This design comes from an exercise in tuning for small area and a short achievable clock period on the open sky130 flow, not from production work.
In this exercise RTL edits were held to simulation tests only and were not proved equivalent to the original.
Not every run is shown, and edits may drop behaviour that the tests do not exercise.

==> design.v <==
/*verilator lint_off MULTITOP*/
module num_rpad #(
    parameter int IN_WIDTH  = 32,
    parameter int OUT_WIDTH = 32
) (
    input  logic [ IN_WIDTH-1:0] in,
    output logic [OUT_WIDTH-1:0] out
);
  localparam int EXTEND = OUT_WIDTH - IN_WIDTH;
  assign out = {in, {EXTEND{1'b0}}};
endmodule
module num_sneg #(
    parameter int WIDTH = 32
) (
    input  logic signed [WIDTH-1:0] in,
    output logic signed [WIDTH-1:0] out
);
  assign out = -in;
endmodule
module num_sabs #(
    parameter int WIDTH = 32
) (
    input  logic signed [WIDTH-1:0] in,
    output logic signed [WIDTH-1:0] out
);
  assign out = in[WIDTH-1] ? -in : in;
endmodule
module num_min #(
    parameter int WIDTH = 32
) (
    input  logic [WIDTH-1:0] left,
    input  logic [WIDTH-1:0] right,
    output logic [WIDTH-1:0] out
);
  assign out = (left < right) ? left : right;
endmodule
module num_max #(
    parameter int WIDTH = 32
) (
    input  logic [WIDTH-1:0] left,
    input  logic [WIDTH-1:0] right,
    output logic [WIDTH-1:0] out
);
  assign out = (left > right) ? left : right;
endmodule
module num_smin #(
    parameter int WIDTH = 32
) (
    input  logic signed [WIDTH-1:0] left,
    input  logic signed [WIDTH-1:0] right,
    output logic signed [WIDTH-1:0] out
);
  assign out = (left < right) ? left : right;
endmodule
module num_smax #(
    parameter int WIDTH = 32
) (
    input  logic signed [WIDTH-1:0] left,
    input  logic signed [WIDTH-1:0] right,
    output logic signed [WIDTH-1:0] out
);
  assign out = (left > right) ? left : right;
endmodule
module num_ssignbit #(
    parameter int WIDTH = 32
) (
    input logic signed [WIDTH-1:0] in,
    output logic out
);
  assign out = in[WIDTH-1];
endmodule
module num_sadd #(
    parameter int LEFT_WIDTH = 32,
    parameter int LEFT_LSB = 0,
    parameter int RIGHT_WIDTH = 32,
    parameter int RIGHT_LSB = 0,
    parameter int OUT_WIDTH = 33
) (
    input  logic signed [ LEFT_WIDTH-1:0] left,
    input  logic signed [RIGHT_WIDTH-1:0] right,
    output logic signed [  OUT_WIDTH-1:0] out
);
  logic signed [  LEFT_LSB+LEFT_WIDTH-1:0] left_aligned;
  logic signed [RIGHT_LSB+RIGHT_WIDTH-1:0] right_aligned;
  assign left_aligned = {left, {LEFT_LSB{1'b0}}};
  assign right_aligned = {right, {RIGHT_LSB{1'b0}}};
  assign out = left_aligned + right_aligned;
endmodule
module num_smul #(
    parameter int LEFT_WIDTH = 32,
    parameter int RIGHT_WIDTH = 32,
    parameter int OUT_WIDTH = 64,
    parameter int OUT_LSB = 0
) (
    input  logic signed [ LEFT_WIDTH-1:0] left,
    input  logic signed [RIGHT_WIDTH-1:0] right,
    input  logic                          go,
    input  logic                          reset,
    input  logic                          clk,
    output logic signed [  OUT_WIDTH-1:0] out,
    output logic                          done
);
  logic [1:0] done_buffer;
  assign done = done_buffer[1];
  logic signed [       LEFT_WIDTH-1:0] left_tmp;
  logic signed [      RIGHT_WIDTH-1:0] right_tmp;
  logic signed [OUT_LSB+OUT_WIDTH-1:0] out_tmp;
  assign out = out_tmp[OUT_LSB+OUT_WIDTH-1:OUT_LSB];
  always_ff @(posedge clk) begin
    if (go) begin
      done_buffer[0] <= 1;
      done_buffer[1] <= done_buffer[0];
    end else begin
      done_buffer <= 0;
    end
  end
  always_ff @(posedge clk) begin
    if (!reset && go) begin
      left_tmp  <= left;
      right_tmp <= right;
    end else begin
      left_tmp  <= 0;
      right_tmp <= 0;
    end
  end
  always_ff @(posedge clk) begin
    if (reset) begin
      out_tmp <= 0;
    end else if (go) begin
      out_tmp <= left_tmp * right_tmp;
    end else begin
      out_tmp <= out_tmp;
    end
  end
endmodule
module smul_q31 (
    input  logic        clk,
    input  logic        reset,
    input  logic        go,
    input  logic [31:0] left,
    input  logic [31:0] right,
    output logic [31:0] out,
    output logic        done
);
  num_smul #(
      .LEFT_WIDTH (32),
      .RIGHT_WIDTH(32),
      .OUT_WIDTH  (32),
      .OUT_LSB    (31)
  ) mul (
      .left (left),
      .right(right),
      .go   (go),
      .reset(reset),
      .clk  (clk),
      .out  (out),
      .done (done)
  );
endmodule
==> run.sh <==
#!/bin/bash
# synth_recipe.tcl (not shown) runs the flow's synth.tcl, then flattens the netlist and writes it again
# the make line also repeats each setting of config.mk as NAME=value (left out here)
make -C /OpenROAD-flow-scripts/flow DESIGN_CONFIG=/design/flow/config.mk WORK_HOME=/design/flow/orfs CLKGATE_MAP_FILE= SYNTH_SCRIPT=/design/flow/synth_recipe.tcl finish
==> config.mk <==
export PLATFORM = sky130hd
export DESIGN_NAME = smul_q31
export DESIGN_NICKNAME = smul_q31
export VERILOG_FILES = /design/flow/design.v
export SDC_FILE = /design/flow/constraint.sdc
export NUM_CORES = 4
export LEC_CHECK = 0
export CAP_MARGIN = 20
export CORE_MARGIN = 2
export CORE_UTILIZATION = 45
export SETUP_SLACK_MARGIN = 2.5
export SLEW_MARGIN = 20
==> constraint.sdc <==
create_clock -name core_clock -period 8.0 [get_ports {clk}]
set_input_delay 1.6000 -clock core_clock [delete_from_list [all_inputs] [get_ports {clk}]]
set_output_delay 1.6000 -clock core_clock [all_outputs]
set_load 0.01 [all_outputs]
==> summary.txt, run 1 <==
| Group | Result | This run |
|---|---|---|
| status | Result of the run | timing/DRC/antenna clean |
| cts | H-tree depth | 3 |
| cells and area | Fraction of area in non-clock buffers | 9.329% |
| synth | Ys Warns | 1 |
| timing | Min Clock Period, post-route | 7603 ps |
| cells and area | Proportion of layout cells with a drive suffix above 1 | 14.26% |
| cells and area | Finished Layout Cells | 5363 |
| floorplan | Total Die Area | 0.08779 mm² |
| synth | Share of the synthesized area in the top cell type | 55.82% |
| route | Overall via count from detail_route | 27310 |
| setup path | Endpoint of the most critical register-to-register path | mul.out_tmp[60]$_SDFFE_PP0P_ |
| setup path | Worst EP required | 8300 ps |
| min path | Launch instance of the worst min-delay path | mul.done_buffer[0]$_DFF_P_ |
| floorplan | Row count | 107 |
| route | Number of iterations in the first detailed-routing pass | 5 |
| global routing | Total routing usage reported by global routing | 26.28% |
| route | Drt wl/cell | 20.52 µm |
| setup path | Element type at the critical path end | flip-flop |
| min path | HP Class | flip-flop to flip-flop |
| min path | Hold path cells | 1 |
| timing | Actual transition at the worst max-transition pin | 650.3 ps |
| timing | Highest Clock Rate | 0.1315 GHz |
| setup path | Critical path arrival | 7900 ps |
| min path | Worst min-delay path endpoint | mul.done_buffer[1]$_SDFF_PN0_ |
| floorplan | Die boundary width | 296.3 µm |
| cts | Clock root buffer master | clkbuf_16 |
| timing | # setup viols final | 0 |
| setup path | Setup CP Type | flip-flop to flip-flop |
| timing | Portion of the clock cycle consumed by the worst path in the final layout | 95.03% |
| cells and area | Antenna diodes | 3 |
| timing | Count of endpoints failing hold in the final timing report | 0 |
| floorplan | Die height | 296.3 µm |
| timing | Relative slew slack | 56.57% |
| route | Count of nets left with antenna violations after detail routing | 0 |
| synth | Synth Area per Inst | 9.540 µm² |
| cts | Number of buffers created by CTS | 9 |
| cells and area | Multi-input logic portion of the cell area | 73.94% |
| cts | Number of buffers inserted for hold repair after clock tree synthesis | 0 |
| global routing | Number of global-route vias before repair | 30110 |
| route | Vias per Instance | 5.092 |
| cells and area | Clock network contribution to total cell area | 0.6600% |
| cells and area | Leading cell category by total area | multi-input gates |
| synth | Post-synth EDFFs | 0 |
| setup path | Critical path peak fanout | 32 |
| timing | Total count of max-transition violations in the final report | 0 |
| cts | CTS max path bufs | 2 |
| global routing | Congestion Overflow GR | 0 |
| synth | Share of flip-flops with an asynchronous set or reset | 0% |
| synth | Flip-flop and latch count after synthesis | 98 |
| synth | Cell variety after synth | 68 |
| route | Drt initial violations | 1474 |
| setup path | Crit. Startpoint | mul.right_tmp[5]$_SDFF_PN0_ |
| synth | Gate count after technology mapping | 4030 |
| timing | Skew final | 26.67 ps |
| synth | List of most frequent post-synthesis cells | fa_1 (1072), inv_1 (969), and2_1 (590) |
| floorplan | Initial cell density of the core | 45.29% |
| cells and area | Count of multi-input combinational gates | 2749 |
| setup path | Sort of element at the start of the critical path | flip-flop |
| cells and area | Total area of multi-input combinational cells | 0.03322 mm² |
| cells and area | Fill cells | 7841 |
| job | Max Cap Viol | 0 |
| place | Dpl cells | 5206 |
| setup path | Capture point of the worst path | mul.out_tmp[60]$_SDFFE_PP0P_ |
| setup path | Worst r2r path cells | 26 |
| setup path | Critical-path cell with the highest stage delay | fa_1 |
| synth | Sequential fraction of the synthesis area | 5.103% |
| synth | Area leader, netlist | fa_1 |
| synth | Count leader, synth | fa_1 |
| setup path | Most frequent CP cell | fa_1 |
| cells and area | Number of sequential cells | 98 |
| setup path | R2r startpoint | mul.right_tmp[5]$_SDFF_PN0_ |
| route | # DRC | 0 |
| global routing | Maximum number of pins on one net before global-route repair | 51 |
| place | Gpl congestion | 0.8639 |
| cts | TritonCTS clock tree | built |
| setup path | CP max stage delay | 620 ps |
| timing | Setup TNS after final layout | 0 ps |
| global routing | Antenna violations before repair | 8 |
| timing | Setup repair after global routing missed its margin | true |
| floorplan | Tapcells | 1144 |
| route | Final wirelength | 110.1 mm |
| cts | Number of sinks driven by the clock tree | 98 |
| cells and area | Net count, final | 5528 |
| cells and area | Non-clock inverter count | 969 |
| synth | Post-synthesis instance area | 0.03845 mm² |
| synth | Most frequently used flop master after synthesis | dfxtp_1 |
| global routing | Wire length of the first global-routing pass | 172.3 mm |
| cells and area | Clock buffer count in the final layout | 9 |
| cts | Post-CTS clock slew at the launch and capture registers of the worst setup and hold paths | 100 ps |
| place | HPWL reported at the end of detailed placement | 85.70 mm |
| cts | Later-pin clock latency in the skew report | 430 ps |
| synth | Largest cells by area after synthesis | fa_1 (56%), and2_1 (9.6%), inv_1 (9.5%), ha_1 (5.8%), dfxtp_1 (5.1%) |
[run 1: stage by stage]
stage / utilization (%) / area (µm²) / worst slack, ps / hold slack (ps)
final: 52.93 / 44930 / 397.4 / 440.9
after global routing: 52.93 / 44930 / 162.5 / 455.5
after CTS: 51.88 / 44040 / 414.4 / 443.4
after detailed placement: 49.63 / 42130 / 61.20 / 423.2
after global placement: 49.63 / 42130 / 82.88 / 421.8
after floorplan: - / 39660 / 385.9 / 411.9
[run 1: kinds of logic (layout without fill, tap and decap cells)]
kind of cell               Yosys count  after routing  share of synthesized area (%)
and+or+nand+nor                   1261           1261                          17.00
muxes                               17             17                         0.4426
DFF                                 98             98                          5.103
other                                0              3                              0
buffers and inverters             1183           1369                          11.55
adders and majority gates         1250           1250                          61.61
xor gates and xnor gates            40             40                         0.9113
AOI/OAI and AO/OA                  181            181                          3.372
[run 1: critical path, delay by kind of cell, from the launching register on]
family / cells / cell delay, ps
compound gates: 4 / 580
fa+ha+maj: 9 / 4490
buf+inv: 9 / 840
flops: 1 / 340
simple gates: 4 / 1180
[run 1: routing by layer]
metal	share of wire [%]	up-vias	global-route usage (%)
met5	0.011	-	0
met4	4.4	2	10.48
met3	3.7	196	2.637
met2	53	593	47.59
met1	39	14620	32.14
li1	-	11900	-
[run 1: sequential cells by signal (all words and copies together) (netlist names)]
| register | count |
|---|---|
| mul.left_tmp | 32 |
| mul.out_tmp | 32 |
| mul.right_tmp | 32 |
| mul.done_buffer | 2 |
[run 1: cells in the final DEF, fill, tap and decap left out, types with 11 or more instances in the layout]
master / count
dfxtp_1: 47
nor2b_1: 27
a21oi_1: 33
buf_4: 174
nor3b_1: 13
clkbuf_16: 13
fa_2: 58
a21oi_2: 15
mux2i_1: 16
ha_1: 150
and2_4: 35
o21bai_1: 11
nand4_1: 14
nand2_1: 499
fa_1: 1014
inv_1: 947
dfxtp_4: 44
nand2b_1: 13
xnor2_1: 24
clkdlybuf4s50_1: 97
nand3_1: 11
ha_4: 28
inv_2: 20
a21o_1: 24
nor2_1: 33
and2_1: 555
buf_12: 44
buf_6: 44
[run 1: repair_timing]
item,4_1_cts,5_1_grt
gates resized for setup,194,104
gates cloned,10,4
pin swaps,91,97
endpoints found under the setup margin,32,32
setup buffers,75,49
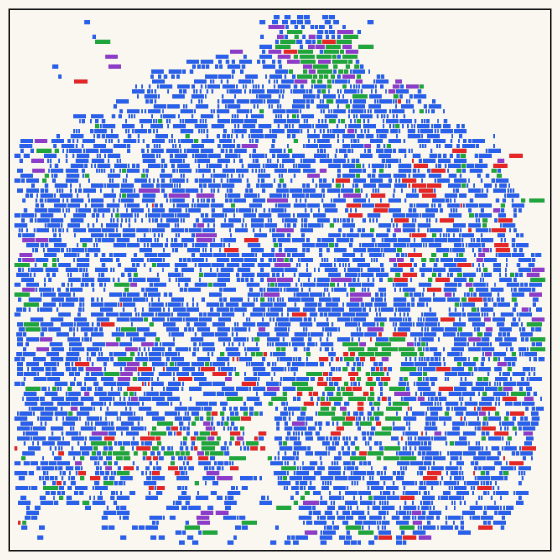
Run 1: sizing map
size	color	cells
drive 3 to 4	green	323
drive 1 or less	blue	3615
drive 6 and up	purple	124
drive 2	red	154
Area Growth Syn to Fin: 16.86%
post-route cell area: 0.04493 mm²
count of buffers not belonging to the clock network in the layout: 384
final setup margin: 397.4 ps

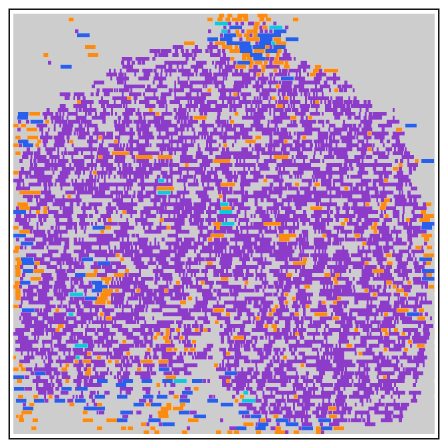
Run 1: cells colored by class
Fill, decap, tap and diode cells in gray.
class	color	cells	share of their area
all other logic	purple	3718	85%
flip-flops	blue	98	4.9%
other buffers and delay cells	orange	384	9.6%
clock drivers and dummy loads	cyan	16	0.68%
fin util: 52.93%
area inside the core boundary: 0.08488 mm²
flip-flop and latch share of the layout cell area: 4.754%

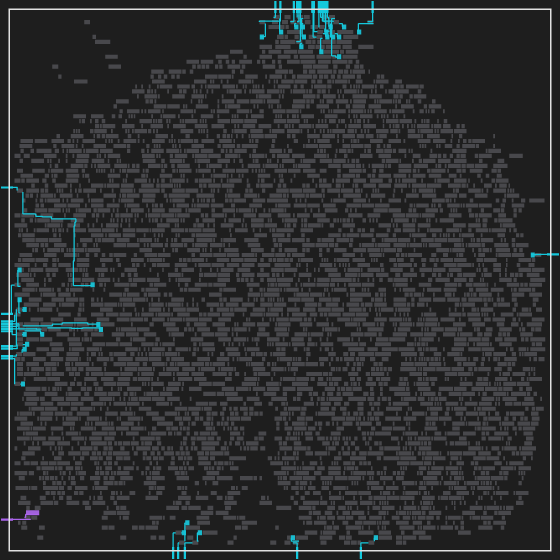
Run 1: nets reached from selected ports
port	color	bits	direction	end cells	buffers	wire
done	purple	1	output	1	1	20.5 µm
left	cyan	32	input	32	32	644 µm
I/O Buffers: 99
count of pins on the block boundary: 100

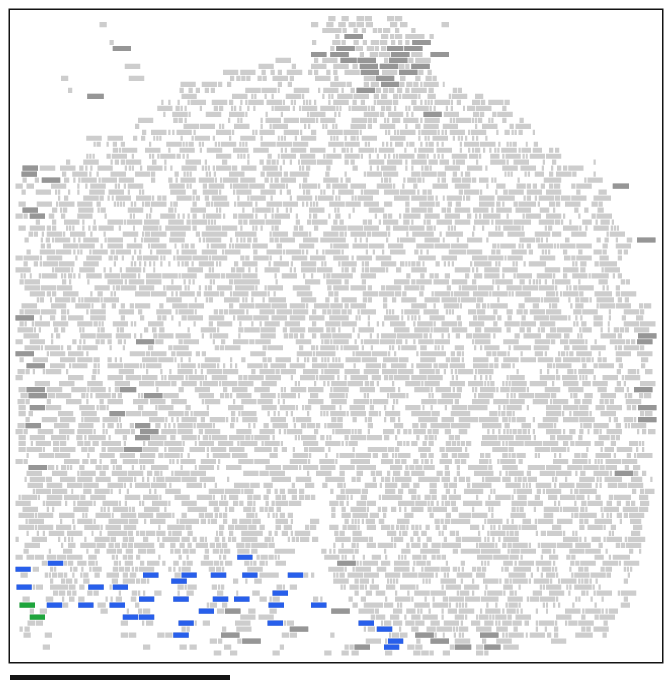
Run 1: where the registers sit
Scale bar: 100 µm.
signal	color	sequential cells
mul.done_buffer	green	2
mul.out_tmp	blue	32
Seq. cell area: 0.002136 mm²

--- run 2 (changed files replaced; the others as in run 1) ---
==> design.v <==
/*verilator lint_off MULTITOP*/
module num_rpad #(
    parameter int IN_WIDTH  = 32,
    parameter int OUT_WIDTH = 32
) (
    input  logic [ IN_WIDTH-1:0] in,
    output logic [OUT_WIDTH-1:0] out
);
  localparam int EXTEND = OUT_WIDTH - IN_WIDTH;
  assign out = {in, {EXTEND{1'b0}}};
endmodule
module num_sneg #(
    parameter int WIDTH = 32
) (
    input  logic signed [WIDTH-1:0] in,
    output logic signed [WIDTH-1:0] out
);
  assign out = -in;
endmodule
module num_sabs #(
    parameter int WIDTH = 32
) (
    input  logic signed [WIDTH-1:0] in,
    output logic signed [WIDTH-1:0] out
);
  assign out = in[WIDTH-1] ? -in : in;
endmodule
module num_min #(
    parameter int WIDTH = 32
) (
    input  logic [WIDTH-1:0] left,
    input  logic [WIDTH-1:0] right,
    output logic [WIDTH-1:0] out
);
  assign out = (left < right) ? left : right;
endmodule
module num_max #(
    parameter int WIDTH = 32
) (
    input  logic [WIDTH-1:0] left,
    input  logic [WIDTH-1:0] right,
    output logic [WIDTH-1:0] out
);
  assign out = (left > right) ? left : right;
endmodule
module num_smin #(
    parameter int WIDTH = 32
) (
    input  logic signed [WIDTH-1:0] left,
    input  logic signed [WIDTH-1:0] right,
    output logic signed [WIDTH-1:0] out
);
  assign out = (left < right) ? left : right;
endmodule
module num_smax #(
    parameter int WIDTH = 32
) (
    input  logic signed [WIDTH-1:0] left,
    input  logic signed [WIDTH-1:0] right,
    output logic signed [WIDTH-1:0] out
);
  assign out = (left > right) ? left : right;
endmodule
module num_ssignbit #(
    parameter int WIDTH = 32
) (
    input logic signed [WIDTH-1:0] in,
    output logic out
);
  assign out = in[WIDTH-1];
endmodule
module num_sadd #(
    parameter int LEFT_WIDTH = 32,
    parameter int LEFT_LSB = 0,
    parameter int RIGHT_WIDTH = 32,
    parameter int RIGHT_LSB = 0,
    parameter int OUT_WIDTH = 33
) (
    input  logic signed [ LEFT_WIDTH-1:0] left,
    input  logic signed [RIGHT_WIDTH-1:0] right,
    output logic signed [  OUT_WIDTH-1:0] out
);
  logic signed [  LEFT_LSB+LEFT_WIDTH-1:0] left_aligned;
  logic signed [RIGHT_LSB+RIGHT_WIDTH-1:0] right_aligned;
  assign left_aligned = {left, {LEFT_LSB{1'b0}}};
  assign right_aligned = {right, {RIGHT_LSB{1'b0}}};
  assign out = left_aligned + right_aligned;
endmodule
module num_smul #(
    parameter int LEFT_WIDTH = 32,
    parameter int RIGHT_WIDTH = 32,
    parameter int OUT_WIDTH = 64,
    parameter int OUT_LSB = 0
) (
    input  logic signed [ LEFT_WIDTH-1:0] left,
    input  logic signed [RIGHT_WIDTH-1:0] right,
    input  logic                          go,
    input  logic                          reset,
    input  logic                          clk,
    output logic signed [  OUT_WIDTH-1:0] out,
    output logic                          done
);
  logic [1:0] done_buffer;
  assign done = done_buffer[1];
  logic signed [       LEFT_WIDTH-1:0] left_tmp;
  logic signed [      RIGHT_WIDTH-1:0] right_tmp;
  logic signed [OUT_LSB+OUT_WIDTH-1:0] out_tmp;
  assign out = out_tmp[OUT_LSB+OUT_WIDTH-1:OUT_LSB];
  always_ff @(posedge clk) begin
    if (go) begin
      done_buffer[0] <= 1;
      done_buffer[1] <= done_buffer[0];
    end else begin
      done_buffer <= 0;
    end
  end
  always_ff @(posedge clk) begin
    if (!reset && go) begin
      left_tmp  <= left;
      right_tmp <= right;
    end else begin
      left_tmp  <= 0;
      right_tmp <= 0;
    end
  end
  always_ff @(posedge clk) begin
    if (reset) begin
      out_tmp <= 0;
    end else if (go) begin
      out_tmp <= left_tmp * right_tmp;
    end else begin
      out_tmp <= out_tmp;
    end
  end
endmodule
module smul_q31 (
    input  logic        clk,
    input  logic        reset,
    input  logic        go,
    input  logic [31:0] left,
    input  logic [31:0] right,
    output logic [31:0] out,
    output logic        done
);
  logic d0, d1;               
  logic zero;                 
  logic [41:0] p1, p2;       
  logic pl;                   
  logic [40:0] a1, a2;       
  logic al;                   
  wire phase = d0;            
  wire load = d0 & ~d1;       
  assign done = d1;
  wire [16:0] bs = phase ? right[31:15] : {right[15:0], 1'b0};
  wire [10:0] plo = {1'b0, p1[9:0]} + {1'b0, p2[9:0]} + {10'd0, pl};
  wire [31:0] g1 = phase ? p1[41:10] : 32'd0;
  wire [31:0] g2 = phase ? p2[41:10] : 32'd0;
  wire gc = phase & plo[10];
  wire neg0, one0, two0;
  sq_benc e0 (.b(bs[2:0]), .neg(neg0), .one(one0), .two(two0));
  wire neg1, one1, two1;
  sq_benc e1 (.b(bs[4:2]), .neg(neg1), .one(one1), .two(two1));
  wire neg2, one2, two2;
  sq_benc e2 (.b(bs[6:4]), .neg(neg2), .one(one2), .two(two2));
  wire neg3, one3, two3;
  sq_benc e3 (.b(bs[8:6]), .neg(neg3), .one(one3), .two(two3));
  wire neg4, one4, two4;
  sq_benc e4 (.b(bs[10:8]), .neg(neg4), .one(one4), .two(two4));
  wire neg5, one5, two5;
  sq_benc e5 (.b(bs[12:10]), .neg(neg5), .one(one5), .two(two5));
  wire neg6, one6, two6;
  sq_benc e6 (.b(bs[14:12]), .neg(neg6), .one(one6), .two(two6));
  wire neg7, one7, two7;
  sq_benc e7 (.b(bs[16:14]), .neg(neg7), .one(one7), .two(two7));
  wire [32:0] pp0, q0;
  sq_bpp b0[32:0] (.x0({left[31], left}), .x1({left, 1'b0}), .neg(neg0), .one(one0), .two(two0), .p(q0));
  assign pp0 = {~q0[32], q0[31:0]};
  wire [32:0] pp1, q1;
  sq_bpp b1[32:0] (.x0({left[31], left}), .x1({left, 1'b0}), .neg(neg1), .one(one1), .two(two1), .p(q1));
  assign pp1 = {~q1[32], q1[31:0]};
  wire [32:0] pp2, q2;
  sq_bpp b2[32:0] (.x0({left[31], left}), .x1({left, 1'b0}), .neg(neg2), .one(one2), .two(two2), .p(q2));
  assign pp2 = {~q2[32], q2[31:0]};
  wire [32:0] pp3, q3;
  sq_bpp b3[32:0] (.x0({left[31], left}), .x1({left, 1'b0}), .neg(neg3), .one(one3), .two(two3), .p(q3));
  assign pp3 = {~q3[32], q3[31:0]};
  wire [32:0] pp4, q4;
  sq_bpp b4[32:0] (.x0({left[31], left}), .x1({left, 1'b0}), .neg(neg4), .one(one4), .two(two4), .p(q4));
  assign pp4 = {~q4[32], q4[31:0]};
  wire [32:0] pp5, q5;
  sq_bpp b5[32:0] (.x0({left[31], left}), .x1({left, 1'b0}), .neg(neg5), .one(one5), .two(two5), .p(q5));
  assign pp5 = {~q5[32], q5[31:0]};
  wire [32:0] pp6, q6;
  sq_bpp b6[32:0] (.x0({left[31], left}), .x1({left, 1'b0}), .neg(neg6), .one(one6), .two(two6), .p(q6));
  assign pp6 = {~q6[32], q6[31:0]};
  wire [32:0] pp7, q7;
  sq_bpp b7[32:0] (.x0({left[31], left}), .x1({left, 1'b0}), .neg(neg7), .one(one7), .two(two7), .p(q7));
  assign pp7 = {~q7[32], q7[31:0]};
  wire s1, c2;
  sq_fa f2 (.a(g1[0]), .b(g2[0]), .c(gc), .s(s1), .co(c2));
  wire s3, c4;
  sq_ha h4 (.a(s1), .b(neg0), .s(s3), .co(c4));
  wire s5, c6;
  sq_fa f6 (.a(g1[1]), .b(g2[1]), .c(c2), .s(s5), .co(c6));
  wire s7, c8;
  sq_ha h8 (.a(s5), .b(c4), .s(s7), .co(c8));
  wire s9, c10;
  sq_fa f10 (.a(g1[2]), .b(g2[2]), .c(neg1), .s(s9), .co(c10));
  wire s11, c12;
  sq_fa f12 (.a(c6), .b(pp0[2]), .c(pp1[0]), .s(s11), .co(c12));
  wire s13, c14;
  sq_ha h14 (.a(s9), .b(c8), .s(s13), .co(c14));
  wire s15, c16;
  sq_fa f16 (.a(g1[3]), .b(g2[3]), .c(pp0[3]), .s(s15), .co(c16));
  wire s17, c18;
  sq_fa f18 (.a(pp1[1]), .b(c10), .c(c12), .s(s17), .co(c18));
  wire s19, c20;
  sq_ha h20 (.a(c14), .b(s15), .s(s19), .co(c20));
  wire s21, c22;
  sq_fa f22 (.a(g1[4]), .b(g2[4]), .c(neg2), .s(s21), .co(c22));
  wire s23, c24;
  sq_fa f24 (.a(pp0[4]), .b(pp1[2]), .c(pp2[0]), .s(s23), .co(c24));
  wire s25, c26;
  sq_fa f26 (.a(s21), .b(c16), .c(s23), .s(s25), .co(c26));
  wire s27, c28;
  sq_ha h28 (.a(c20), .b(c18), .s(s27), .co(c28));
  wire s29, c30;
  sq_fa f30 (.a(g1[5]), .b(g2[5]), .c(pp0[5]), .s(s29), .co(c30));
  wire s31, c32;
  sq_fa f32 (.a(pp1[3]), .b(pp2[1]), .c(c22), .s(s31), .co(c32));
  wire s33, c34;
  sq_fa f34 (.a(c24), .b(s29), .c(s31), .s(s33), .co(c34));
  wire s35, c36;
  sq_ha h36 (.a(c26), .b(s33), .s(s35), .co(c36));
  wire s37, c38;
  sq_fa f38 (.a(g1[6]), .b(g2[6]), .c(neg3), .s(s37), .co(c38));
  wire s39, c40;
  sq_fa f40 (.a(pp0[6]), .b(pp1[4]), .c(pp2[2]), .s(s39), .co(c40));
  wire s41, c42;
  sq_fa f42 (.a(pp3[0]), .b(s37), .c(c30), .s(s41), .co(c42));
  wire s43, c44;
  sq_fa f44 (.a(s39), .b(c32), .c(s41), .s(s43), .co(c44));
  wire s45, c46;
  sq_ha h46 (.a(c34), .b(c36), .s(s45), .co(c46));
  wire s47, c48;
  sq_fa f48 (.a(g1[7]), .b(g2[7]), .c(pp0[7]), .s(s47), .co(c48));
  wire s49, c50;
  sq_fa f50 (.a(pp1[5]), .b(pp2[3]), .c(pp3[1]), .s(s49), .co(c50));
  wire s51, c52;
  sq_fa f52 (.a(c38), .b(c40), .c(s47), .s(s51), .co(c52));
  wire s53, c54;
  sq_fa f54 (.a(s49), .b(c42), .c(s51), .s(s53), .co(c54));
  wire s55, c56;
  sq_ha h56 (.a(c44), .b(s53), .s(s55), .co(c56));
  wire s57, c58;
  sq_fa f58 (.a(g1[8]), .b(g2[8]), .c(neg4), .s(s57), .co(c58));
  wire s59, c60;
  sq_fa f60 (.a(pp0[8]), .b(pp1[6]), .c(pp2[4]), .s(s59), .co(c60));
  wire s61, c62;
  sq_fa f62 (.a(pp3[2]), .b(pp4[0]), .c(s57), .s(s61), .co(c62));
  wire s63, c64;
  sq_fa f64 (.a(c48), .b(c50), .c(s59), .s(s63), .co(c64));
  wire s65, c66;
  sq_fa f66 (.a(s61), .b(c52), .c(s63), .s(s65), .co(c66));
  wire s67, c68;
  sq_ha h68 (.a(c54), .b(s65), .s(s67), .co(c68));
  wire s69, c70;
  sq_fa f70 (.a(g1[9]), .b(g2[9]), .c(pp0[9]), .s(s69), .co(c70));
  wire s71, c72;
  sq_fa f72 (.a(pp1[7]), .b(pp2[5]), .c(pp3[3]), .s(s71), .co(c72));
  wire s73, c74;
  sq_fa f74 (.a(pp4[1]), .b(c58), .c(c60), .s(s73), .co(c74));
  wire s75, c76;
  sq_fa f76 (.a(s69), .b(s71), .c(c62), .s(s75), .co(c76));
  wire s77, c78;
  sq_fa f78 (.a(c64), .b(s73), .c(s75), .s(s77), .co(c78));
  wire s79, c80;
  sq_ha h80 (.a(c66), .b(s77), .s(s79), .co(c80));
  wire s81, c82;
  sq_fa f82 (.a(g1[10]), .b(g2[10]), .c(neg5), .s(s81), .co(c82));
  wire s83, c84;
  sq_fa f84 (.a(pp0[10]), .b(pp1[8]), .c(pp2[6]), .s(s83), .co(c84));
  wire s85, c86;
  sq_fa f86 (.a(pp3[4]), .b(pp4[2]), .c(pp5[0]), .s(s85), .co(c86));
  wire s87, c88;
  sq_fa f88 (.a(s81), .b(c70), .c(c72), .s(s87), .co(c88));
  wire s89, c90;
  sq_fa f90 (.a(s83), .b(s85), .c(c74), .s(s89), .co(c90));
  wire s91, c92;
  sq_fa f92 (.a(s87), .b(c76), .c(s89), .s(s91), .co(c92));
  wire s93, c94;
  sq_ha h94 (.a(c78), .b(c80), .s(s93), .co(c94));
  wire s95, c96;
  sq_fa f96 (.a(g1[11]), .b(g2[11]), .c(pp0[11]), .s(s95), .co(c96));
  wire s97, c98;
  sq_fa f98 (.a(pp1[9]), .b(pp2[7]), .c(pp3[5]), .s(s97), .co(c98));
  wire s99, c100;
  sq_fa f100 (.a(pp4[3]), .b(pp5[1]), .c(c82), .s(s99), .co(c100));
  wire s101, c102;
  sq_fa f102 (.a(c84), .b(c86), .c(s95), .s(s101), .co(c102));
  wire s103, c104;
  sq_fa f104 (.a(s97), .b(s99), .c(c88), .s(s103), .co(c104));
  wire s105, c106;
  sq_fa f106 (.a(s101), .b(c90), .c(s103), .s(s105), .co(c106));
  wire s107, c108;
  sq_ha h108 (.a(c92), .b(s105), .s(s107), .co(c108));
  wire s109, c110;
  sq_fa f110 (.a(g1[12]), .b(g2[12]), .c(neg6), .s(s109), .co(c110));
  wire s111, c112;
  sq_fa f112 (.a(pp0[12]), .b(pp1[10]), .c(pp2[8]), .s(s111), .co(c112));
  wire s113, c114;
  sq_fa f114 (.a(pp3[6]), .b(pp4[4]), .c(pp5[2]), .s(s113), .co(c114));
  wire s115, c116;
  sq_fa f116 (.a(pp6[0]), .b(s109), .c(c96), .s(s115), .co(c116));
  wire s117, c118;
  sq_fa f118 (.a(c98), .b(s111), .c(s113), .s(s117), .co(c118));
  wire s119, c120;
  sq_fa f120 (.a(c100), .b(c102), .c(s115), .s(s119), .co(c120));
  wire s121, c122;
  sq_fa f122 (.a(s117), .b(c104), .c(s119), .s(s121), .co(c122));
  wire s123, c124;
  sq_ha h124 (.a(c106), .b(s121), .s(s123), .co(c124));
  wire s125, c126;
  sq_fa f126 (.a(g1[13]), .b(g2[13]), .c(pp0[13]), .s(s125), .co(c126));
  wire s127, c128;
  sq_fa f128 (.a(pp1[11]), .b(pp2[9]), .c(pp3[7]), .s(s127), .co(c128));
  wire s129, c130;
  sq_fa f130 (.a(pp4[5]), .b(pp5[3]), .c(pp6[1]), .s(s129), .co(c130));
  wire s131, c132;
  sq_fa f132 (.a(c110), .b(c112), .c(c114), .s(s131), .co(c132));
  wire s133, c134;
  sq_fa f134 (.a(s125), .b(s127), .c(s129), .s(s133), .co(c134));
  wire s135, c136;
  sq_fa f136 (.a(c116), .b(c118), .c(s131), .s(s135), .co(c136));
  wire s137, c138;
  sq_fa f138 (.a(s133), .b(c120), .c(s135), .s(s137), .co(c138));
  wire s139, c140;
  sq_ha h140 (.a(c122), .b(s137), .s(s139), .co(c140));
  wire s141, c142;
  sq_fa f142 (.a(g1[14]), .b(g2[14]), .c(neg7), .s(s141), .co(c142));
  wire s143, c144;
  sq_fa f144 (.a(pp0[14]), .b(pp1[12]), .c(pp2[10]), .s(s143), .co(c144));
  wire s145, c146;
  sq_fa f146 (.a(pp3[8]), .b(pp4[6]), .c(pp5[4]), .s(s145), .co(c146));
  wire s147, c148;
  sq_fa f148 (.a(pp6[2]), .b(pp7[0]), .c(s141), .s(s147), .co(c148));
  wire s149, c150;
  sq_fa f150 (.a(c126), .b(c128), .c(c130), .s(s149), .co(c150));
  wire s151, c152;
  sq_fa f152 (.a(s143), .b(s145), .c(s147), .s(s151), .co(c152));
  wire s153, c154;
  sq_fa f154 (.a(c132), .b(c134), .c(s149), .s(s153), .co(c154));
  wire s155, c156;
  sq_fa f156 (.a(s151), .b(c136), .c(s153), .s(s155), .co(c156));
  wire s157, c158;
  sq_ha h158 (.a(c138), .b(s155), .s(s157), .co(c158));
  wire s159, c160;
  sq_fa f160 (.a(g1[15]), .b(g2[15]), .c(pp0[15]), .s(s159), .co(c160));
  wire s161, c162;
  sq_fa f162 (.a(pp1[13]), .b(pp2[11]), .c(pp3[9]), .s(s161), .co(c162));
  wire s163, c164;
  sq_fa f164 (.a(pp4[7]), .b(pp5[5]), .c(pp6[3]), .s(s163), .co(c164));
  wire s165, c166;
  sq_fa f166 (.a(pp7[1]), .b(c142), .c(c144), .s(s165), .co(c166));
  wire s167, c168;
  sq_fa f168 (.a(c146), .b(s159), .c(s161), .s(s167), .co(c168));
  wire s169, c170;
  sq_fa f170 (.a(s163), .b(c148), .c(c150), .s(s169), .co(c170));
  wire s171, c172;
  sq_fa f172 (.a(s165), .b(s167), .c(c152), .s(s171), .co(c172));
  wire s173, c174;
  sq_fa f174 (.a(c154), .b(s169), .c(s171), .s(s173), .co(c174));
  wire s175, c176;
  sq_ha h176 (.a(c156), .b(s173), .s(s175), .co(c176));
  wire s177, c178;
  sq_fa f178 (.a(phase), .b(g1[16]), .c(g2[16]), .s(s177), .co(c178));
  wire s179, c180;
  sq_fa f180 (.a(s177), .b(pp0[16]), .c(pp1[14]), .s(s179), .co(c180));
  wire s181, c182;
  sq_fa f182 (.a(pp2[12]), .b(pp3[10]), .c(pp4[8]), .s(s181), .co(c182));
  wire s183, c184;
  sq_fa f184 (.a(pp5[6]), .b(pp6[4]), .c(pp7[2]), .s(s183), .co(c184));
  wire s185, c186;
  sq_fa f186 (.a(c160), .b(c162), .c(c164), .s(s185), .co(c186));
  wire s187, c188;
  sq_fa f188 (.a(s179), .b(s181), .c(s183), .s(s187), .co(c188));
  wire s189, c190;
  sq_fa f190 (.a(c166), .b(c168), .c(s185), .s(s189), .co(c190));
  wire s191, c192;
  sq_fa f192 (.a(s187), .b(c170), .c(s189), .s(s191), .co(c192));
  wire s193, c194;
  sq_fa f194 (.a(c172), .b(s191), .c(c174), .s(s193), .co(c194));
  wire s195, c196;
  sq_fa f196 (.a(phase), .b(g1[17]), .c(g2[17]), .s(s195), .co(c196));
  wire s197, c198;
  sq_fa f198 (.a(c178), .b(s195), .c(pp0[17]), .s(s197), .co(c198));
  wire s199, c200;
  sq_fa f200 (.a(pp1[15]), .b(pp2[13]), .c(pp3[11]), .s(s199), .co(c200));
  wire s201, c202;
  sq_fa f202 (.a(pp4[9]), .b(pp5[7]), .c(pp6[5]), .s(s201), .co(c202));
  wire s203, c204;
  sq_fa f204 (.a(pp7[3]), .b(c180), .c(c182), .s(s203), .co(c204));
  wire s205, c206;
  sq_fa f206 (.a(c184), .b(s197), .c(s199), .s(s205), .co(c206));
  wire s207, c208;
  sq_fa f208 (.a(s201), .b(c186), .c(c188), .s(s207), .co(c208));
  wire s209, c210;
  sq_fa f210 (.a(s203), .b(s205), .c(c190), .s(s209), .co(c210));
  wire s211, c212;
  sq_fa f212 (.a(s207), .b(s209), .c(c192), .s(s211), .co(c212));
  wire s213, c214;
  sq_fa f214 (.a(g1[18]), .b(g2[18]), .c(c196), .s(s213), .co(c214));
  wire s215, c216;
  sq_fa f216 (.a(s213), .b(pp0[18]), .c(pp1[16]), .s(s215), .co(c216));
  wire s217, c218;
  sq_fa f218 (.a(pp2[14]), .b(pp3[12]), .c(pp4[10]), .s(s217), .co(c218));
  wire s219, c220;
  sq_fa f220 (.a(pp5[8]), .b(pp6[6]), .c(pp7[4]), .s(s219), .co(c220));
  wire s221, c222;
  sq_fa f222 (.a(c198), .b(c200), .c(c202), .s(s221), .co(c222));
  wire s223, c224;
  sq_fa f224 (.a(s215), .b(s217), .c(s219), .s(s223), .co(c224));
  wire s225, c226;
  sq_fa f226 (.a(c204), .b(c206), .c(s221), .s(s225), .co(c226));
  wire s227, c228;
  sq_fa f228 (.a(s223), .b(c208), .c(s225), .s(s227), .co(c228));
  wire s229, c230;
  sq_ha h230 (.a(c210), .b(s227), .s(s229), .co(c230));
  wire s231, c232;
  sq_fa f232 (.a(phase), .b(g1[19]), .c(g2[19]), .s(s231), .co(c232));
  wire s233, c234;
  sq_fa f234 (.a(s231), .b(c214), .c(pp0[19]), .s(s233), .co(c234));
  wire s235, c236;
  sq_fa f236 (.a(pp1[17]), .b(pp2[15]), .c(pp3[13]), .s(s235), .co(c236));
  wire s237, c238;
  sq_fa f238 (.a(pp4[11]), .b(pp5[9]), .c(pp6[7]), .s(s237), .co(c238));
  wire s239, c240;
  sq_fa f240 (.a(pp7[5]), .b(c216), .c(c218), .s(s239), .co(c240));
  wire s241, c242;
  sq_fa f242 (.a(c220), .b(s233), .c(s235), .s(s241), .co(c242));
  wire s243, c244;
  sq_fa f244 (.a(s237), .b(c222), .c(c224), .s(s243), .co(c244));
  wire s245, c246;
  sq_fa f246 (.a(s239), .b(s241), .c(c226), .s(s245), .co(c246));
  wire s247, c248;
  sq_fa f248 (.a(s243), .b(s245), .c(c228), .s(s247), .co(c248));
  wire s249, c250;
  sq_fa f250 (.a(g1[20]), .b(g2[20]), .c(c232), .s(s249), .co(c250));
  wire s251, c252;
  sq_fa f252 (.a(s249), .b(pp0[20]), .c(pp1[18]), .s(s251), .co(c252));
  wire s253, c254;
  sq_fa f254 (.a(pp2[16]), .b(pp3[14]), .c(pp4[12]), .s(s253), .co(c254));
  wire s255, c256;
  sq_fa f256 (.a(pp5[10]), .b(pp6[8]), .c(pp7[6]), .s(s255), .co(c256));
  wire s257, c258;
  sq_fa f258 (.a(c234), .b(c236), .c(c238), .s(s257), .co(c258));
  wire s259, c260;
  sq_fa f260 (.a(s251), .b(s253), .c(s255), .s(s259), .co(c260));
  wire s261, c262;
  sq_fa f262 (.a(c240), .b(c242), .c(s257), .s(s261), .co(c262));
  wire s263, c264;
  sq_fa f264 (.a(s259), .b(c244), .c(s261), .s(s263), .co(c264));
  wire s265, c266;
  sq_ha h266 (.a(c246), .b(s263), .s(s265), .co(c266));
  wire s267, c268;
  sq_fa f268 (.a(phase), .b(g1[21]), .c(g2[21]), .s(s267), .co(c268));
  wire s269, c270;
  sq_fa f270 (.a(s267), .b(c250), .c(pp0[21]), .s(s269), .co(c270));
  wire s271, c272;
  sq_fa f272 (.a(pp1[19]), .b(pp2[17]), .c(pp3[15]), .s(s271), .co(c272));
  wire s273, c274;
  sq_fa f274 (.a(pp4[13]), .b(pp5[11]), .c(pp6[9]), .s(s273), .co(c274));
  wire s275, c276;
  sq_fa f276 (.a(pp7[7]), .b(c252), .c(c254), .s(s275), .co(c276));
  wire s277, c278;
  sq_fa f278 (.a(c256), .b(s269), .c(s271), .s(s277), .co(c278));
  wire s279, c280;
  sq_fa f280 (.a(s273), .b(c258), .c(c260), .s(s279), .co(c280));
  wire s281, c282;
  sq_fa f282 (.a(s275), .b(s277), .c(c262), .s(s281), .co(c282));
  wire s283, c284;
  sq_fa f284 (.a(s279), .b(s281), .c(c264), .s(s283), .co(c284));
  wire s285, c286;
  sq_fa f286 (.a(g1[22]), .b(g2[22]), .c(c268), .s(s285), .co(c286));
  wire s287, c288;
  sq_fa f288 (.a(s285), .b(pp0[22]), .c(pp1[20]), .s(s287), .co(c288));
  wire s289, c290;
  sq_fa f290 (.a(pp2[18]), .b(pp3[16]), .c(pp4[14]), .s(s289), .co(c290));
  wire s291, c292;
  sq_fa f292 (.a(pp5[12]), .b(pp6[10]), .c(pp7[8]), .s(s291), .co(c292));
  wire s293, c294;
  sq_fa f294 (.a(c270), .b(c272), .c(c274), .s(s293), .co(c294));
  wire s295, c296;
  sq_fa f296 (.a(s287), .b(s289), .c(s291), .s(s295), .co(c296));
  wire s297, c298;
  sq_fa f298 (.a(c276), .b(c278), .c(s293), .s(s297), .co(c298));
  wire s299, c300;
  sq_fa f300 (.a(s295), .b(c280), .c(s297), .s(s299), .co(c300));
  wire s301, c302;
  sq_ha h302 (.a(c282), .b(s299), .s(s301), .co(c302));
  wire s303, c304;
  sq_fa f304 (.a(phase), .b(g1[23]), .c(g2[23]), .s(s303), .co(c304));
  wire s305, c306;
  sq_fa f306 (.a(s303), .b(c286), .c(pp0[23]), .s(s305), .co(c306));
  wire s307, c308;
  sq_fa f308 (.a(pp1[21]), .b(pp2[19]), .c(pp3[17]), .s(s307), .co(c308));
  wire s309, c310;
  sq_fa f310 (.a(pp4[15]), .b(pp5[13]), .c(pp6[11]), .s(s309), .co(c310));
  wire s311, c312;
  sq_fa f312 (.a(pp7[9]), .b(c288), .c(c290), .s(s311), .co(c312));
  wire s313, c314;
  sq_fa f314 (.a(c292), .b(s305), .c(s307), .s(s313), .co(c314));
  wire s315, c316;
  sq_fa f316 (.a(s309), .b(c294), .c(c296), .s(s315), .co(c316));
  wire s317, c318;
  sq_fa f318 (.a(s311), .b(s313), .c(c298), .s(s317), .co(c318));
  wire s319, c320;
  sq_fa f320 (.a(s315), .b(s317), .c(c300), .s(s319), .co(c320));
  wire s321, c322;
  sq_fa f322 (.a(g1[24]), .b(g2[24]), .c(c304), .s(s321), .co(c322));
  wire s323, c324;
  sq_fa f324 (.a(s321), .b(pp0[24]), .c(pp1[22]), .s(s323), .co(c324));
  wire s325, c326;
  sq_fa f326 (.a(pp2[20]), .b(pp3[18]), .c(pp4[16]), .s(s325), .co(c326));
  wire s327, c328;
  sq_fa f328 (.a(pp5[14]), .b(pp6[12]), .c(pp7[10]), .s(s327), .co(c328));
  wire s329, c330;
  sq_fa f330 (.a(c306), .b(c308), .c(c310), .s(s329), .co(c330));
  wire s331, c332;
  sq_fa f332 (.a(s323), .b(s325), .c(s327), .s(s331), .co(c332));
  wire s333, c334;
  sq_fa f334 (.a(c312), .b(c314), .c(s329), .s(s333), .co(c334));
  wire s335, c336;
  sq_fa f336 (.a(s331), .b(c316), .c(s333), .s(s335), .co(c336));
  wire s337, c338;
  sq_ha h338 (.a(c318), .b(s335), .s(s337), .co(c338));
  wire s339, c340;
  sq_fa f340 (.a(phase), .b(g1[25]), .c(g2[25]), .s(s339), .co(c340));
  wire s341, c342;
  sq_fa f342 (.a(s339), .b(c322), .c(pp0[25]), .s(s341), .co(c342));
  wire s343, c344;
  sq_fa f344 (.a(pp1[23]), .b(pp2[21]), .c(pp3[19]), .s(s343), .co(c344));
  wire s345, c346;
  sq_fa f346 (.a(pp4[17]), .b(pp5[15]), .c(pp6[13]), .s(s345), .co(c346));
  wire s347, c348;
  sq_fa f348 (.a(pp7[11]), .b(c324), .c(c326), .s(s347), .co(c348));
  wire s349, c350;
  sq_fa f350 (.a(c328), .b(s341), .c(s343), .s(s349), .co(c350));
  wire s351, c352;
  sq_fa f352 (.a(s345), .b(c330), .c(c332), .s(s351), .co(c352));
  wire s353, c354;
  sq_fa f354 (.a(s347), .b(s349), .c(c334), .s(s353), .co(c354));
  wire s355, c356;
  sq_fa f356 (.a(s351), .b(s353), .c(c336), .s(s355), .co(c356));
  wire s357, c358;
  sq_fa f358 (.a(g1[26]), .b(g2[26]), .c(c340), .s(s357), .co(c358));
  wire s359, c360;
  sq_fa f360 (.a(s357), .b(pp0[26]), .c(pp1[24]), .s(s359), .co(c360));
  wire s361, c362;
  sq_fa f362 (.a(pp2[22]), .b(pp3[20]), .c(pp4[18]), .s(s361), .co(c362));
  wire s363, c364;
  sq_fa f364 (.a(pp5[16]), .b(pp6[14]), .c(pp7[12]), .s(s363), .co(c364));
  wire s365, c366;
  sq_fa f366 (.a(c342), .b(c344), .c(c346), .s(s365), .co(c366));
  wire s367, c368;
  sq_fa f368 (.a(s359), .b(s361), .c(s363), .s(s367), .co(c368));
  wire s369, c370;
  sq_fa f370 (.a(c348), .b(c350), .c(s365), .s(s369), .co(c370));
  wire s371, c372;
  sq_fa f372 (.a(s367), .b(c352), .c(s369), .s(s371), .co(c372));
  wire s373, c374;
  sq_ha h374 (.a(c354), .b(s371), .s(s373), .co(c374));
  wire s375, c376;
  sq_fa f376 (.a(phase), .b(g1[27]), .c(g2[27]), .s(s375), .co(c376));
  wire s377, c378;
  sq_fa f378 (.a(s375), .b(c358), .c(pp0[27]), .s(s377), .co(c378));
  wire s379, c380;
  sq_fa f380 (.a(pp1[25]), .b(pp2[23]), .c(pp3[21]), .s(s379), .co(c380));
  wire s381, c382;
  sq_fa f382 (.a(pp4[19]), .b(pp5[17]), .c(pp6[15]), .s(s381), .co(c382));
  wire s383, c384;
  sq_fa f384 (.a(pp7[13]), .b(c360), .c(c362), .s(s383), .co(c384));
  wire s385, c386;
  sq_fa f386 (.a(c364), .b(s377), .c(s379), .s(s385), .co(c386));
  wire s387, c388;
  sq_fa f388 (.a(s381), .b(c366), .c(c368), .s(s387), .co(c388));
  wire s389, c390;
  sq_fa f390 (.a(s383), .b(s385), .c(c370), .s(s389), .co(c390));
  wire s391, c392;
  sq_fa f392 (.a(s387), .b(s389), .c(c372), .s(s391), .co(c392));
  wire s393, c394;
  sq_fa f394 (.a(g1[28]), .b(g2[28]), .c(c376), .s(s393), .co(c394));
  wire s395, c396;
  sq_fa f396 (.a(s393), .b(pp0[28]), .c(pp1[26]), .s(s395), .co(c396));
  wire s397, c398;
  sq_fa f398 (.a(pp2[24]), .b(pp3[22]), .c(pp4[20]), .s(s397), .co(c398));
  wire s399, c400;
  sq_fa f400 (.a(pp5[18]), .b(pp6[16]), .c(pp7[14]), .s(s399), .co(c400));
  wire s401, c402;
  sq_fa f402 (.a(c378), .b(c380), .c(c382), .s(s401), .co(c402));
  wire s403, c404;
  sq_fa f404 (.a(s395), .b(s397), .c(s399), .s(s403), .co(c404));
  wire s405, c406;
  sq_fa f406 (.a(c384), .b(c386), .c(s401), .s(s405), .co(c406));
  wire s407, c408;
  sq_fa f408 (.a(s403), .b(c388), .c(s405), .s(s407), .co(c408));
  wire s409, c410;
  sq_ha h410 (.a(c390), .b(s407), .s(s409), .co(c410));
  wire s411, c412;
  sq_fa f412 (.a(phase), .b(g1[29]), .c(g2[29]), .s(s411), .co(c412));
  wire s413, c414;
  sq_fa f414 (.a(s411), .b(c394), .c(pp0[29]), .s(s413), .co(c414));
  wire s415, c416;
  sq_fa f416 (.a(pp1[27]), .b(pp2[25]), .c(pp3[23]), .s(s415), .co(c416));
  wire s417, c418;
  sq_fa f418 (.a(pp4[21]), .b(pp5[19]), .c(pp6[17]), .s(s417), .co(c418));
  wire s419, c420;
  sq_fa f420 (.a(pp7[15]), .b(c396), .c(c398), .s(s419), .co(c420));
  wire s421, c422;
  sq_fa f422 (.a(c400), .b(s413), .c(s415), .s(s421), .co(c422));
  wire s423, c424;
  sq_fa f424 (.a(s417), .b(c402), .c(c404), .s(s423), .co(c424));
  wire s425, c426;
  sq_fa f426 (.a(s419), .b(s421), .c(c406), .s(s425), .co(c426));
  wire s427, c428;
  sq_fa f428 (.a(s423), .b(s425), .c(c408), .s(s427), .co(c428));
  wire s429, c430;
  sq_fa f430 (.a(g1[30]), .b(g2[30]), .c(c412), .s(s429), .co(c430));
  wire s431, c432;
  sq_fa f432 (.a(s429), .b(pp0[30]), .c(pp1[28]), .s(s431), .co(c432));
  wire s433, c434;
  sq_fa f434 (.a(pp2[26]), .b(pp3[24]), .c(pp4[22]), .s(s433), .co(c434));
  wire s435, c436;
  sq_fa f436 (.a(pp5[20]), .b(pp6[18]), .c(pp7[16]), .s(s435), .co(c436));
  wire s437, c438;
  sq_fa f438 (.a(c414), .b(c416), .c(c418), .s(s437), .co(c438));
  wire s439, c440;
  sq_fa f440 (.a(s431), .b(s433), .c(s435), .s(s439), .co(c440));
  wire s441, c442;
  sq_fa f442 (.a(c420), .b(c422), .c(s437), .s(s441), .co(c442));
  wire s443, c444;
  sq_fa f444 (.a(s439), .b(c424), .c(s441), .s(s443), .co(c444));
  wire s445, c446;
  sq_ha h446 (.a(c426), .b(s443), .s(s445), .co(c446));
  wire s447, c448;
  sq_fa f448 (.a(phase), .b(g1[31]), .c(g2[31]), .s(s447), .co(c448));
  wire s449, c450;
  sq_fa f450 (.a(s447), .b(c430), .c(pp0[31]), .s(s449), .co(c450));
  wire s451, c452;
  sq_fa f452 (.a(pp1[29]), .b(pp2[27]), .c(pp3[25]), .s(s451), .co(c452));
  wire s453, c454;
  sq_fa f454 (.a(pp4[23]), .b(pp5[21]), .c(pp6[19]), .s(s453), .co(c454));
  wire s455, c456;
  sq_fa f456 (.a(pp7[17]), .b(c432), .c(c434), .s(s455), .co(c456));
  wire s457, c458;
  sq_fa f458 (.a(c436), .b(s449), .c(s451), .s(s457), .co(c458));
  wire s459, c460;
  sq_fa f460 (.a(s453), .b(c438), .c(c440), .s(s459), .co(c460));
  wire s461, c462;
  sq_fa f462 (.a(s455), .b(s457), .c(c442), .s(s461), .co(c462));
  wire s463, c464;
  sq_fa f464 (.a(s459), .b(s461), .c(c444), .s(s463), .co(c464));
  wire s465, c466;
  sq_fa f466 (.a(c448), .b(pp0[32]), .c(pp1[30]), .s(s465), .co(c466));
  wire s467, c468;
  sq_fa f468 (.a(pp2[28]), .b(pp3[26]), .c(pp4[24]), .s(s467), .co(c468));
  wire s469, c470;
  sq_fa f470 (.a(pp5[22]), .b(pp6[20]), .c(pp7[18]), .s(s469), .co(c470));
  wire s471, c472;
  sq_fa f472 (.a(c450), .b(c452), .c(c454), .s(s471), .co(c472));
  wire s473, c474;
  sq_fa f474 (.a(s465), .b(s467), .c(s469), .s(s473), .co(c474));
  wire s475, c476;
  sq_fa f476 (.a(c456), .b(c458), .c(s471), .s(s475), .co(c476));
  wire s477, c478;
  sq_fa f478 (.a(s473), .b(c460), .c(s475), .s(s477), .co(c478));
  wire s479, c480;
  sq_ha h480 (.a(c462), .b(s477), .s(s479), .co(c480));
  wire s481, c482;
  sq_fa f482 (.a(phase), .b(pp1[31]), .c(pp2[29]), .s(s481), .co(c482));
  wire s483, c484;
  sq_fa f484 (.a(pp3[27]), .b(pp4[25]), .c(pp5[23]), .s(s483), .co(c484));
  wire s485, c486;
  sq_fa f486 (.a(pp6[21]), .b(pp7[19]), .c(c466), .s(s485), .co(c486));
  wire s487, c488;
  sq_fa f488 (.a(c468), .b(c470), .c(s481), .s(s487), .co(c488));
  wire s489, c490;
  sq_fa f490 (.a(s483), .b(c472), .c(c474), .s(s489), .co(c490));
  wire s491, c492;
  sq_fa f492 (.a(s485), .b(s487), .c(c476), .s(s491), .co(c492));
  wire s493, c494;
  sq_fa f494 (.a(s489), .b(s491), .c(c478), .s(s493), .co(c494));
  wire s495, c496;
  sq_fa f496 (.a(pp1[32]), .b(pp2[30]), .c(pp3[28]), .s(s495), .co(c496));
  wire s497, c498;
  sq_fa f498 (.a(pp4[26]), .b(pp5[24]), .c(pp6[22]), .s(s497), .co(c498));
  wire s499, c500;
  sq_fa f500 (.a(pp7[20]), .b(c482), .c(c484), .s(s499), .co(c500));
  wire s501, c502;
  sq_fa f502 (.a(s495), .b(s497), .c(c486), .s(s501), .co(c502));
  wire s503, c504;
  sq_fa f504 (.a(c488), .b(s499), .c(c490), .s(s503), .co(c504));
  wire s505, c506;
  sq_fa f506 (.a(s501), .b(c492), .c(s503), .s(s505), .co(c506));
  wire s507, c508;
  sq_fa f508 (.a(phase), .b(pp2[31]), .c(pp3[29]), .s(s507), .co(c508));
  wire s509, c510;
  sq_fa f510 (.a(pp4[27]), .b(pp5[25]), .c(pp6[23]), .s(s509), .co(c510));
  wire s511, c512;
  sq_fa f512 (.a(pp7[21]), .b(c496), .c(c498), .s(s511), .co(c512));
  wire s513, c514;
  sq_fa f514 (.a(s507), .b(s509), .c(c500), .s(s513), .co(c514));
  wire s515, c516;
  sq_fa f516 (.a(s511), .b(c502), .c(s513), .s(s515), .co(c516));
  wire s517, c518;
  sq_ha h518 (.a(c504), .b(s515), .s(s517), .co(c518));
  wire s519, c520;
  sq_fa f520 (.a(pp2[32]), .b(pp3[30]), .c(pp4[28]), .s(s519), .co(c520));
  wire s521, c522;
  sq_fa f522 (.a(pp5[26]), .b(pp6[24]), .c(pp7[22]), .s(s521), .co(c522));
  wire s523, c524;
  sq_fa f524 (.a(c508), .b(c510), .c(s519), .s(s523), .co(c524));
  wire s525, c526;
  sq_fa f526 (.a(s521), .b(c512), .c(s523), .s(s525), .co(c526));
  wire s527, c528;
  sq_fa f528 (.a(c514), .b(s525), .c(c516), .s(s527), .co(c528));
  wire s529, c530;
  sq_fa f530 (.a(phase), .b(pp3[31]), .c(pp4[29]), .s(s529), .co(c530));
  wire s531, c532;
  sq_fa f532 (.a(pp5[27]), .b(pp6[25]), .c(pp7[23]), .s(s531), .co(c532));
  wire s533, c534;
  sq_fa f534 (.a(c520), .b(c522), .c(s529), .s(s533), .co(c534));
  wire s535, c536;
  sq_fa f536 (.a(s531), .b(c524), .c(s533), .s(s535), .co(c536));
  wire s537, c538;
  sq_ha h538 (.a(c526), .b(s535), .s(s537), .co(c538));
  wire s539, c540;
  sq_fa f540 (.a(pp3[32]), .b(pp4[30]), .c(pp5[28]), .s(s539), .co(c540));
  wire s541, c542;
  sq_fa f542 (.a(pp6[26]), .b(pp7[24]), .c(c530), .s(s541), .co(c542));
  wire s543, c544;
  sq_fa f544 (.a(c532), .b(s539), .c(c534), .s(s543), .co(c544));
  wire s545, c546;
  sq_fa f546 (.a(s541), .b(c536), .c(s543), .s(s545), .co(c546));
  wire s547, c548;
  sq_fa f548 (.a(phase), .b(pp4[31]), .c(pp5[29]), .s(s547), .co(c548));
  wire s549, c550;
  sq_fa f550 (.a(pp6[27]), .b(pp7[25]), .c(c540), .s(s549), .co(c550));
  wire s551, c552;
  sq_fa f552 (.a(s547), .b(c542), .c(s549), .s(s551), .co(c552));
  wire s553, c554;
  sq_ha h554 (.a(c544), .b(s551), .s(s553), .co(c554));
  wire s555, c556;
  sq_fa f556 (.a(pp4[32]), .b(pp5[30]), .c(pp6[28]), .s(s555), .co(c556));
  wire s557, c558;
  sq_fa f558 (.a(pp7[26]), .b(c548), .c(s555), .s(s557), .co(c558));
  wire s559, c560;
  sq_fa f560 (.a(c550), .b(s557), .c(c552), .s(s559), .co(c560));
  wire s561, c562;
  sq_fa f562 (.a(phase), .b(pp5[31]), .c(pp6[29]), .s(s561), .co(c562));
  wire s563, c564;
  sq_fa f564 (.a(pp7[27]), .b(c556), .c(s561), .s(s563), .co(c564));
  wire s565, c566;
  sq_ha h566 (.a(c558), .b(s563), .s(s565), .co(c566));
  wire s567, c568;
  sq_fa f568 (.a(pp5[32]), .b(pp6[30]), .c(pp7[28]), .s(s567), .co(c568));
  wire s569, c570;
  sq_fa f570 (.a(c562), .b(s567), .c(c564), .s(s569), .co(c570));
  wire s571, c572;
  sq_fa f572 (.a(phase), .b(pp6[31]), .c(pp7[29]), .s(s571), .co(c572));
  wire s573, c574;
  sq_ha h574 (.a(c568), .b(s571), .s(s573), .co(c574));
  wire s575, c576;
  sq_fa f576 (.a(pp6[32]), .b(pp7[30]), .c(c572), .s(s575), .co(c576));
  wire s577, c578;
  sq_ha h578 (.a(phase), .b(pp7[31]), .s(s577), .co(c578));
  wire [47:0] v1 = {1'b0, pp7[32], s577, c574, s573, c566, s565, c554, s553, c538, s537, c518, s517, c494, c480, s479, c446, s445, c410, s409, c374, s373, c338, s337, c302, s301, c266, s265, c230, s229, s211, c176, c158, c140, c124, c108, c94, s91, c68, c56, c46, s43, c28, s25, s19, s11, pp0[1], s3};
  wire [47:0] v2 = {1'b0, c578, c576, s575, c570, s569, c560, s559, c546, s545, c528, s527, c506, s505, s493, c464, s463, c428, s427, c392, s391, c356, s355, c320, s319, c284, s283, c248, s247, c212, c194, s193, s175, s157, s139, s123, s107, s93, s79, s67, s55, s45, s35, s27, s17, s13, s7, pp0[0]};
  wire [6:0] c1lo = {1'b0, v1[5:0]} + {1'b0, v2[5:0]};
  wire [6:0] c2lo = {1'b0, v1[5:0]} + {1'b0, v2[5:0]};
  always_ff @(posedge clk) begin
    d0 <= go;
    d1 <= go & d0;
    p1 <= v1[47:6];
    p2 <= v2[47:6];
    pl <= c1lo[6];
    if (reset) zero <= 1'b1;
    else if (load) zero <= 1'b0;
    if (load) begin
      a1 <= v1[46:6];
      a2 <= v2[46:6];
      al <= c2lo[6];
    end
  end
  wire [40:0] res = a1 + a2 + {40'd0, al};
  assign out = zero ? 32'd0 : res[40:9];
endmodule
module sq_benc (
    input  logic [2:0] b,
    output logic       neg,
    output logic       one,
    output logic       two
);
  assign neg = b[2];
  assign one = b[1] ^ b[0];
  assign two = (b[2] & ~b[1] & ~b[0]) | (~b[2] & b[1] & b[0]);
endmodule
module sq_bpp (
    input  logic x0,
    input  logic x1,
    input  logic neg,
    input  logic one,
    input  logic two,
    output logic p
);
  assign p = ((one & x0) | (two & x1)) ^ neg;
endmodule
module sq_fa (
    input  logic a,
    input  logic b,
    input  logic c,
    output logic s,
    output logic co
);
  assign s = a ^ b ^ c;
  assign co = (a & b) | (a & c) | (b & c);
endmodule
module sq_ha (
    input  logic a,
    input  logic b,
    output logic s,
    output logic co
);
  assign s = a ^ b;
  assign co = a & b;
endmodule
==> config.mk <==
export PLATFORM = sky130hd
export DESIGN_NAME = smul_q31
export DESIGN_NICKNAME = smul_q31
export VERILOG_FILES = /design/flow/design.v
export SDC_FILE = /design/flow/constraint.sdc
export NUM_CORES = 4
export LEC_CHECK = 0
export CAP_MARGIN = 20
export CORE_MARGIN = 2
export CORE_UTILIZATION = 45
export SETUP_SLACK_MARGIN = 4.0
export SLEW_MARGIN = 20
export SYNTH_HIERARCHICAL = 1
export SYNTH_MINIMUM_KEEP_SIZE = 0
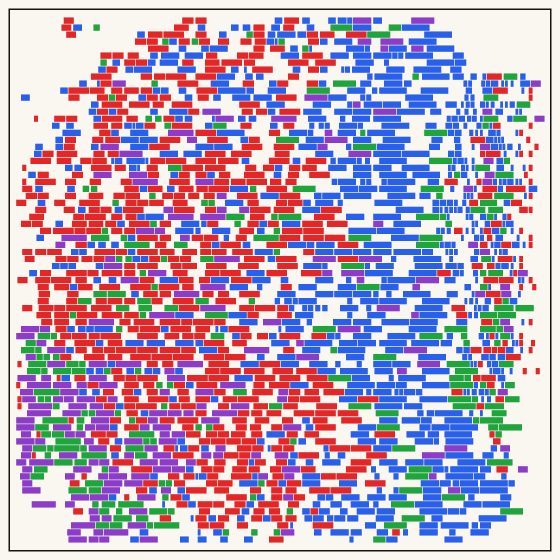
Run 2: sizing map
size	color	cells
drive 6 and up	purple	209
drive 2	red	635
drive 1 or less	blue	804
drive 3 to 4	green	229
Area Growth Syn to Fin: 42.42%
final setup margin: 2878 ps
post-route cell area: 0.02706 mm²
count of buffers not belonging to the clock network in the layout: 343

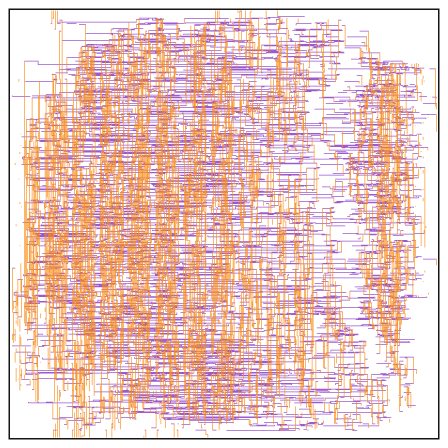
Run 2: metal layers overlaid
Only two layers are drawn.
layer	color	wire length
met2	orange	29.9 mm
met1	purple	28.7 mm
overall via count from detail_route: 14690
drt wl/cell: 28.76 µm

==> summary.txt, run 2 <==
| Group | Result | This run | vs previous |
|---|---|---|---|
| status | Result of the run | timing/DRC/antenna clean | unchanged |
| synth | List of most frequent post-synthesis cells | xnor2_1 (280), a22oi_2 (264), fa_1 (259) | was fa_1 (1072), inv_1 (969), and2_1 (590) |
| timing | Highest Clock Rate | 0.1952 GHz | was 0.1315 GHz |
| cells and area | Net count, final | 2275 | was 5528 |
| cts | Clock root buffer master | clkbuf_16 | unchanged |
| cells and area | Commonest non-fill, non-tap cells in the layout | a22oi_2 (265), xnor2_1 (173), fa_2 (169) | was fa_1 (1014), inv_1 (947), and2_1 (555) |
| cells and area | Seq. cell area | 0.004219 mm² | was 0.002136 mm² |
| timing | Total count of max-transition violations in the final report | 0 | unchanged |
| cts | CTS max path bufs | 2 | unchanged |
| cts | Number of sinks driven by the clock tree | 169 | was 98 |
| global routing | Wire length of the first global-routing pass | 103.2 mm | was 172.3 mm |
| min path | HP Class | flip-flop to flip-flop | unchanged |
| timing | Skew final | 14.87 ps | was 26.67 ps |
| timing | # setup viols final | 0 | unchanged |
| cts | Post-CTS clock slew at the launch and capture registers of the worst setup and hold paths | 70 ps | was 100 ps |
| setup path | Critical path peak fanout | 5 | was 32 |
| floorplan | Die boundary width | 209.5 µm | was 296.3 µm |
| setup path | Endpoint of the most critical register-to-register path | a2[27]$_DFFE_PP_ | was mul.out_tmp[60]$_SDFFE_PP0P_ |
| setup path | Crit. Startpoint | right[2] | was mul.right_tmp[5]$_SDFF_PN0_ |
| place | HPWL reported at the end of detailed placement | 41.54 mm | was 85.70 mm |
| cells and area | Commonest non-fill, non-tap cell in the layout | a22oi_2 | was fa_1 |
| route | Final wirelength | 69.49 mm | was 110.1 mm |
| timing | Relative slew slack | 26.53% | was 56.57% |
| floorplan | Die height | 209.5 µm | was 296.3 µm |
| timing | Count of endpoints failing hold in the final timing report | 0 | unchanged |
| route | Drt initial violations | 1286 | was 1474 |
| cts | Number of buffers inserted for hold repair after clock tree synthesis | 0 | unchanged |
| synth | Ys Warns | 7 | was 1 |
| global routing | Total routing usage reported by global routing | 32.15% | was 26.28% |
| setup path | Setup CP Type | input pin to flip-flop | was flip-flop to flip-flop |
| timing | Actual transition at the worst max-transition pin | 1102 ps | was 650.3 ps |
| min path | Worst min-delay path endpoint | a1[38]$_DFFE_PP_ | was mul.done_buffer[1]$_SDFF_PN0_ |
| synth | Largest cells by area after synthesis | fa_1 (27%), a22oi_2 (17%), edfxtp_1 (13%), xnor2_1 (13%), dfxtp_1 (9.1%) | was fa_1 (56%), and2_1 (9.6%), inv_1 (9.5%), ha_1 (5.8%), dfxtp_1 (5.1%) |
| global routing | Maximum number of pins on one net before global-route repair | 77 | was 51 |
| cells and area | Finished Layout Cells | 2416 | was 5363 |
| global routing | Number of global-route vias before repair | 15400 | was 30110 |
| setup path | Critical path arrival | 5270 ps | was 7900 ps |
| timing | Setup TNS after final layout | 0 ps | unchanged |
| floorplan | Count of pins on the block boundary | 100 | unchanged |
| place | Setup Slack @ Placement | 1107 ps | was 61.20 ps |
| cells and area | Antenna diodes | 0 | was 3 |
| timing | Portion of the clock cycle consumed by the worst path in the final layout | 64.02% | was 95.03% |
| global routing | Congestion Overflow GR | 0 | unchanged |
| min path | Launch instance of the worst min-delay path | d1$_DFF_P_ | was mul.done_buffer[0]$_DFF_P_ |
| synth | Post-synthesis instance area | 0.01900 mm² | was 0.03845 mm² |
| cells and area | Total area of multi-input combinational cells | 0.01746 mm² | was 0.03322 mm² |
| min path | Hold path cells | 1 | unchanged |
| place | Instance area at placement | 0.02176 mm² | was 0.04213 mm² |
| global routing | Antenna violations before repair | 0 | was 8 |
| synth | Flip-flop and latch count after synthesis | 169 | was 98 |
| cts | TritonCTS clock tree | built | unchanged |
| setup path | R2r startpoint | d0$_DFF_P_ | was mul.right_tmp[5]$_SDFF_PN0_ |
| cts | Later-pin clock latency in the skew report | 430 ps | about the same |
| floorplan | Total Die Area | 0.04388 mm² | was 0.08779 mm² |
| synth | Share of the synthesized area in the top cell type | 27.29% | was 55.82% |
| setup path | Worst EP required | 8150 ps | was 8300 ps |
| cells and area | Fin util | 64.65% | was 52.93% |
| floorplan | Row count | 75 | was 107 |
| synth | Count leader, synth | xnor2_1 | was fa_1 |
| setup path | Worst r2r path cells | 13 | was 26 |
| synth | Post-synth EDFFs | 83 | was 0 |
| synth | Synth Area per Inst | 12.64 µm² | was 9.540 µm² |
| setup path | Element type at the critical path end | flip-flop | unchanged |
| cts | Number of buffers created by CTS | 17 | was 9 |
| timing | Min Clock Period, post-route | 5122 ps | was 7603 ps |
| floorplan | Area inside the core boundary | 0.04185 mm² | was 0.08488 mm² |
| place | Dpl cells | 2154 | was 5206 |
| synth | Share of flip-flops with an asynchronous set or reset | 0% | unchanged |
| route | Vias per Instance | 6.082 | was 5.092 |
| floorplan | Initial cell density of the core | 45.39% | was 45.29% |
| job | Max Cap Viol | 0 | unchanged |
| synth | Cell variety after synth | 61 | was 68 |
| route | # DRC | 0 | unchanged |
| synth | Area leader, netlist | fa_1 | unchanged |
| route | Number of iterations in the first detailed-routing pass | 6 | was 5 |
| setup path | Sort of element at the start of the critical path | input pin | was flip-flop |
| route | Count of nets left with antenna violations after detail routing | 0 | unchanged |
| synth | Sequential fraction of the synthesis area | 22.18% | was 5.103% |
| synth | Gate count after technology mapping | 1503 | was 4030 |
| place | Gpl congestion | 0.8727 | was 0.8639 |
| cells and area | Fill cells | 3084 | was 7841 |
| cts | H-tree depth | 4 | was 3 |
| cells and area | Proportion of layout cells with a drive suffix above 1 | 57.17% | was 14.26% |
| synth | Most frequently used flop master after synthesis | dfxtp_1 | unchanged |
| timing | Setup repair after global routing missed its margin | true | unchanged |
| place | I/O Buffers | 99 | unchanged |
==> run 2: cell count changes after synthesis, sizes merged, moves of 93 or more <==
cell	previous run	this run
inv	969	16
fa	1072	259
and2	591	66
nand2	513	49
a22oi	0	265
xnor2	33	280
clkbuf	210	17
ha	178	85
==> run 2: worst max-delay path, cell delays in order <==
cell and delay (ps):
buf_6 90, mux2_4 290, buf_12 130, xor2_4 150, buf_12 150, buf_12 150, a22oi_2 250, xnor2_2 170
fa_2 490, fa_2 360, fa_2 410, fa_1 540, fa_2 490
==> run 2: worst max-delay path by stage <==
stage,endpoint,slack (ps),depth (start not counted)
detailed placement,a2[28]$_DFFE_PP_,1110,12
global route,a2[10]$_DFFE_PP_,2840,13
CTS,a2[10]$_DFFE_PP_,2930,13
global placement,a2[10]$_DFFE_PP_,1190,12
floorplan,a2[10]$_DFFE_PP_,2250,9
finish,a2[15]$_DFFE_PP_,2880,13
==> run 2: through the flow <==
step	hold slack, ps
floorplan	816.1
global placement	618.6
detailed placement	625.5
CTS	638.9
global route	645.3
finish	633.6
==> run 2: cell families (layout without fill, tap and decap cells) <==
kind of cell,Yosys count,count (layout),synth area share (%)
xor+xnor,298,300,13.74
compound gates,415,418,23.28
buf+inv,45,391,1.080
fa+ha+maj,344,344,32.89
flops,169,169,22.18
other cells,1,10,0.01974
mux,20,34,1.205
simple gates,211,211,5.605
==> run 2: layout make-up <==
cell class / count / area share (%)
tap: 539 / 2.493
multi-input combinational: 1317 / 64.54
inverter: 16 / 0.2220
timing repair buffer: 343 / 15.04
clock buffer: 19 / 1.674
clock inverter: 13 / 0.4347
sequential: 169 / 15.59
==> run 2: per-layer routing <==
metal	GRT usage, %	part of all wire (%)	up-vias	wire, µm
li1	-	-	6223	-
met1	43.76	41	7430	28740
met2	48.31	43	784	29930
met3	7.931	9.1	257	6335
met4	15.53	6.5	0	4489
met5	0	0	-	0
==> run 2: timing repair <==
item                                    CTS  global route
setup buffers                           176            17
pin swaps                               231           111
resized for setup                       706            89
gates cloned                             36             1
endpoints found under the setup margin  198           189
hold endpoints to repair                  0             0
==> run 3: changes to the inputs <==
--- a/config.mk
+++ b/config.mk
@@ -9,5 +9,5 @@
 export CORE_MARGIN = 2
 export CORE_UTILIZATION = 45
-export SETUP_SLACK_MARGIN = 4.0
+export SETUP_SLACK_MARGIN = 2.5
 export SLEW_MARGIN = 20
 export SYNTH_HIERARCHICAL = 1
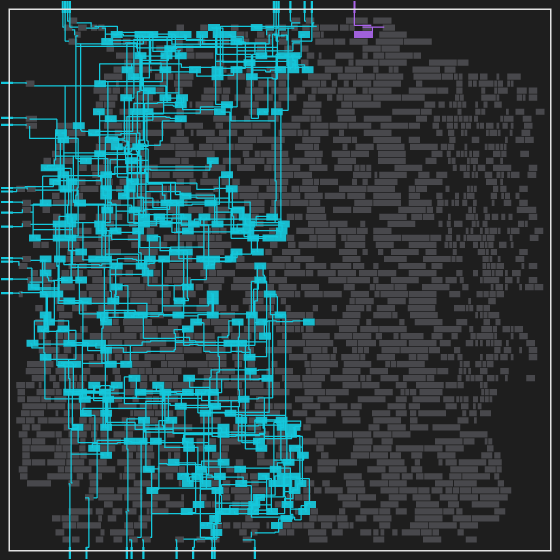
Run 3: nets reached from selected ports
port	color	bits	direction	end cells	buffers	wire
done	purple	1	output	1	1	22.4 µm
left	cyan	32	input	264	43	8640 µm

==> summary.txt, run 3 <==
| Group | Result | This run | vs previous |
|---|---|---|---|
| setup path | Critical path arrival | 5670 ps | was 5270 ps |
| timing | Relative slew slack | 21.17% | was 26.53% |
| synth | Most frequently used flop master after synthesis | dfxtp_1 | unchanged |
| cts | Later-pin clock latency in the skew report | 430 ps | about the same |
| floorplan | Initial cell density of the core | 45.39% | unchanged |
| timing | Count of endpoints failing hold in the final timing report | 0 | unchanged |
| synth | Share of the synthesized area in the top cell type | 27.29% | unchanged |
| synth | Share of flip-flops with an asynchronous set or reset | 0% | unchanged |
| timing | Portion of the clock cycle consumed by the worst path in the final layout | 68.72% | was 64.02% |
| synth | Synth Area per Inst | 12.64 µm² | unchanged |
| synth | Ys Warns | 7 | unchanged |
| synth | Gate count after technology mapping | 1503 | unchanged |
| cells and area | Commonest non-fill, non-tap cell in the layout | a22oi_2 | unchanged |
| cells and area | Proportion of layout cells with a drive suffix above 1 | 34.69% | was 57.17% |
| place | I/O Buffers | 99 | unchanged |
| synth | Xor and xnor fraction of the mapped netlist area | 13.74% | unchanged |
| setup path | Element type at the critical path end | flip-flop | unchanged |
| floorplan | Die boundary width | 209.5 µm | unchanged |
| cts | H-tree depth | 4 | unchanged |
| status | Result of the run | timing/DRC/antenna clean | unchanged |
| route | # DRC | 0 | unchanged |
| cts | TritonCTS clock tree | built | unchanged |
| cts | Number of sinks driven by the clock tree | 169 | unchanged |
| global routing | Maximum number of pins on one net before global-route repair | 77 | unchanged |
| floorplan | Row count | 75 | unchanged |
| floorplan | Area inside the core boundary | 0.04185 mm² | unchanged |
| cells and area | Antenna diodes | 0 | unchanged |
| synth | Cell variety after synth | 61 | unchanged |
| route | Overall via count from detail_route | 13470 | was 14690 |
| cells and area | Net count, final | 2142 | was 2275 |
| timing | Actual transition at the worst max-transition pin | 1179 ps | was 1102 ps |
| setup path | Capture point of the worst path | a2[21]$_DFFE_PP_ | was a2[15]$_DFFE_PP_ |
| setup path | Endpoint of the most critical register-to-register path | a2[19]$_DFFE_PP_ | was a2[27]$_DFFE_PP_ |
| cts | Post-CTS clock slew at the launch and capture registers of the worst setup and hold paths | 60 ps | was 70 ps |
| timing | Total count of max-transition violations in the final report | 0 | unchanged |
| floorplan | Die height | 209.5 µm | unchanged |
| cells and area | Commonest non-fill, non-tap cells in the layout | a22oi_2 (264), xnor2_1 (248), fa_1 (185) | was a22oi_2 (265), xnor2_1 (173), fa_2 (169) |
| route | Number of iterations in the first detailed-routing pass | 7 | was 6 |
| timing | Setup repair after global routing missed its margin | true | unchanged |
| synth | Sequential fraction of the synthesis area | 22.18% | unchanged |
| setup path | Critical path peak fanout | 17 | was 5 |
| cts | CTS max path bufs | 2 | unchanged |
| global routing | Wire length of the first global-routing pass | 91.50 mm | was 103.2 mm |
| global routing | Congestion Overflow GR | 0 | unchanged |
| route | Count of nets left with antenna violations after detail routing | 0 | unchanged |
| setup path | Worst r2r path cells | 9 | was 13 |
| setup path | Sort of element at the start of the critical path | input pin | unchanged |
| synth | Post-synthesis instance area | 0.01900 mm² | unchanged |
| route | Vias per Instance | 5.898 | was 6.082 |
| setup path | Crit. Startpoint | right[29] | was right[2] |
| cts | Number of buffers created by CTS | 17 | unchanged |
| route | Final wirelength | 61.12 mm | was 69.49 mm |
| synth | Largest cells by area after synthesis | fa_1 (27%), a22oi_2 (17%), edfxtp_1 (13%), xnor2_1 (13%), dfxtp_1 (9.1%) | unchanged |
| global routing | Number of global-route vias before repair | 13970 | was 15400 |
| timing | # setup viols final | 0 | unchanged |
| timing | Tightest hold margin | 640.6 ps | was 633.6 ps |
| floorplan | Count of pins on the block boundary | 100 | unchanged |
| synth | Area leader, netlist | fa_1 | unchanged |
| synth | Dominant combinational cell family by area after synthesis | adder cells | unchanged |
| setup path | R2r startpoint | d0$_DFF_P_ | unchanged |
| timing | Skew final | 8.999 ps | was 14.87 ps |
| place | HPWL reported at the end of detailed placement | 40.69 mm | was 41.54 mm |
| cts | Clock root buffer master | clkbuf_16 | unchanged |
| synth | Fraction of the mapped netlist area in compound gates | 23.28% | unchanged |
| setup path | Worst EP required | 8170 ps | was 8150 ps |
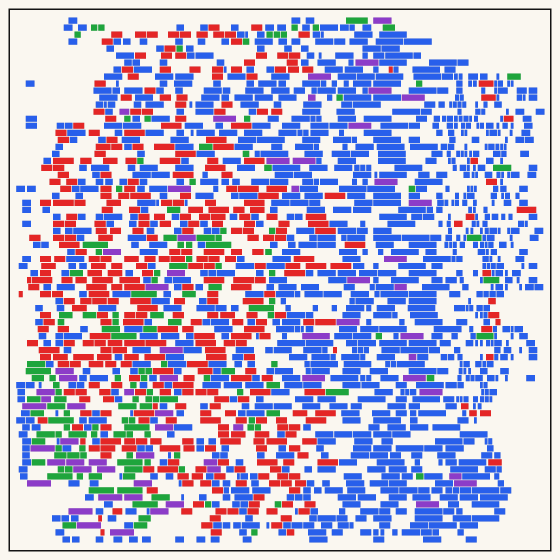
Run 3: sizing map
size	color	cells
drive 2	red	399
drive 1 or less	blue	1139
drive 3 to 4	green	143
drive 6 and up	purple	63
count of buffers not belonging to the clock network in the layout: 207
Area Growth Syn to Fin: 24.10%
post-route cell area: 0.02358 mm²
final setup margin: 2503 ps

==> run 3: cell counts after synthesis <==
Identical to the previous run, type by type.
==> run 3: how the worst min path moves through the flow <==
stage                                  end  depth (start not counted)  slack (ps)        from
after CTS                 a1[40]$_DFFE_PP_                          1         640  d1$_DFF_P_
after global routing      a1[40]$_DFFE_PP_                          1         680  d1$_DFF_P_
after floorplan             p2[40]$_DFF_P_                          1         810  d0$_DFF_P_
after detailed placement  a1[40]$_DFFE_PP_                          1         630  d1$_DFF_P_
after global placement    a1[40]$_DFFE_PP_                          1         620  d1$_DFF_P_
final                     a1[40]$_DFFE_PP_                          1         640  d1$_DFF_P_
==> run 3: routing by layer <==
metal / global-route usage [%] / part of all wire [%] / vias to the layer above
met5: 0 / 0 / -
met4: 6.872 / 3.0 / 0
met3: 5.985 / 8.2 / 114
met2: 43.13 / 44 / 572
met1: 40.83 / 45 / 6848
li1: - / - / 5931
==> run 3: area by class of cell <==
| class | count | area, µm² |
|---|---|---|
| flip-flops and latches | 169 | 4219 |
| clock buffers | 21 | 481.7 |
| multi-input cells | 1320 | 15880 |
| repair buffers | 207 | 2152 |
| inverters | 16 | 60.06 |
| well taps | 539 | 674.4 |
| clock inverters | 11 | 107.6 |
| fillers | 3470 | 18280 |
==> run 3: kinds of logic after synthesis <==
logic type / Yosys count
compound gates: 415
xor+xnor: 298
fa+ha+maj: 344
buf+inv: 45
flops: 169
mux: 20
other cells: 1
simple gates: 211
==> run 3: repair_timing <==
item	4_1_cts	5_1_grt
buffers inserted	45	22
setup endpoints to repair	146	45
hold endpoints to repair	0	0
resized for setup	57	50
pin swaps	18	14
cloned	22	4
==> run 3: critical path: stages <==
cell           delay (ps)
dlygate4sd2_1         460
mux2_8                360
nand2b_4               70
o22ai_4               190
buf_12                150
buf_12                180
a22oi_2                80
xnor2_1               200
fa_1                  500
fa_1                  490
fa_2                  370
fa_1                  550
fa_2                  450
==> run 4: too many edits to list; what changed since run 3 <==
design.v: 836 -> 988 lines; modules unchanged: 14
  smul_q31: edited, 662 -> 814 lines
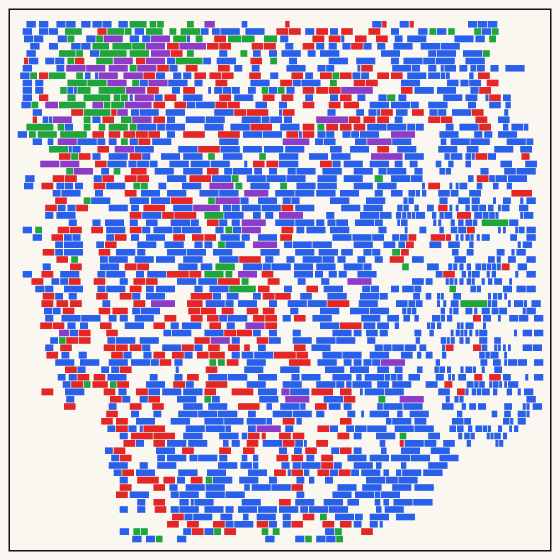
Run 4: sizing map
size	color	cells
drive 6 and up	purple	54
drive 2	red	334
drive 3 to 4	green	121
drive 1 or less	blue	1166
post-route cell area: 0.02106 mm²
count of buffers not belonging to the clock network in the layout: 221
Area Growth Syn to Fin: 22.19%

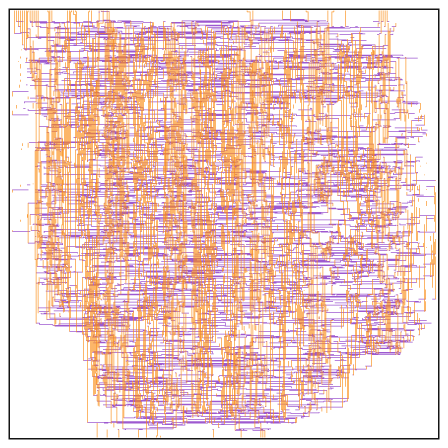
Run 4: metal layers overlaid
Only two layers are drawn.
layer	color	wire length
met1	purple	25.8 mm
met2	orange	27.5 mm
total routing usage reported by global routing: 30.68%
overall via count from detail_route: 13480

==> summary.txt, run 4 <==
| Group | Result | This run | vs previous |
|---|---|---|---|
| synth | List of most frequent post-synthesis cells | fa_1 (290), xnor2_1 (283), a22oi_2 (264) | was xnor2_1 (280), a22oi_2 (264), fa_1 (259) |
| global routing | Number of global-route vias before repair | 13780 | was 13970 |
| route | Drt initial violations | 1196 | was 1191 |
| timing | Portion of the clock cycle consumed by the worst path in the final layout | 68.90% | was 68.72% |
| synth | Count leader, synth | fa_1 | was xnor2_1 |
| place | I/O Buffers | 99 | unchanged |
| cells and area | Clock buffer count in the final layout | 10 | was 21 |
| global routing | Maximum number of pins on one net before global-route repair | 76 | was 77 |
| setup path | Cell Chain, Critical Path | clkdlybuf4s50_1 > a22o_4 > buf_12 > o22ai_4 > buf_12 > buf_12 > buf_16 > a22oi_2 > xnor2_2 > fa_1 > fa_1 > fa_2 > fa_1 > fa_2 | was dlygate4sd2_1 > mux2_8 > nand2b_4 > o22ai_4 > buf_12 > buf_12 > a22oi_2 > xnor2_1 > fa_1 > fa_1 > fa_2 > fa_1 > fa_2 |
| cells and area | Non-clock inverter count | 19 | was 16 |
| cells and area | Fill cells | 3275 | was 3470 |
| timing | Highest Clock Rate | 0.1814 GHz | was 0.1819 GHz |
| cts | H-tree depth | 3 | was 4 |
| global routing | Antenna violations before repair | 0 | unchanged |
| global routing | Most used routing layer | met2 | unchanged |
| synth | Xor and xnor fraction of the mapped netlist area | 15.24% | was 13.74% |
| global routing | Global routing met1 resource utilization | 44.06% | was 40.83% |
| timing | Setup TNS after final layout | 0 ps | unchanged |
| setup path | Element type at the critical path end | flip-flop | unchanged |
| synth | Most frequently used flop master after synthesis | dfxtp_1 | unchanged |
| cells and area | Net count, final | 2102 | was 2142 |
| setup path | Critical path arrival | 5740 ps | was 5670 ps |
| synth | Ys Warns | 7 | unchanged |
| cts | Number of buffers inserted for hold repair after clock tree synthesis | 0 | unchanged |
| route | Vias per Instance | 6.165 | was 5.898 |
| cells and area | Commonest non-fill, non-tap cells in the layout | xnor2_1 (273), fa_1 (265), a22oi_2 (264) | was a22oi_2 (264), xnor2_1 (248), fa_1 (185) |
| cts | Number of buffers created by CTS | 9 | was 17 |
| cells and area | Fin util | 55.92% | was 56.33% |
| cells and area | Leading cell category by total area | multi-input gates | unchanged |
| global routing | Congestion Overflow GR | 0 | unchanged |
| synth | Area leader, netlist | fa_1 | unchanged |
| route | # DRC | 0 | unchanged |
| cts | Number of sinks driven by the clock tree | 88 | was 169 |
| global routing | Met2 track demand over resource | 47.25% | was 43.13% |
| timing | Actual transition at the worst max-transition pin | 1177 ps | was 1179 ps |
| synth | Largest cells by area after synthesis | fa_1 (34%), a22oi_2 (19%), xnor2_1 (14%), dfxtp_1 (10%), ha_1 (5.4%) | was fa_1 (27%), a22oi_2 (17%), edfxtp_1 (13%), xnor2_1 (13%), dfxtp_1 (9.1%) |
| global routing | Wire length of the first global-routing pass | 89.77 mm | was 91.50 mm |
| cells and area | Commonest non-fill, non-tap cell in the layout | xnor2_1 | was a22oi_2 |
| synth | Share of the synthesized area in the top cell type | 33.68% | was 27.29% |
| cts | Later-pin clock latency in the skew report | 360 ps | was 430 ps |
| timing | Min Clock Period, post-route | 5512 ps | was 5497 ps |
| status | Result of the run | timing/DRC/antenna clean | unchanged |
| cells and area | Total area of multi-input combinational cells | 0.01583 mm² | was 0.01588 mm² |
| setup path | Critical-path cell with the highest stage delay | fa_1 | unchanged |
| synth | Fraction of the mapped netlist area in compound gates | 28.47% | was 23.28% |
| floorplan | Count of pins on the block boundary | 100 | unchanged |
| cells and area | Antenna diodes | 0 | unchanged |
| floorplan | Area inside the core boundary | 0.03767 mm² | was 0.04185 mm² |
| timing | Skew final | 13.17 ps | was 8.999 ps |
| cts | Clock root buffer master | clkbuf_16 | unchanged |
| cts | Post-CTS clock slew at the launch and capture registers of the worst setup and hold paths | 70 ps | was 60 ps |
| synth | Multiplexer area fraction after synthesis | 0.06532% | was 1.205% |
| floorplan | Total Die Area | 0.03989 mm² | was 0.04388 mm² |
| floorplan | Initial cell density of the core | 45.77% | was 45.39% |
| timing | Relative slew slack | 21.31% | was 21.17% |
| timing | Total count of max-transition violations in the final report | 0 | unchanged |
| timing | # setup viols final | 0 | unchanged |
| floorplan | Row count | 71 | was 75 |
| route | Count of nets left with antenna violations after detail routing | 0 | unchanged |
| place | HPWL reported at the end of detailed placement | 43.14 mm | was 40.69 mm |
| floorplan | Die boundary width | 199.7 µm | was 209.5 µm |
| cells and area | Fraction of area in non-clock buffers | 11.79% | was 9.129% |
| floorplan | Die height | 199.7 µm | was 209.5 µm |
| synth | Synth Area per Inst | 11.73 µm² | was 12.64 µm² |
| synth | Sequential fraction of the synthesis area | 10.22% | was 22.18% |
| synth | Adder and majority gate portion of the synthesized area | 39.12% | was 32.89% |
| cells and area | Proportion of layout cells with a drive suffix above 1 | 30.39% | was 34.69% |
| synth | Cell variety after synth | 58 | was 61 |
| cells and area | Seq. cell area | 0.001763 mm² | was 0.004219 mm² |
| setup path | Setup CP Type | input pin to flip-flop | unchanged |
| job | Max Cap Viol | 0 | unchanged |
| setup path | Sort of element at the start of the critical path | input pin | unchanged |
| synth | Share of flip-flops with an asynchronous set or reset | 0% | unchanged |
| setup path | CP max stage delay | 550 ps | about the same |
| cells and area | Multi-input logic portion of the cell area | 75.17% | was 67.36% |
| synth | Post-synthesis instance area | 0.01724 mm² | was 0.01900 mm² |
| synth | Dominant combinational cell family by area after synthesis | adder cells | unchanged |
| timing | Setup repair after global routing missed its margin | true | unchanged |
| cells and area | Count of multi-input combinational gates | 1331 | was 1320 |
| setup path | Worst EP required | 8230 ps | was 8170 ps |
| setup path | Critical path peak fanout | 19 | was 17 |
| min path | HP Class | flip-flop to flip-flop | unchanged |
| global routing | GR met3 Demand/Resource | 5.283% | was 5.985% |
| floorplan | Tapcells | 511 | was 539 |
| route | Number of iterations in the first detailed-routing pass | 5 | was 7 |
| synth | Simple-gate share of the synthesized area | 5.320% | was 5.605% |
| cells and area | Flip-flop and latch share of the layout cell area | 8.369% | was 17.90% |
| route | Drt wl/cell | 27.84 µm | was 26.77 µm |
| timing | Tightest hold margin | 645.1 ps | was 640.6 ps |
| cts | CTS max path bufs | 2 | unchanged |
| synth | Flip-flop and latch count after synthesis | 88 | was 169 |
| timing | Count of endpoints failing hold in the final timing report | 0 | unchanged |
| route | Final wirelength | 60.87 mm | was 61.12 mm |
| synth | Post-synth EDFFs | 0 | was 83 |
| place | Gpl congestion | 0.9038 | was 0.8672 |
| cells and area | Number of sequential cells | 88 | was 169 |
| cts | TritonCTS clock tree | built | unchanged |
| synth | Gate count after technology mapping | 1470 | was 1503 |
| cells and area | Clock network contribution to total cell area | 1.295% | was 2.500% |
| cells and area | Largest registers | sa x42, sb x42 |  |
[run 4: cell types whose count changed after synthesis, sizes merged, moves of 6 or more]
| cell | previous run | this run |
|---|---|---|
| nand2 | 49 | 35 |
| a211oi | 8 | 2 |
| ha | 85 | 75 |
| a22o | 0 | 68 |
| and2 | 66 | 50 |
| mux2 | 20 | 1 |
| edfxtp | 83 | 0 |
| clkbuf | 17 | 30 |
| fa | 259 | 290 |
[run 4: per-stage QoR]
step	worst slack [ps]	instances	area [µm²]
finish	2488	2186	21060
global placement	842.5	2104	19510
detailed placement	819.9	2104	19500
floorplan	2247	1477	17620
global route	2461	2186	21060
CTS	2504	2166	20650
[run 4: worst max-delay path, delay by kind of cell]
family                   cells  cell delay (ps)
XOR/XNOR                     1              160
adder cells (fa/ha/maj)      5             2280
buffers and inverters        5             1030
AO/OA/AOI/OAI                3              650
[run 4: path summary, 6_finish.rpt]
check / start / endpoint / slack, ps / cells past startpoint
setup / recovery: right[19] / sb[26]$_DFF_P_ / 2490 / 14
hold / removal: d0$_DFF_P_ / d1$_DFF_P_ / 650 / 1
setup reg to reg: d0$_DFF_P_ / sb[24]$_DFF_P_ / 3060 / 8
hold reg to reg: d0$_DFF_P_ / d1$_DFF_P_ / 650 / 1
[run 4: per-layer routing]
metal / vias up / share of wire [%]
met2: 601 / 45
met1: 7004 / 42
met3: 112 / 8.6
li1: 5760 / -
met5: - / 0
met4: 0 / 3.7
[run 4: modules after synthesis (local to each module, per instance)]
module / copies in the design / flip-flops and latches
smul_q31: 1 / 88
sq_benc: 8 / 0
sq_bpp: 264 / 0
sq_fa: 290 / 0
sq_ha: 30 / 0
[run 4: repair_timing]
| action | CTS | global route |
|---|---|---|
| gates resized for setup | 57 | 30 |
| pin swaps | 18 | 19 |
| endpoints found under the setup margin | 82 | 39 |
| buffers inserted | 37 | 15 |
| gates cloned | 9 | 5 |
==> run 5: changes to the inputs <==
--- a/config.mk
+++ b/config.mk
@@ -9,5 +9,5 @@
 export CORE_MARGIN = 2
 export CORE_UTILIZATION = 45
-export SETUP_SLACK_MARGIN = 2.5
+export SETUP_SLACK_MARGIN = 3.0
 export SLEW_MARGIN = 20
 export SYNTH_HIERARCHICAL = 1
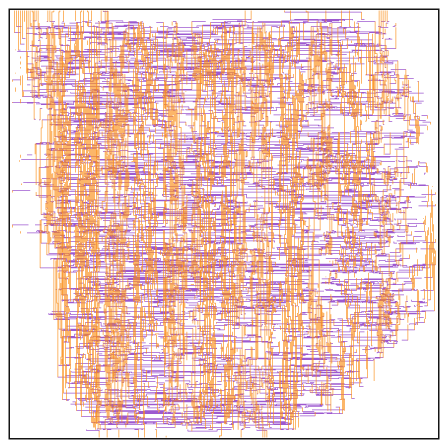
Run 5: metal layers overlaid
Only two layers are drawn.
layer	color	wire length
met1	purple	26.2 mm
met2	orange	27.7 mm
overall via count from detail_route: 13950
total routing usage reported by global routing: 31.23%
drt wl/cell: 27.44 µm
final wirelength: 62.34 mm

==> summary.txt, run 5 <==
| Group | Result | This run | vs previous |
|---|---|---|---|
| synth | Largest cells by area after synthesis | fa_1 (34%), a22oi_2 (19%), xnor2_1 (14%), dfxtp_1 (10%), ha_1 (5.4%) | unchanged |
| global routing | Antenna violations before repair | 2 | was 0 |
| synth | Share of the synthesized area in the top cell type | 33.68% | unchanged |
| route | # DRC | 0 | unchanged |
| timing | Setup repair after global routing missed its margin | true | unchanged |
| timing | Portion of the clock cycle consumed by the worst path in the final layout | 66.77% | was 68.90% |
| cts | Later-pin clock latency in the skew report | 360 ps | about the same |
| cells and area | Area Growth Syn to Fin | 30.50% | was 22.19% |
| synth | Gate count after technology mapping | 1470 | unchanged |
| cells and area | Proportion of layout cells with a drive suffix above 1 | 42.56% | was 30.39% |
| route | Vias per Instance | 6.141 | was 6.165 |
| setup path | Element type at the critical path end | flip-flop | unchanged |
| setup path | Critical path arrival | 5590 ps | was 5740 ps |
| route | Count of nets left with antenna violations after detail routing | 0 | unchanged |
| cells and area | Commonest non-fill, non-tap cell in the layout | a22oi_2 | was xnor2_1 |
| setup path | Sort of element at the start of the critical path | input pin | unchanged |
| synth | Count leader, synth | fa_1 | unchanged |
| setup path | Critical path peak fanout | 6 | was 19 |
| job | Max Cap Viol | 0 | unchanged |
| timing | Actual transition at the worst max-transition pin | 1181 ps | was 1177 ps |
| synth | Post-synth EDFFs | 0 | unchanged |
| route | Number of iterations in the first detailed-routing pass | 5 | unchanged |
| synth | List of most frequent post-synthesis cells | fa_1 (290), xnor2_1 (283), a22oi_2 (264) | unchanged |
| cells and area | Net count, final | 2187 | was 2102 |
| cells and area | Fill cells | 3061 | was 3275 |
| synth | Area leader, netlist | fa_1 | unchanged |
| synth | Ys Warns | 7 | unchanged |
| cts | Clock root buffer master | clkbuf_16 | unchanged |
| synth | Cell variety after synth | 58 | unchanged |
| min path | HP Class | flip-flop to flip-flop | unchanged |
| synth | Share of flip-flops with an asynchronous set or reset | 0% | unchanged |
| cts | Post-CTS clock slew at the launch and capture registers of the worst setup and hold paths | 70 ps | about the same |
| setup path | Worst EP required | 8240 ps | was 8230 ps |
| floorplan | Row count | 71 | unchanged |
| floorplan | Die height | 199.7 µm | unchanged |
| timing | Min Clock Period, post-route | 5342 ps | was 5512 ps |
| cts | TritonCTS clock tree | built | unchanged |
| synth | Flip-flop and latch count after synthesis | 88 | unchanged |
| synth | Sequential fraction of the synthesis area | 10.22% | unchanged |
| place | I/O Buffers | 99 | unchanged |
| setup path | CP max stage delay | 590 ps | was 550 ps |
| timing | Total count of max-transition violations in the final report | 0 | unchanged |
| timing | # setup viols final | 0 | unchanged |
| cells and area | Commonest non-fill, non-tap cells in the layout | a22oi_2 (264), xnor2_1 (236), fa_1 (178) | was xnor2_1 (273), fa_1 (265), a22oi_2 (264) |
| setup path | Setup CP Type | input pin to flip-flop | unchanged |
| global routing | Number of global-route vias before repair | 14390 | was 13780 |
| cts | Number of buffers inserted for hold repair after clock tree synthesis | 0 | unchanged |
| synth | Post-synthesis instance area | 0.01724 mm² | unchanged |
| global routing | Wire length of the first global-routing pass | 90.72 mm | was 89.77 mm |
| global routing | Maximum number of pins on one net before global-route repair | 76 | unchanged |
| setup path | Most frequent CP cell | fa_2 |  |
| place | Gpl congestion | 0.8993 | was 0.9038 |
| timing | Setup TNS after final layout | 0 ps | unchanged |
| floorplan | Die boundary width | 199.7 µm | unchanged |
| timing | Highest Clock Rate | 0.1872 GHz | was 0.1814 GHz |
| setup path | Cell Chain, Critical Path | buf_8 > nor2b_4 > buf_6 > a22o_4 > buf_12 > xor2_4 > buf_12 > buf_8 > buf_4 > a22oi_2 > xnor2_2 > fa_1 > fa_2 > fa_2 > fa_1 > fa_2 | was clkdlybuf4s50_1 > a22o_4 > buf_12 > o22ai_4 > buf_12 > buf_12 > buf_16 > a22oi_2 > xnor2_2 > fa_1 > fa_1 > fa_2 > fa_1 > fa_2 |
| synth | Synth Area per Inst | 11.73 µm² | unchanged |
| status | Result of the run | timing/DRC/antenna clean | unchanged |
| floorplan | Initial cell density of the core | 45.77% | unchanged |
| place | Dpl cells | 2107 | was 2104 |
| floorplan | Count of pins on the block boundary | 100 | unchanged |
| floorplan | Area inside the core boundary | 0.03767 mm² | unchanged |
| timing | Skew final | 6.189 ps | was 13.17 ps |
| global routing | Congestion Overflow GR | 0 | unchanged |
| cts | Number of sinks driven by the clock tree | 88 | unchanged |
| cells and area | Largest registers | sa x42, sb x42 | unchanged |
| cts | CTS max path bufs | 2 | unchanged |
| cts | H-tree depth | 3 | unchanged |
| synth | Most frequently used flop master after synthesis | dfxtp_1 | unchanged |
| place | HPWL reported at the end of detailed placement | 43.13 mm | was 43.14 mm |
| setup path | Critical-path cell with the highest stage delay | fa_1 | unchanged |
| cts | Number of buffers created by CTS | 9 | unchanged |
| route | Drt initial violations | 1122 | was 1196 |
| timing | Count of endpoints failing hold in the final timing report | 0 | unchanged |
| floorplan | Total Die Area | 0.03989 mm² | unchanged |
| timing | Relative slew slack | 21.30% | was 21.31% |
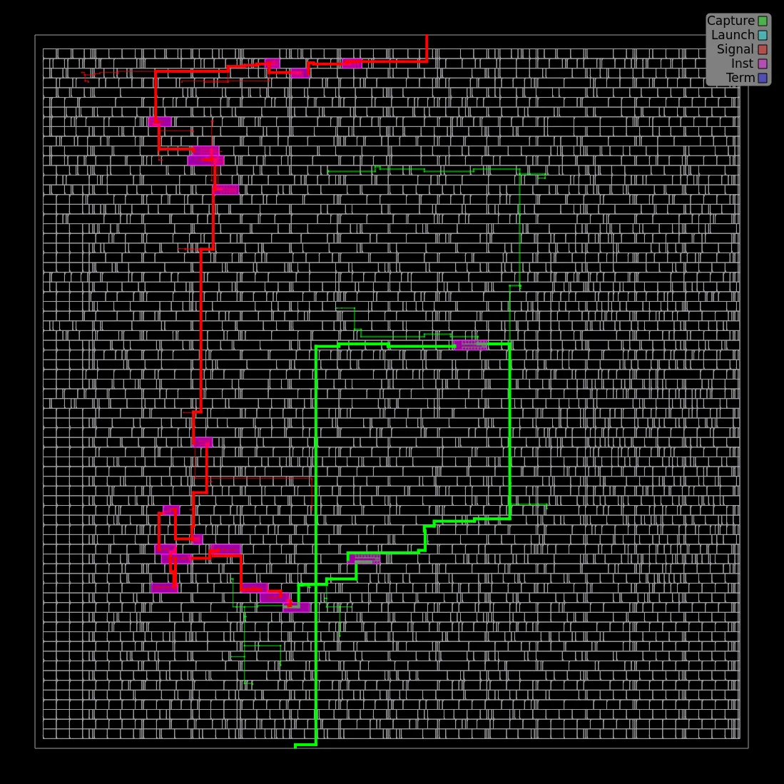
Run 5: worst path highlighted
Finished Layout Cells: 2272
fin util: 59.73%

==> run 5: metal layers <==
layer  GRT usage [%]  share of wire [%]  wire [µm]
met1           42.79                 42      26160
met2           46.69                 44      27730
met3           8.405                9.1       5652
met4           13.09                4.5       2801
met5               0                  0          0
==> run 5: timing repair <==
| action | in CTS | in global routing |
|---|---|---|
| buffers inserted | 100 | 37 |
| endpoints found under the setup margin | 100 | 79 |
| resized for setup | 215 | 115 |
| pin swaps | 88 | 108 |
| gates cloned | 6 | 5 |
==> run 5: layout make-up <==
cell class,count,area (µm²),area share [%]
multi-input combinational,1329,16470,73.20
timing repair buffer,308,3246,14.43
clock buffer,13,260.3,1.157
clock inverter,3,40.04,0.1780
tap,511,639.4,2.842
antenna,1,2.502,0.01112
sequential,88,1769,7.864
inverter,19,71.32,0.3170
==> run 5: per-stage QoR <==
stage	hold slack, ps	setup WS (ps)	utilization, %	instance area (µm²)
after floorplan	460.3	2249	-	17660
after global placement	587.6	1273	51.93	19560
after detailed placement	593.3	1190	51.96	19570
after CTS	630.5	2695	57.39	21620
after global routing	638.3	2609	59.72	22490
final	642.6	2658	59.73	22500
==> run 5: path summary, 6_finish.rpt <==
path              startpoint        endpoint  slack [ps]  cells after the start
setup / recovery          go  sb[27]$_DFF_P_        2660                     16
hold / removal    d0$_DFF_P_      d1$_DFF_P_         640                      1
setup reg to reg  d0$_DFF_P_  sb[19]$_DFF_P_        3010                      8
hold reg to reg   d0$_DFF_P_      d1$_DFF_P_         640                      1
==> run 5: kinds of logic after synthesis <==
kind of cell	share of synthesized area, %
flops	10.22
other cells	0.02175
buf+inv	1.539
mux	0.06532
simple gates	5.320
compound gates	28.47
xor+xnor	15.24
fa+ha+maj	39.12
==> run 5: worst max-delay path, delay by kind of cell <==
family / cells / cell delay, ps
xor+xnor: 2 / 250
buf+inv: 6 / 770
fa+ha+maj: 5 / 2360
compound gates: 2 / 460
simple gates: 1 / 130
==> run 5: Yosys stat by module, one instance, submodules excluded <==
module	flip-flops and latches	area (µm²)
smul_q31	88	5132
sq_benc	0	38.79
sq_bpp	0	21.27
sq_fa	0	20.02
sq_ha	0	12.51
Run 5, nets reached from selected ports:
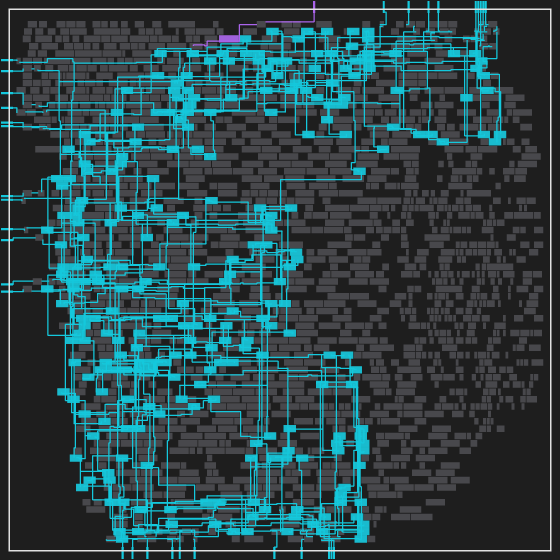

==> run 6: changes to the inputs <==
--- a/config.mk
+++ b/config.mk
@@ -9,5 +9,5 @@
 export CORE_MARGIN = 2
 export CORE_UTILIZATION = 45
-export SETUP_SLACK_MARGIN = 3.0
+export SETUP_SLACK_MARGIN = 2.0
 export SLEW_MARGIN = 20
 export SYNTH_HIERARCHICAL = 1
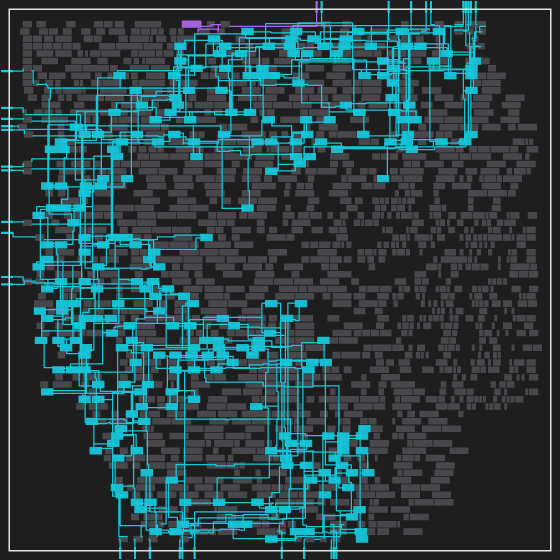
Run 6: nets reached from selected ports
port	color	bits	direction	end cells	buffers	wire
left	cyan	32	input	264	48	8470 µm
done	purple	1	output	1	1	56.5 µm

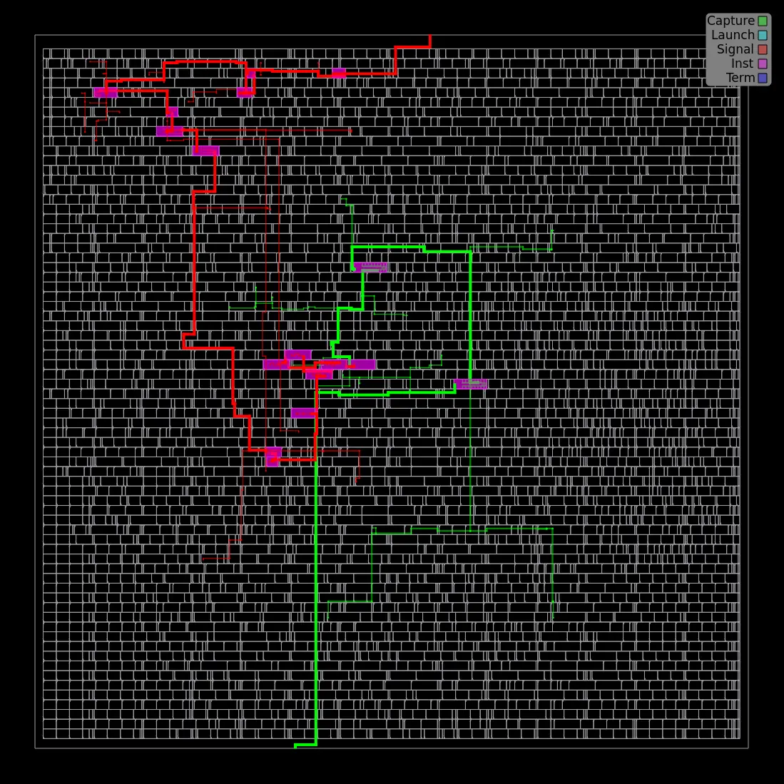
Run 6: worst path highlighted
Finished Layout Cells: 2140
setup TNS after final layout: 0 ps
Min Clock Period, post-route: 5924 ps
fin util: 53.60%
final setup margin: 2076 ps

==> summary.txt, run 6 <==
| Group | Result | This run | vs previous |
|---|---|---|---|
| status | Result of the run | timing/DRC/antenna clean | unchanged |
| setup path | Setup CP Type | input pin to flip-flop | unchanged |
| synth | Dominant combinational cell family by area after synthesis | adder cells | unchanged |
| synth | Share of the synthesized area in the top cell type | 33.68% | unchanged |
| cts | Post-CTS clock slew at the launch and capture registers of the worst setup and hold paths | 80 ps | was 70 ps |
| cts | TritonCTS clock tree | built | unchanged |
| cts | CTS max path bufs | 2 | unchanged |
| setup path | Most frequent CP cell | fa_1 | was fa_2 |
| floorplan | Row count | 71 | unchanged |
| min path | HP Class | flip-flop to flip-flop | unchanged |
| timing | Setup repair after global routing missed its margin | false | was true |
| setup path | CP top delay family | adder cells | unchanged |
| synth | Simple-gate share of the synthesized area | 5.320% | unchanged |
| route | Final wirelength | 57.91 mm | was 62.34 mm |
| synth | Largest cells by area after synthesis | fa_1 (34%), a22oi_2 (19%), xnor2_1 (14%), dfxtp_1 (10%), ha_1 (5.4%) | unchanged |
| cells and area | Largest registers | sa x42, sb x42 | unchanged |
| synth | Area leader, netlist | fa_1 | unchanged |
| global routing | Congestion Overflow GR | 0 | unchanged |
| cts | Number of buffers created by CTS | 9 | unchanged |
| synth | Most frequently used flop master after synthesis | dfxtp_1 | unchanged |
| setup path | Worst r2r path cells | 12 | was 8 |
| place | Instance area at placement | 0.01932 mm² | was 0.01957 mm² |
| synth | Xor and xnor fraction of the mapped netlist area | 15.24% | unchanged |
| synth | Post-synth EDFFs | 0 | unchanged |
| synth | Ys Warns | 7 | unchanged |
| route | # DRC | 0 | unchanged |
| synth | Cell variety after synth | 58 | unchanged |
| synth | Multiplexer area fraction after synthesis | 0.06532% | unchanged |
| synth | Synth Area per Inst | 11.73 µm² | unchanged |
| synth | Fraction of the mapped netlist area in compound gates | 28.47% | unchanged |
| timing | Actual transition at the worst max-transition pin | 1160 ps | was 1181 ps |
| timing | Total count of max-transition violations in the final report | 0 | unchanged |
| job | Max Cap Viol | 0 | unchanged |
| synth | List of most frequent post-synthesis cells | fa_1 (290), xnor2_1 (283), a22oi_2 (264) | unchanged |
| setup path | Capture point of the worst path | sb[18]$_DFF_P_ | was sb[27]$_DFF_P_ |
| cells and area | Commonest non-fill, non-tap cell in the layout | fa_1 | was a22oi_2 |
| setup path | CP max stage delay | 520 ps | was 590 ps |
| global routing | Wire length of the first global-routing pass | 88.67 mm | was 90.72 mm |
| cells and area | Commonest non-fill, non-tap cells in the layout | fa_1 (290), xnor2_1 (282), a22oi_2 (264) | was a22oi_2 (264), xnor2_1 (236), fa_1 (178) |
| route | Drt wl/cell | 27.06 µm | was 27.44 µm |
| timing | Portion of the clock cycle consumed by the worst path in the final layout | 74.05% | was 66.77% |
| cts | Later-pin clock latency in the skew report | 370 ps | was 360 ps |
| floorplan | Total Die Area | 0.03989 mm² | unchanged |
| synth | Post-synthesis instance area | 0.01724 mm² | unchanged |
| setup path | Critical path buffer and inverter count | 3 | was 6 |
| route | Count of nets left with antenna violations after detail routing | 0 | unchanged |
| floorplan | Die boundary width | 199.7 µm | unchanged |
| cells and area | Post-route cell area | 0.02019 mm² | was 0.02250 mm² |
| place | Dpl cells | 2090 | was 2107 |
| timing | Count of endpoints failing hold in the final timing report | 0 | unchanged |
| place | I/O Buffers | 99 | unchanged |
| setup path | Endpoint of the most critical register-to-register path | sb[18]$_DFF_P_ | was sb[19]$_DFF_P_ |
| setup path | Critical path peak fanout | 16 | was 6 |
| place | Setup Slack @ Placement | 1144 ps | was 1190 ps |
| global routing | Total routing usage reported by global routing | 30.30% | was 31.23% |
| cells and area | Fill cells | 3334 | was 3061 |
| setup path | Critical path depth | 14 | was 16 |
| setup path | Critical-path cell with the highest stage delay | fa_1 | unchanged |
| place | Gpl congestion | 0.9091 | was 0.8993 |
| synth | Flip-flop and latch count after synthesis | 88 | unchanged |
| timing | Highest Clock Rate | 0.1688 GHz | was 0.1872 GHz |
| cells and area | Net count, final | 2056 | was 2187 |
| floorplan | Area inside the core boundary | 0.03767 mm² | unchanged |
| setup path | Crit. Startpoint | go | unchanged |
| synth | Gate count after technology mapping | 1470 | unchanged |
| timing | # setup viols final | 0 | unchanged |
| timing | Tightest hold margin | 609.8 ps | was 642.6 ps |
| setup path | Sort of element at the start of the critical path | input pin | unchanged |
| synth | Count leader, synth | fa_1 | unchanged |
| route | Number of iterations in the first detailed-routing pass | 5 | unchanged |
| cts | Number of sinks driven by the clock tree | 88 | unchanged |
| cells and area | Proportion of layout cells with a drive suffix above 1 | 25.54% | was 42.56% |
| synth | Sequential fraction of the synthesis area | 10.22% | unchanged |
| setup path | R2r startpoint | d0$_DFF_P_ | unchanged |
| setup path | Element type at the critical path end | flip-flop | unchanged |
| route | Drt initial violations | 1184 | was 1122 |
| floorplan | Die height | 199.7 µm | unchanged |
| floorplan | Count of pins on the block boundary | 100 | unchanged |
| global routing | Antenna violations before repair | 0 | was 2 |
[run 6: cell counts after synthesis]
No cell type changed its count.
[run 6: Yosys stat by module, one instance, submodules excluded]
module / cells inside / area (µm²) / copies in the design / flip-flops and latches
sq_bpp: 2 / 21.27 / 264 / 0
sq_benc: 5 / 38.79 / 8 / 0
smul_q31: 582 / 5132 / 1 / 88
sq_ha: 1 / 12.51 / 30 / 0
sq_fa: 1 / 20.02 / 290 / 0
[run 6: final cells by class]
type                            count  area (µm²)  share of cell area, %
Multi-Input combinational cell   1333       15680                  77.64
Clock inverter                      7       87.58                 0.4338
Timing Repair Buffer              173        1729                  8.564
Sequential cell                    88        1762                  8.725
Inverter                           19       71.32                 0.3532
Clock buffer                        9       225.2                  1.115
Tap cell                          511       639.4                  3.167
[run 6: how the worst min path moves through the flow]
stage	from	to	slack [ps]	cells past startpoint
final	d0$_DFF_P_	d1$_DFF_P_	610	1
after global routing	d0$_DFF_P_	d1$_DFF_P_	610	1
after CTS	d0$_DFF_P_	d1$_DFF_P_	600	1
after detailed placement	d0$_DFF_P_	d1$_DFF_P_	590	1
after global placement	d0$_DFF_P_	d1$_DFF_P_	590	1
after floorplan	d0$_DFF_P_	d1$_DFF_P_	460	1
[run 6: kinds of logic (layout without fill, tap and decap cells)]
group | Yosys count | in the layout
AOI/OAI and AO/OA | 475 | 478
and+or+nand+nor | 178 | 178
other | 1 | 8
DFF | 88 | 88
xor gates and xnor gates | 300 | 303
buffers and inverters | 62 | 208
muxes | 1 | 1
adders and majority gates | 365 | 365
[run 6: metal layers]
layer  GRT usage (%)  wire length, µm  vias up
li1                -                -     5658
met1           44.67            26480     6739
met2           45.79            25510      498
met3           5.249             4238       78
met4           8.340             1676        0
met5               0                0        -
[run 6: timing repair]
item | 4_1_cts | 5_1_grt
setup endpoints to repair | 65 | 54
buffers inserted | 16 | 12
pin swaps | 10 | 5
gates cloned | 6 | 0
hold buffers | 0 | 0
resized for setup | 21 | 10
==> run 7: changes to the inputs <==
==> flow/run.sh (new file) <==
#!/bin/bash
# The standard synthesis and layout, except that the input and output
# ports are buffered with buf_2 cells rather than the flow's default choice.
set -euo pipefail
bash standard.sh synth > synth.log 2>&1
export BUFFER_PORTS_ARGS="-buffer_cell sky130_fd_sc_hd__buf_2"
bash standard.sh > layout.log 2>&1
==> standard.sh (new file) <==
#!/bin/bash
# synth_recipe.tcl (not shown) runs the flow's synth.tcl, then flattens the netlist and writes it again
# the make line also repeats each setting of config.mk as NAME=value (left out here)
make -C /OpenROAD-flow-scripts/flow DESIGN_CONFIG=/design/flow/config.mk WORK_HOME=/design/flow/orfs CLKGATE_MAP_FILE= SYNTH_SCRIPT=/design/flow/synth_recipe.tcl "${@:-finish}"
--- a/config.mk
+++ b/config.mk
@@ -9,5 +9,5 @@
 export CORE_MARGIN = 2
 export CORE_UTILIZATION = 45
-export SETUP_SLACK_MARGIN = 2.0
+export SETUP_SLACK_MARGIN = 2.5
 export SLEW_MARGIN = 20
 export SYNTH_HIERARCHICAL = 1
removed: run.sh
==> summary.txt, run 7 <==
| Group | Result | This run | vs previous |
|---|---|---|---|
| timing | Portion of the clock cycle consumed by the worst path in the final layout | 67.52% | was 74.05% |
| floorplan | Die height | 199.7 µm | unchanged |
| floorplan | Total Die Area | 0.03989 mm² | unchanged |
| timing | Total count of max-transition violations in the final report | 0 | unchanged |
| global routing | Congestion Overflow GR | 0 | unchanged |
| cells and area | Antenna diodes | 0 | unchanged |
| floorplan | Initial cell density of the core | 45.77% | unchanged |
| place | I/O Buffers | 99 | unchanged |
| timing | Min Clock Period, post-route | 5402 ps | was 5924 ps |
| timing | Actual transition at the worst max-transition pin | 882.8 ps | was 1160 ps |
| cells and area | Area Growth Syn to Fin | 14.51% | was 17.12% |
| synth | Xor and xnor fraction of the mapped netlist area | 15.24% | unchanged |
| synth | Synth Area per Inst | 11.73 µm² | unchanged |
| setup path | Cell Chain, Critical Path | buf_2 > nor2b_4 > buf_6 > a22o_4 > buf_16 > nand2b_4 > o22ai_4 > buf_4 > clkbuf_16 > a22oi_2 > xnor2_2 > fa_1 > fa_1 > fa_2 > fa_1 > fa_2 | was clkdlybuf4s50_1 > nor2b_1 > buf_6 > a22o_4 > nand2b_2 > o22ai_4 > buf_12 > a22oi_2 > xnor2_1 > fa_1 > fa_1 > fa_1 > fa_1 > fa_1 |
| floorplan | Row count | 71 | unchanged |
| timing | Setup TNS after final layout | 0 ps | unchanged |
| route | # DRC | 0 | unchanged |
| cells and area | Largest registers | sa x42, sb x42 | unchanged |
| global routing | Antenna violations before repair | 1 | was 0 |
| cells and area | Commonest non-fill, non-tap cell in the layout | xnor2_1 | was fa_1 |
| cts | H-tree depth | 3 | unchanged |
| cells and area | Proportion of layout cells with a drive suffix above 1 | 33.23% | was 25.54% |
| synth | Sequential fraction of the synthesis area | 10.22% | unchanged |
| cts | Number of sinks driven by the clock tree | 88 | unchanged |
| synth | Cell variety after synth | 58 | unchanged |
| synth | Gate count after technology mapping | 1470 | unchanged |
| route | Highest metal layer with signal wires | met4 | unchanged |
| synth | Post-synth EDFFs | 0 | unchanged |
| cts | Number of buffers created by CTS | 9 | unchanged |
| floorplan | Count of pins on the block boundary | 100 | unchanged |
| status | Result of the run | timing/DRC/antenna clean | unchanged |
| place | Gpl congestion | 0.9272 | was 0.9091 |
| synth | Multiplexer area fraction after synthesis | 0.06532% | unchanged |
| synth | Adder and majority gate portion of the synthesized area | 39.12% | unchanged |
| synth | Area leader, netlist | fa_1 | unchanged |
| min path | HP Class | flip-flop to flip-flop | unchanged |
| global routing | Wire length of the first global-routing pass | 87.75 mm | was 88.67 mm |
| floorplan | Area inside the core boundary | 0.03767 mm² | unchanged |
| cells and area | Commonest non-fill, non-tap cells in the layout | xnor2_1 (278), fa_1 (266), a22oi_2 (264) | was fa_1 (290), xnor2_1 (282), a22oi_2 (264) |
| global routing | Maximum number of pins on one net before global-route repair | 76 | unchanged |
| synth | Flip-flop and latch count after synthesis | 88 | unchanged |
| setup path | Critical path peak fanout | 18 | was 16 |
| cells and area | Fin util | 52.41% | was 53.60% |
| setup path | Worst EP required | 8240 ps | was 8260 ps |
| synth | Share of flip-flops with an asynchronous set or reset | 0% | unchanged |
| setup path | Critical-path cell with the highest stage delay | fa_1 | unchanged |
| place | Instance area at placement | 0.01877 mm² | was 0.01932 mm² |
| timing | Relative slew slack | 41.15% | was 22.42% |
| route | Vias per Instance | 6.176 | was 6.062 |
| timing | Skew final | 11.20 ps | was 15.82 ps |
| place | HPWL reported at the end of detailed placement | 42.84 mm | was 42.71 mm |
| setup path | Element type at the critical path end | flip-flop | unchanged |
| synth | Count leader, synth | fa_1 | unchanged |
| cts | Clock root buffer master | clkbuf_16 | unchanged |
| timing | Count of endpoints failing hold in the final timing report | 0 | unchanged |
| global routing | Total routing usage reported by global routing | 30.16% | was 30.30% |
| route | Drt initial violations | 1067 | was 1184 |
| synth | List of most frequent post-synthesis cells | fa_1 (290), xnor2_1 (283), a22oi_2 (264) | unchanged |
| synth | Largest cells by area after synthesis | fa_1 (34%), a22oi_2 (19%), xnor2_1 (14%), dfxtp_1 (10%), ha_1 (5.4%) | unchanged |
| cts | Later-pin clock latency in the skew report | 360 ps | was 370 ps |
| setup path | CP top delay family | adder cells | unchanged |
| timing | Setup repair after global routing missed its margin | false | unchanged |
| synth | Most frequently used flop master after synthesis | dfxtp_1 | unchanged |
| route | Count of nets left with antenna violations after detail routing | 0 | unchanged |
-- run 7: routing by layer --
layer | track usage, % | vias to the layer above
met1 | 42.56 | 6831
met2 | 45.52 | 601
met5 | 0 | -
met4 | 10.43 | 0
li1 | - | 5656
met3 | 6.937 | 86
-- run 7: timing repair --
item                                    CTS  global route
pin swaps                                12             8
endpoints found under the setup margin   72            41
buffers inserted                         23            13
resized for setup                        27            16
gates cloned                              7             3
-- run 7: path summary, 6_finish.rpt --
| path | startpoint | to | depth (start not counted) |
|---|---|---|---|
| min reg2reg | sa[41]$_DFF_P_ | sa[41]$_DFF_P_ | 2 |
| min | sa[41]$_DFF_P_ | sa[41]$_DFF_P_ | 2 |
| max | go | sb[14]$_DFF_P_ | 16 |
| max reg2reg | d0$_DFF_P_ | sb[28]$_DFF_P_ | 13 |
-- run 7: layout make-up --
cell class	instances	area (µm²)
Fill cell	3357	17930
Multi-Input combinational cell	1333	15760
Sequential cell	88	1762
Timing Repair Buffer	166	1232
Tap cell	511	639.4
Clock buffer	11	242.7
Inverter	19	71.32
Clock inverter	5	32.53
-- run 7: logic make-up (layout without fill, tap and decap cells) --
logic type                 Yosys count  count (layout)
xor gates and xnor gates           300             301
AOI/OAI and AO/OA                  475             480
other                                1               8
DFF                                 88              88
adders and majority gates          365             365
muxes                                1               1
and+or+nand+nor                    178             178
buffers and inverters               62             201
-- run 7: per-module statistics from Yosys (local to each module, per instance) --
module    flip-flops and latches  cells inside
smul_q31                      88           582
sq_benc                        0             5
sq_bpp                         0             2
sq_fa                          0             1
sq_ha                          0             1
-- run 7: through the flow --
stage	setup slack, ps	instances
floorplan	2247	1477
global placement	1313	2071
detailed placement	1242	2071
CTS	2511	2117
global route	2481	2133
finish	2598	2133
-- run 7: tightest hold or removal path, stage by stage (launching register included) --
cell	delay [ps]
dfxtp_1	320
and2_1	150
fa_1	170
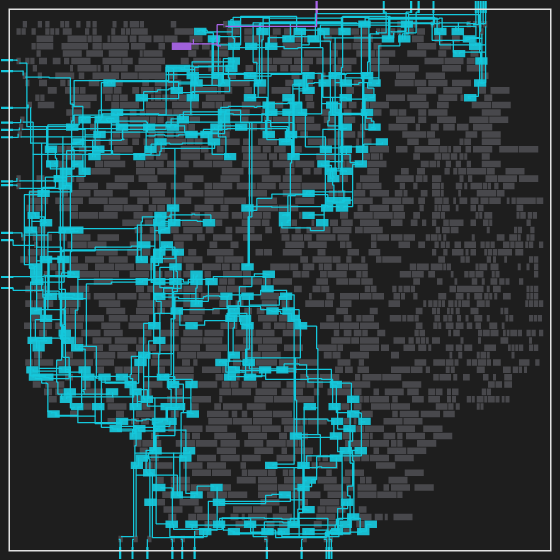
Run 7: nets reached from selected ports
port	color	bits	direction	end cells	buffers	wire
left	cyan	32	input	264	32	8500 µm
done	purple	1	output	1	1	62.3 µm

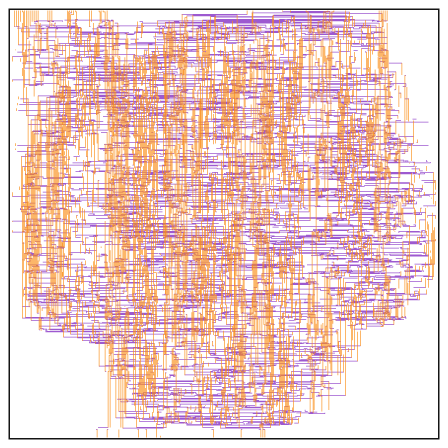
Run 7: metal layers overlaid
Only two layers are drawn.
layer	color	wire length
met1	purple	25.8 mm
met2	orange	26.0 mm
drt wl/cell: 27.52 µm
overall via count from detail_route: 13170


==> gallery <==
Worst path highlighted.
(a)
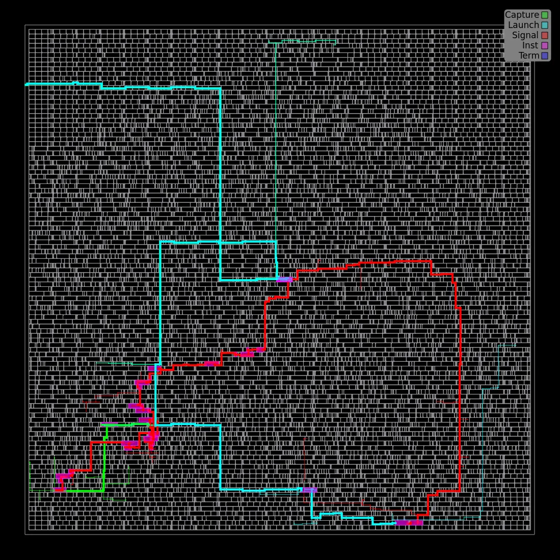
(b)
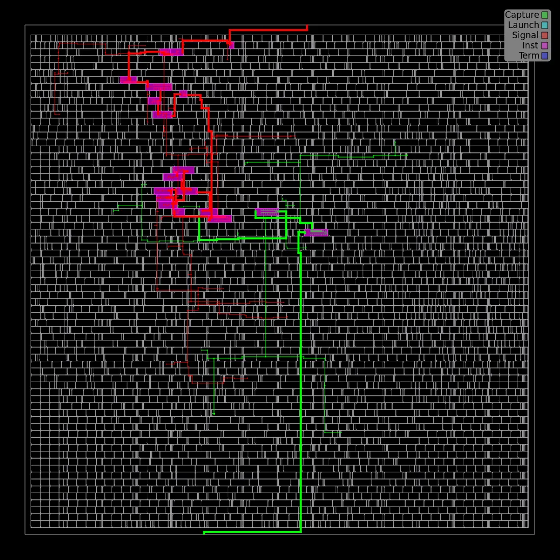
run 7: (b)
run 1: (a)
The one with the most cells is (a).


==> gallery <==
Sizing map.
picture 1
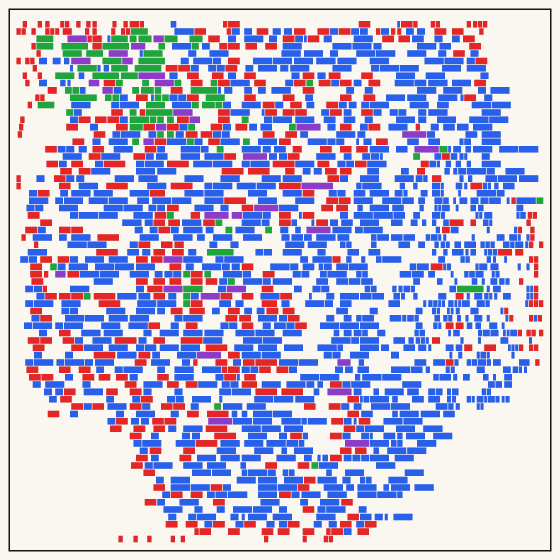
picture 2
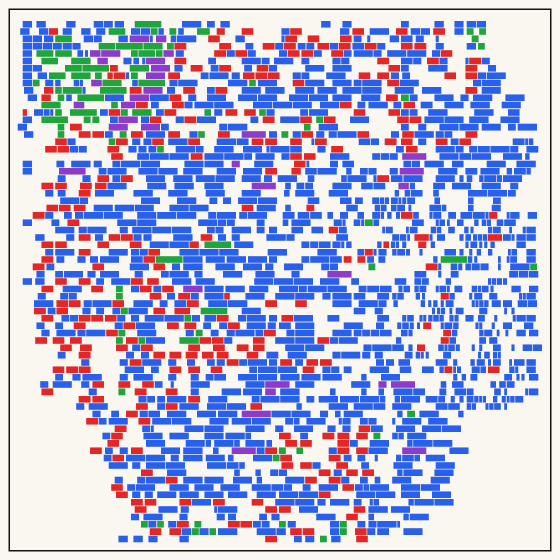
picture 3
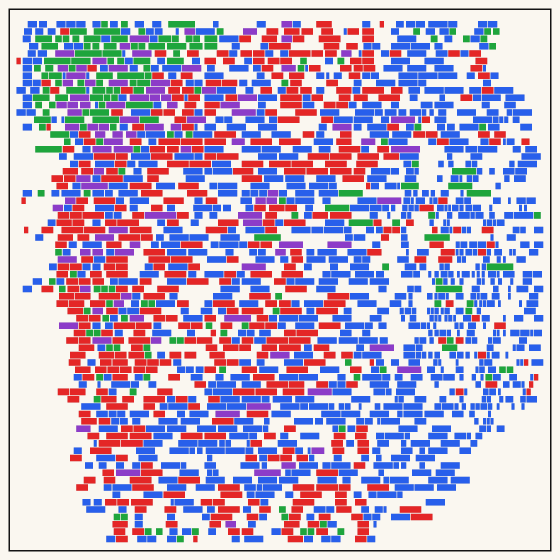
run 6: picture 2
run 5: picture 3
run 7: picture 1

static timing again, ports no longer ideal:
The flow's constraints put no driver on any port. The routed layouts listed below were extracted and timed again, unchanged, in two steps.
Step 1: set_driving_cell puts a clkbuf_16 on clk and a buf_2 on each other input, an assumption about the parent block.
Step 2 moves the port delays by t, midway between the first and last clock arrival at a register: inputs arrive t later, outputs are due t later. That takes back most of the time a late clock gives input paths.
Slacks: no drivers / after step 1 / after step 2; pairs: no drivers / after step 1.
run | t, ns | setup slack, ns | hold WS [ns] | worst setup path after step 2 | latest minus earliest clock arrival (ns)
run 1 | 0.488 | 0.397 / 0.397 / 0.397 | 0.441 / 0.441 / 0.441 | register to register | 0.030 / 0.030
run 2 | 0.478 | 2.878 / 2.894 / 2.416 | 0.634 / 0.634 / 0.634 | input to register | 0.016 / 0.016
run 3 | 0.483 | 2.503 / 2.539 / 2.055 | 0.641 / 0.641 / 0.641 | input to register | 0.009 / 0.009
run 4 | 0.398 | 2.488 / 2.510 / 2.113 | 0.645 / 0.645 / 0.645 | input to register | 0.014 / 0.013
run 5 | 0.410 | 2.658 / 2.655 / 2.245 | 0.643 / 0.643 / 0.643 | input to register | 0.008 / 0.008
run 6 | 0.410 | 2.076 / 2.079 / 1.669 | 0.610 / 0.610 / 0.610 | input to register | 0.016 / 0.016
run 7 | 0.408 | 2.598 / 2.601 / 2.193 | 0.673 / 0.673 / 0.673 | input to register | 0.011 / 0.011
After both steps every run listed still meets setup and hold. For run 2, which loses most, drivers alone change the setup slack by +0.016 ns; drivers and shift together by -0.462 ns.
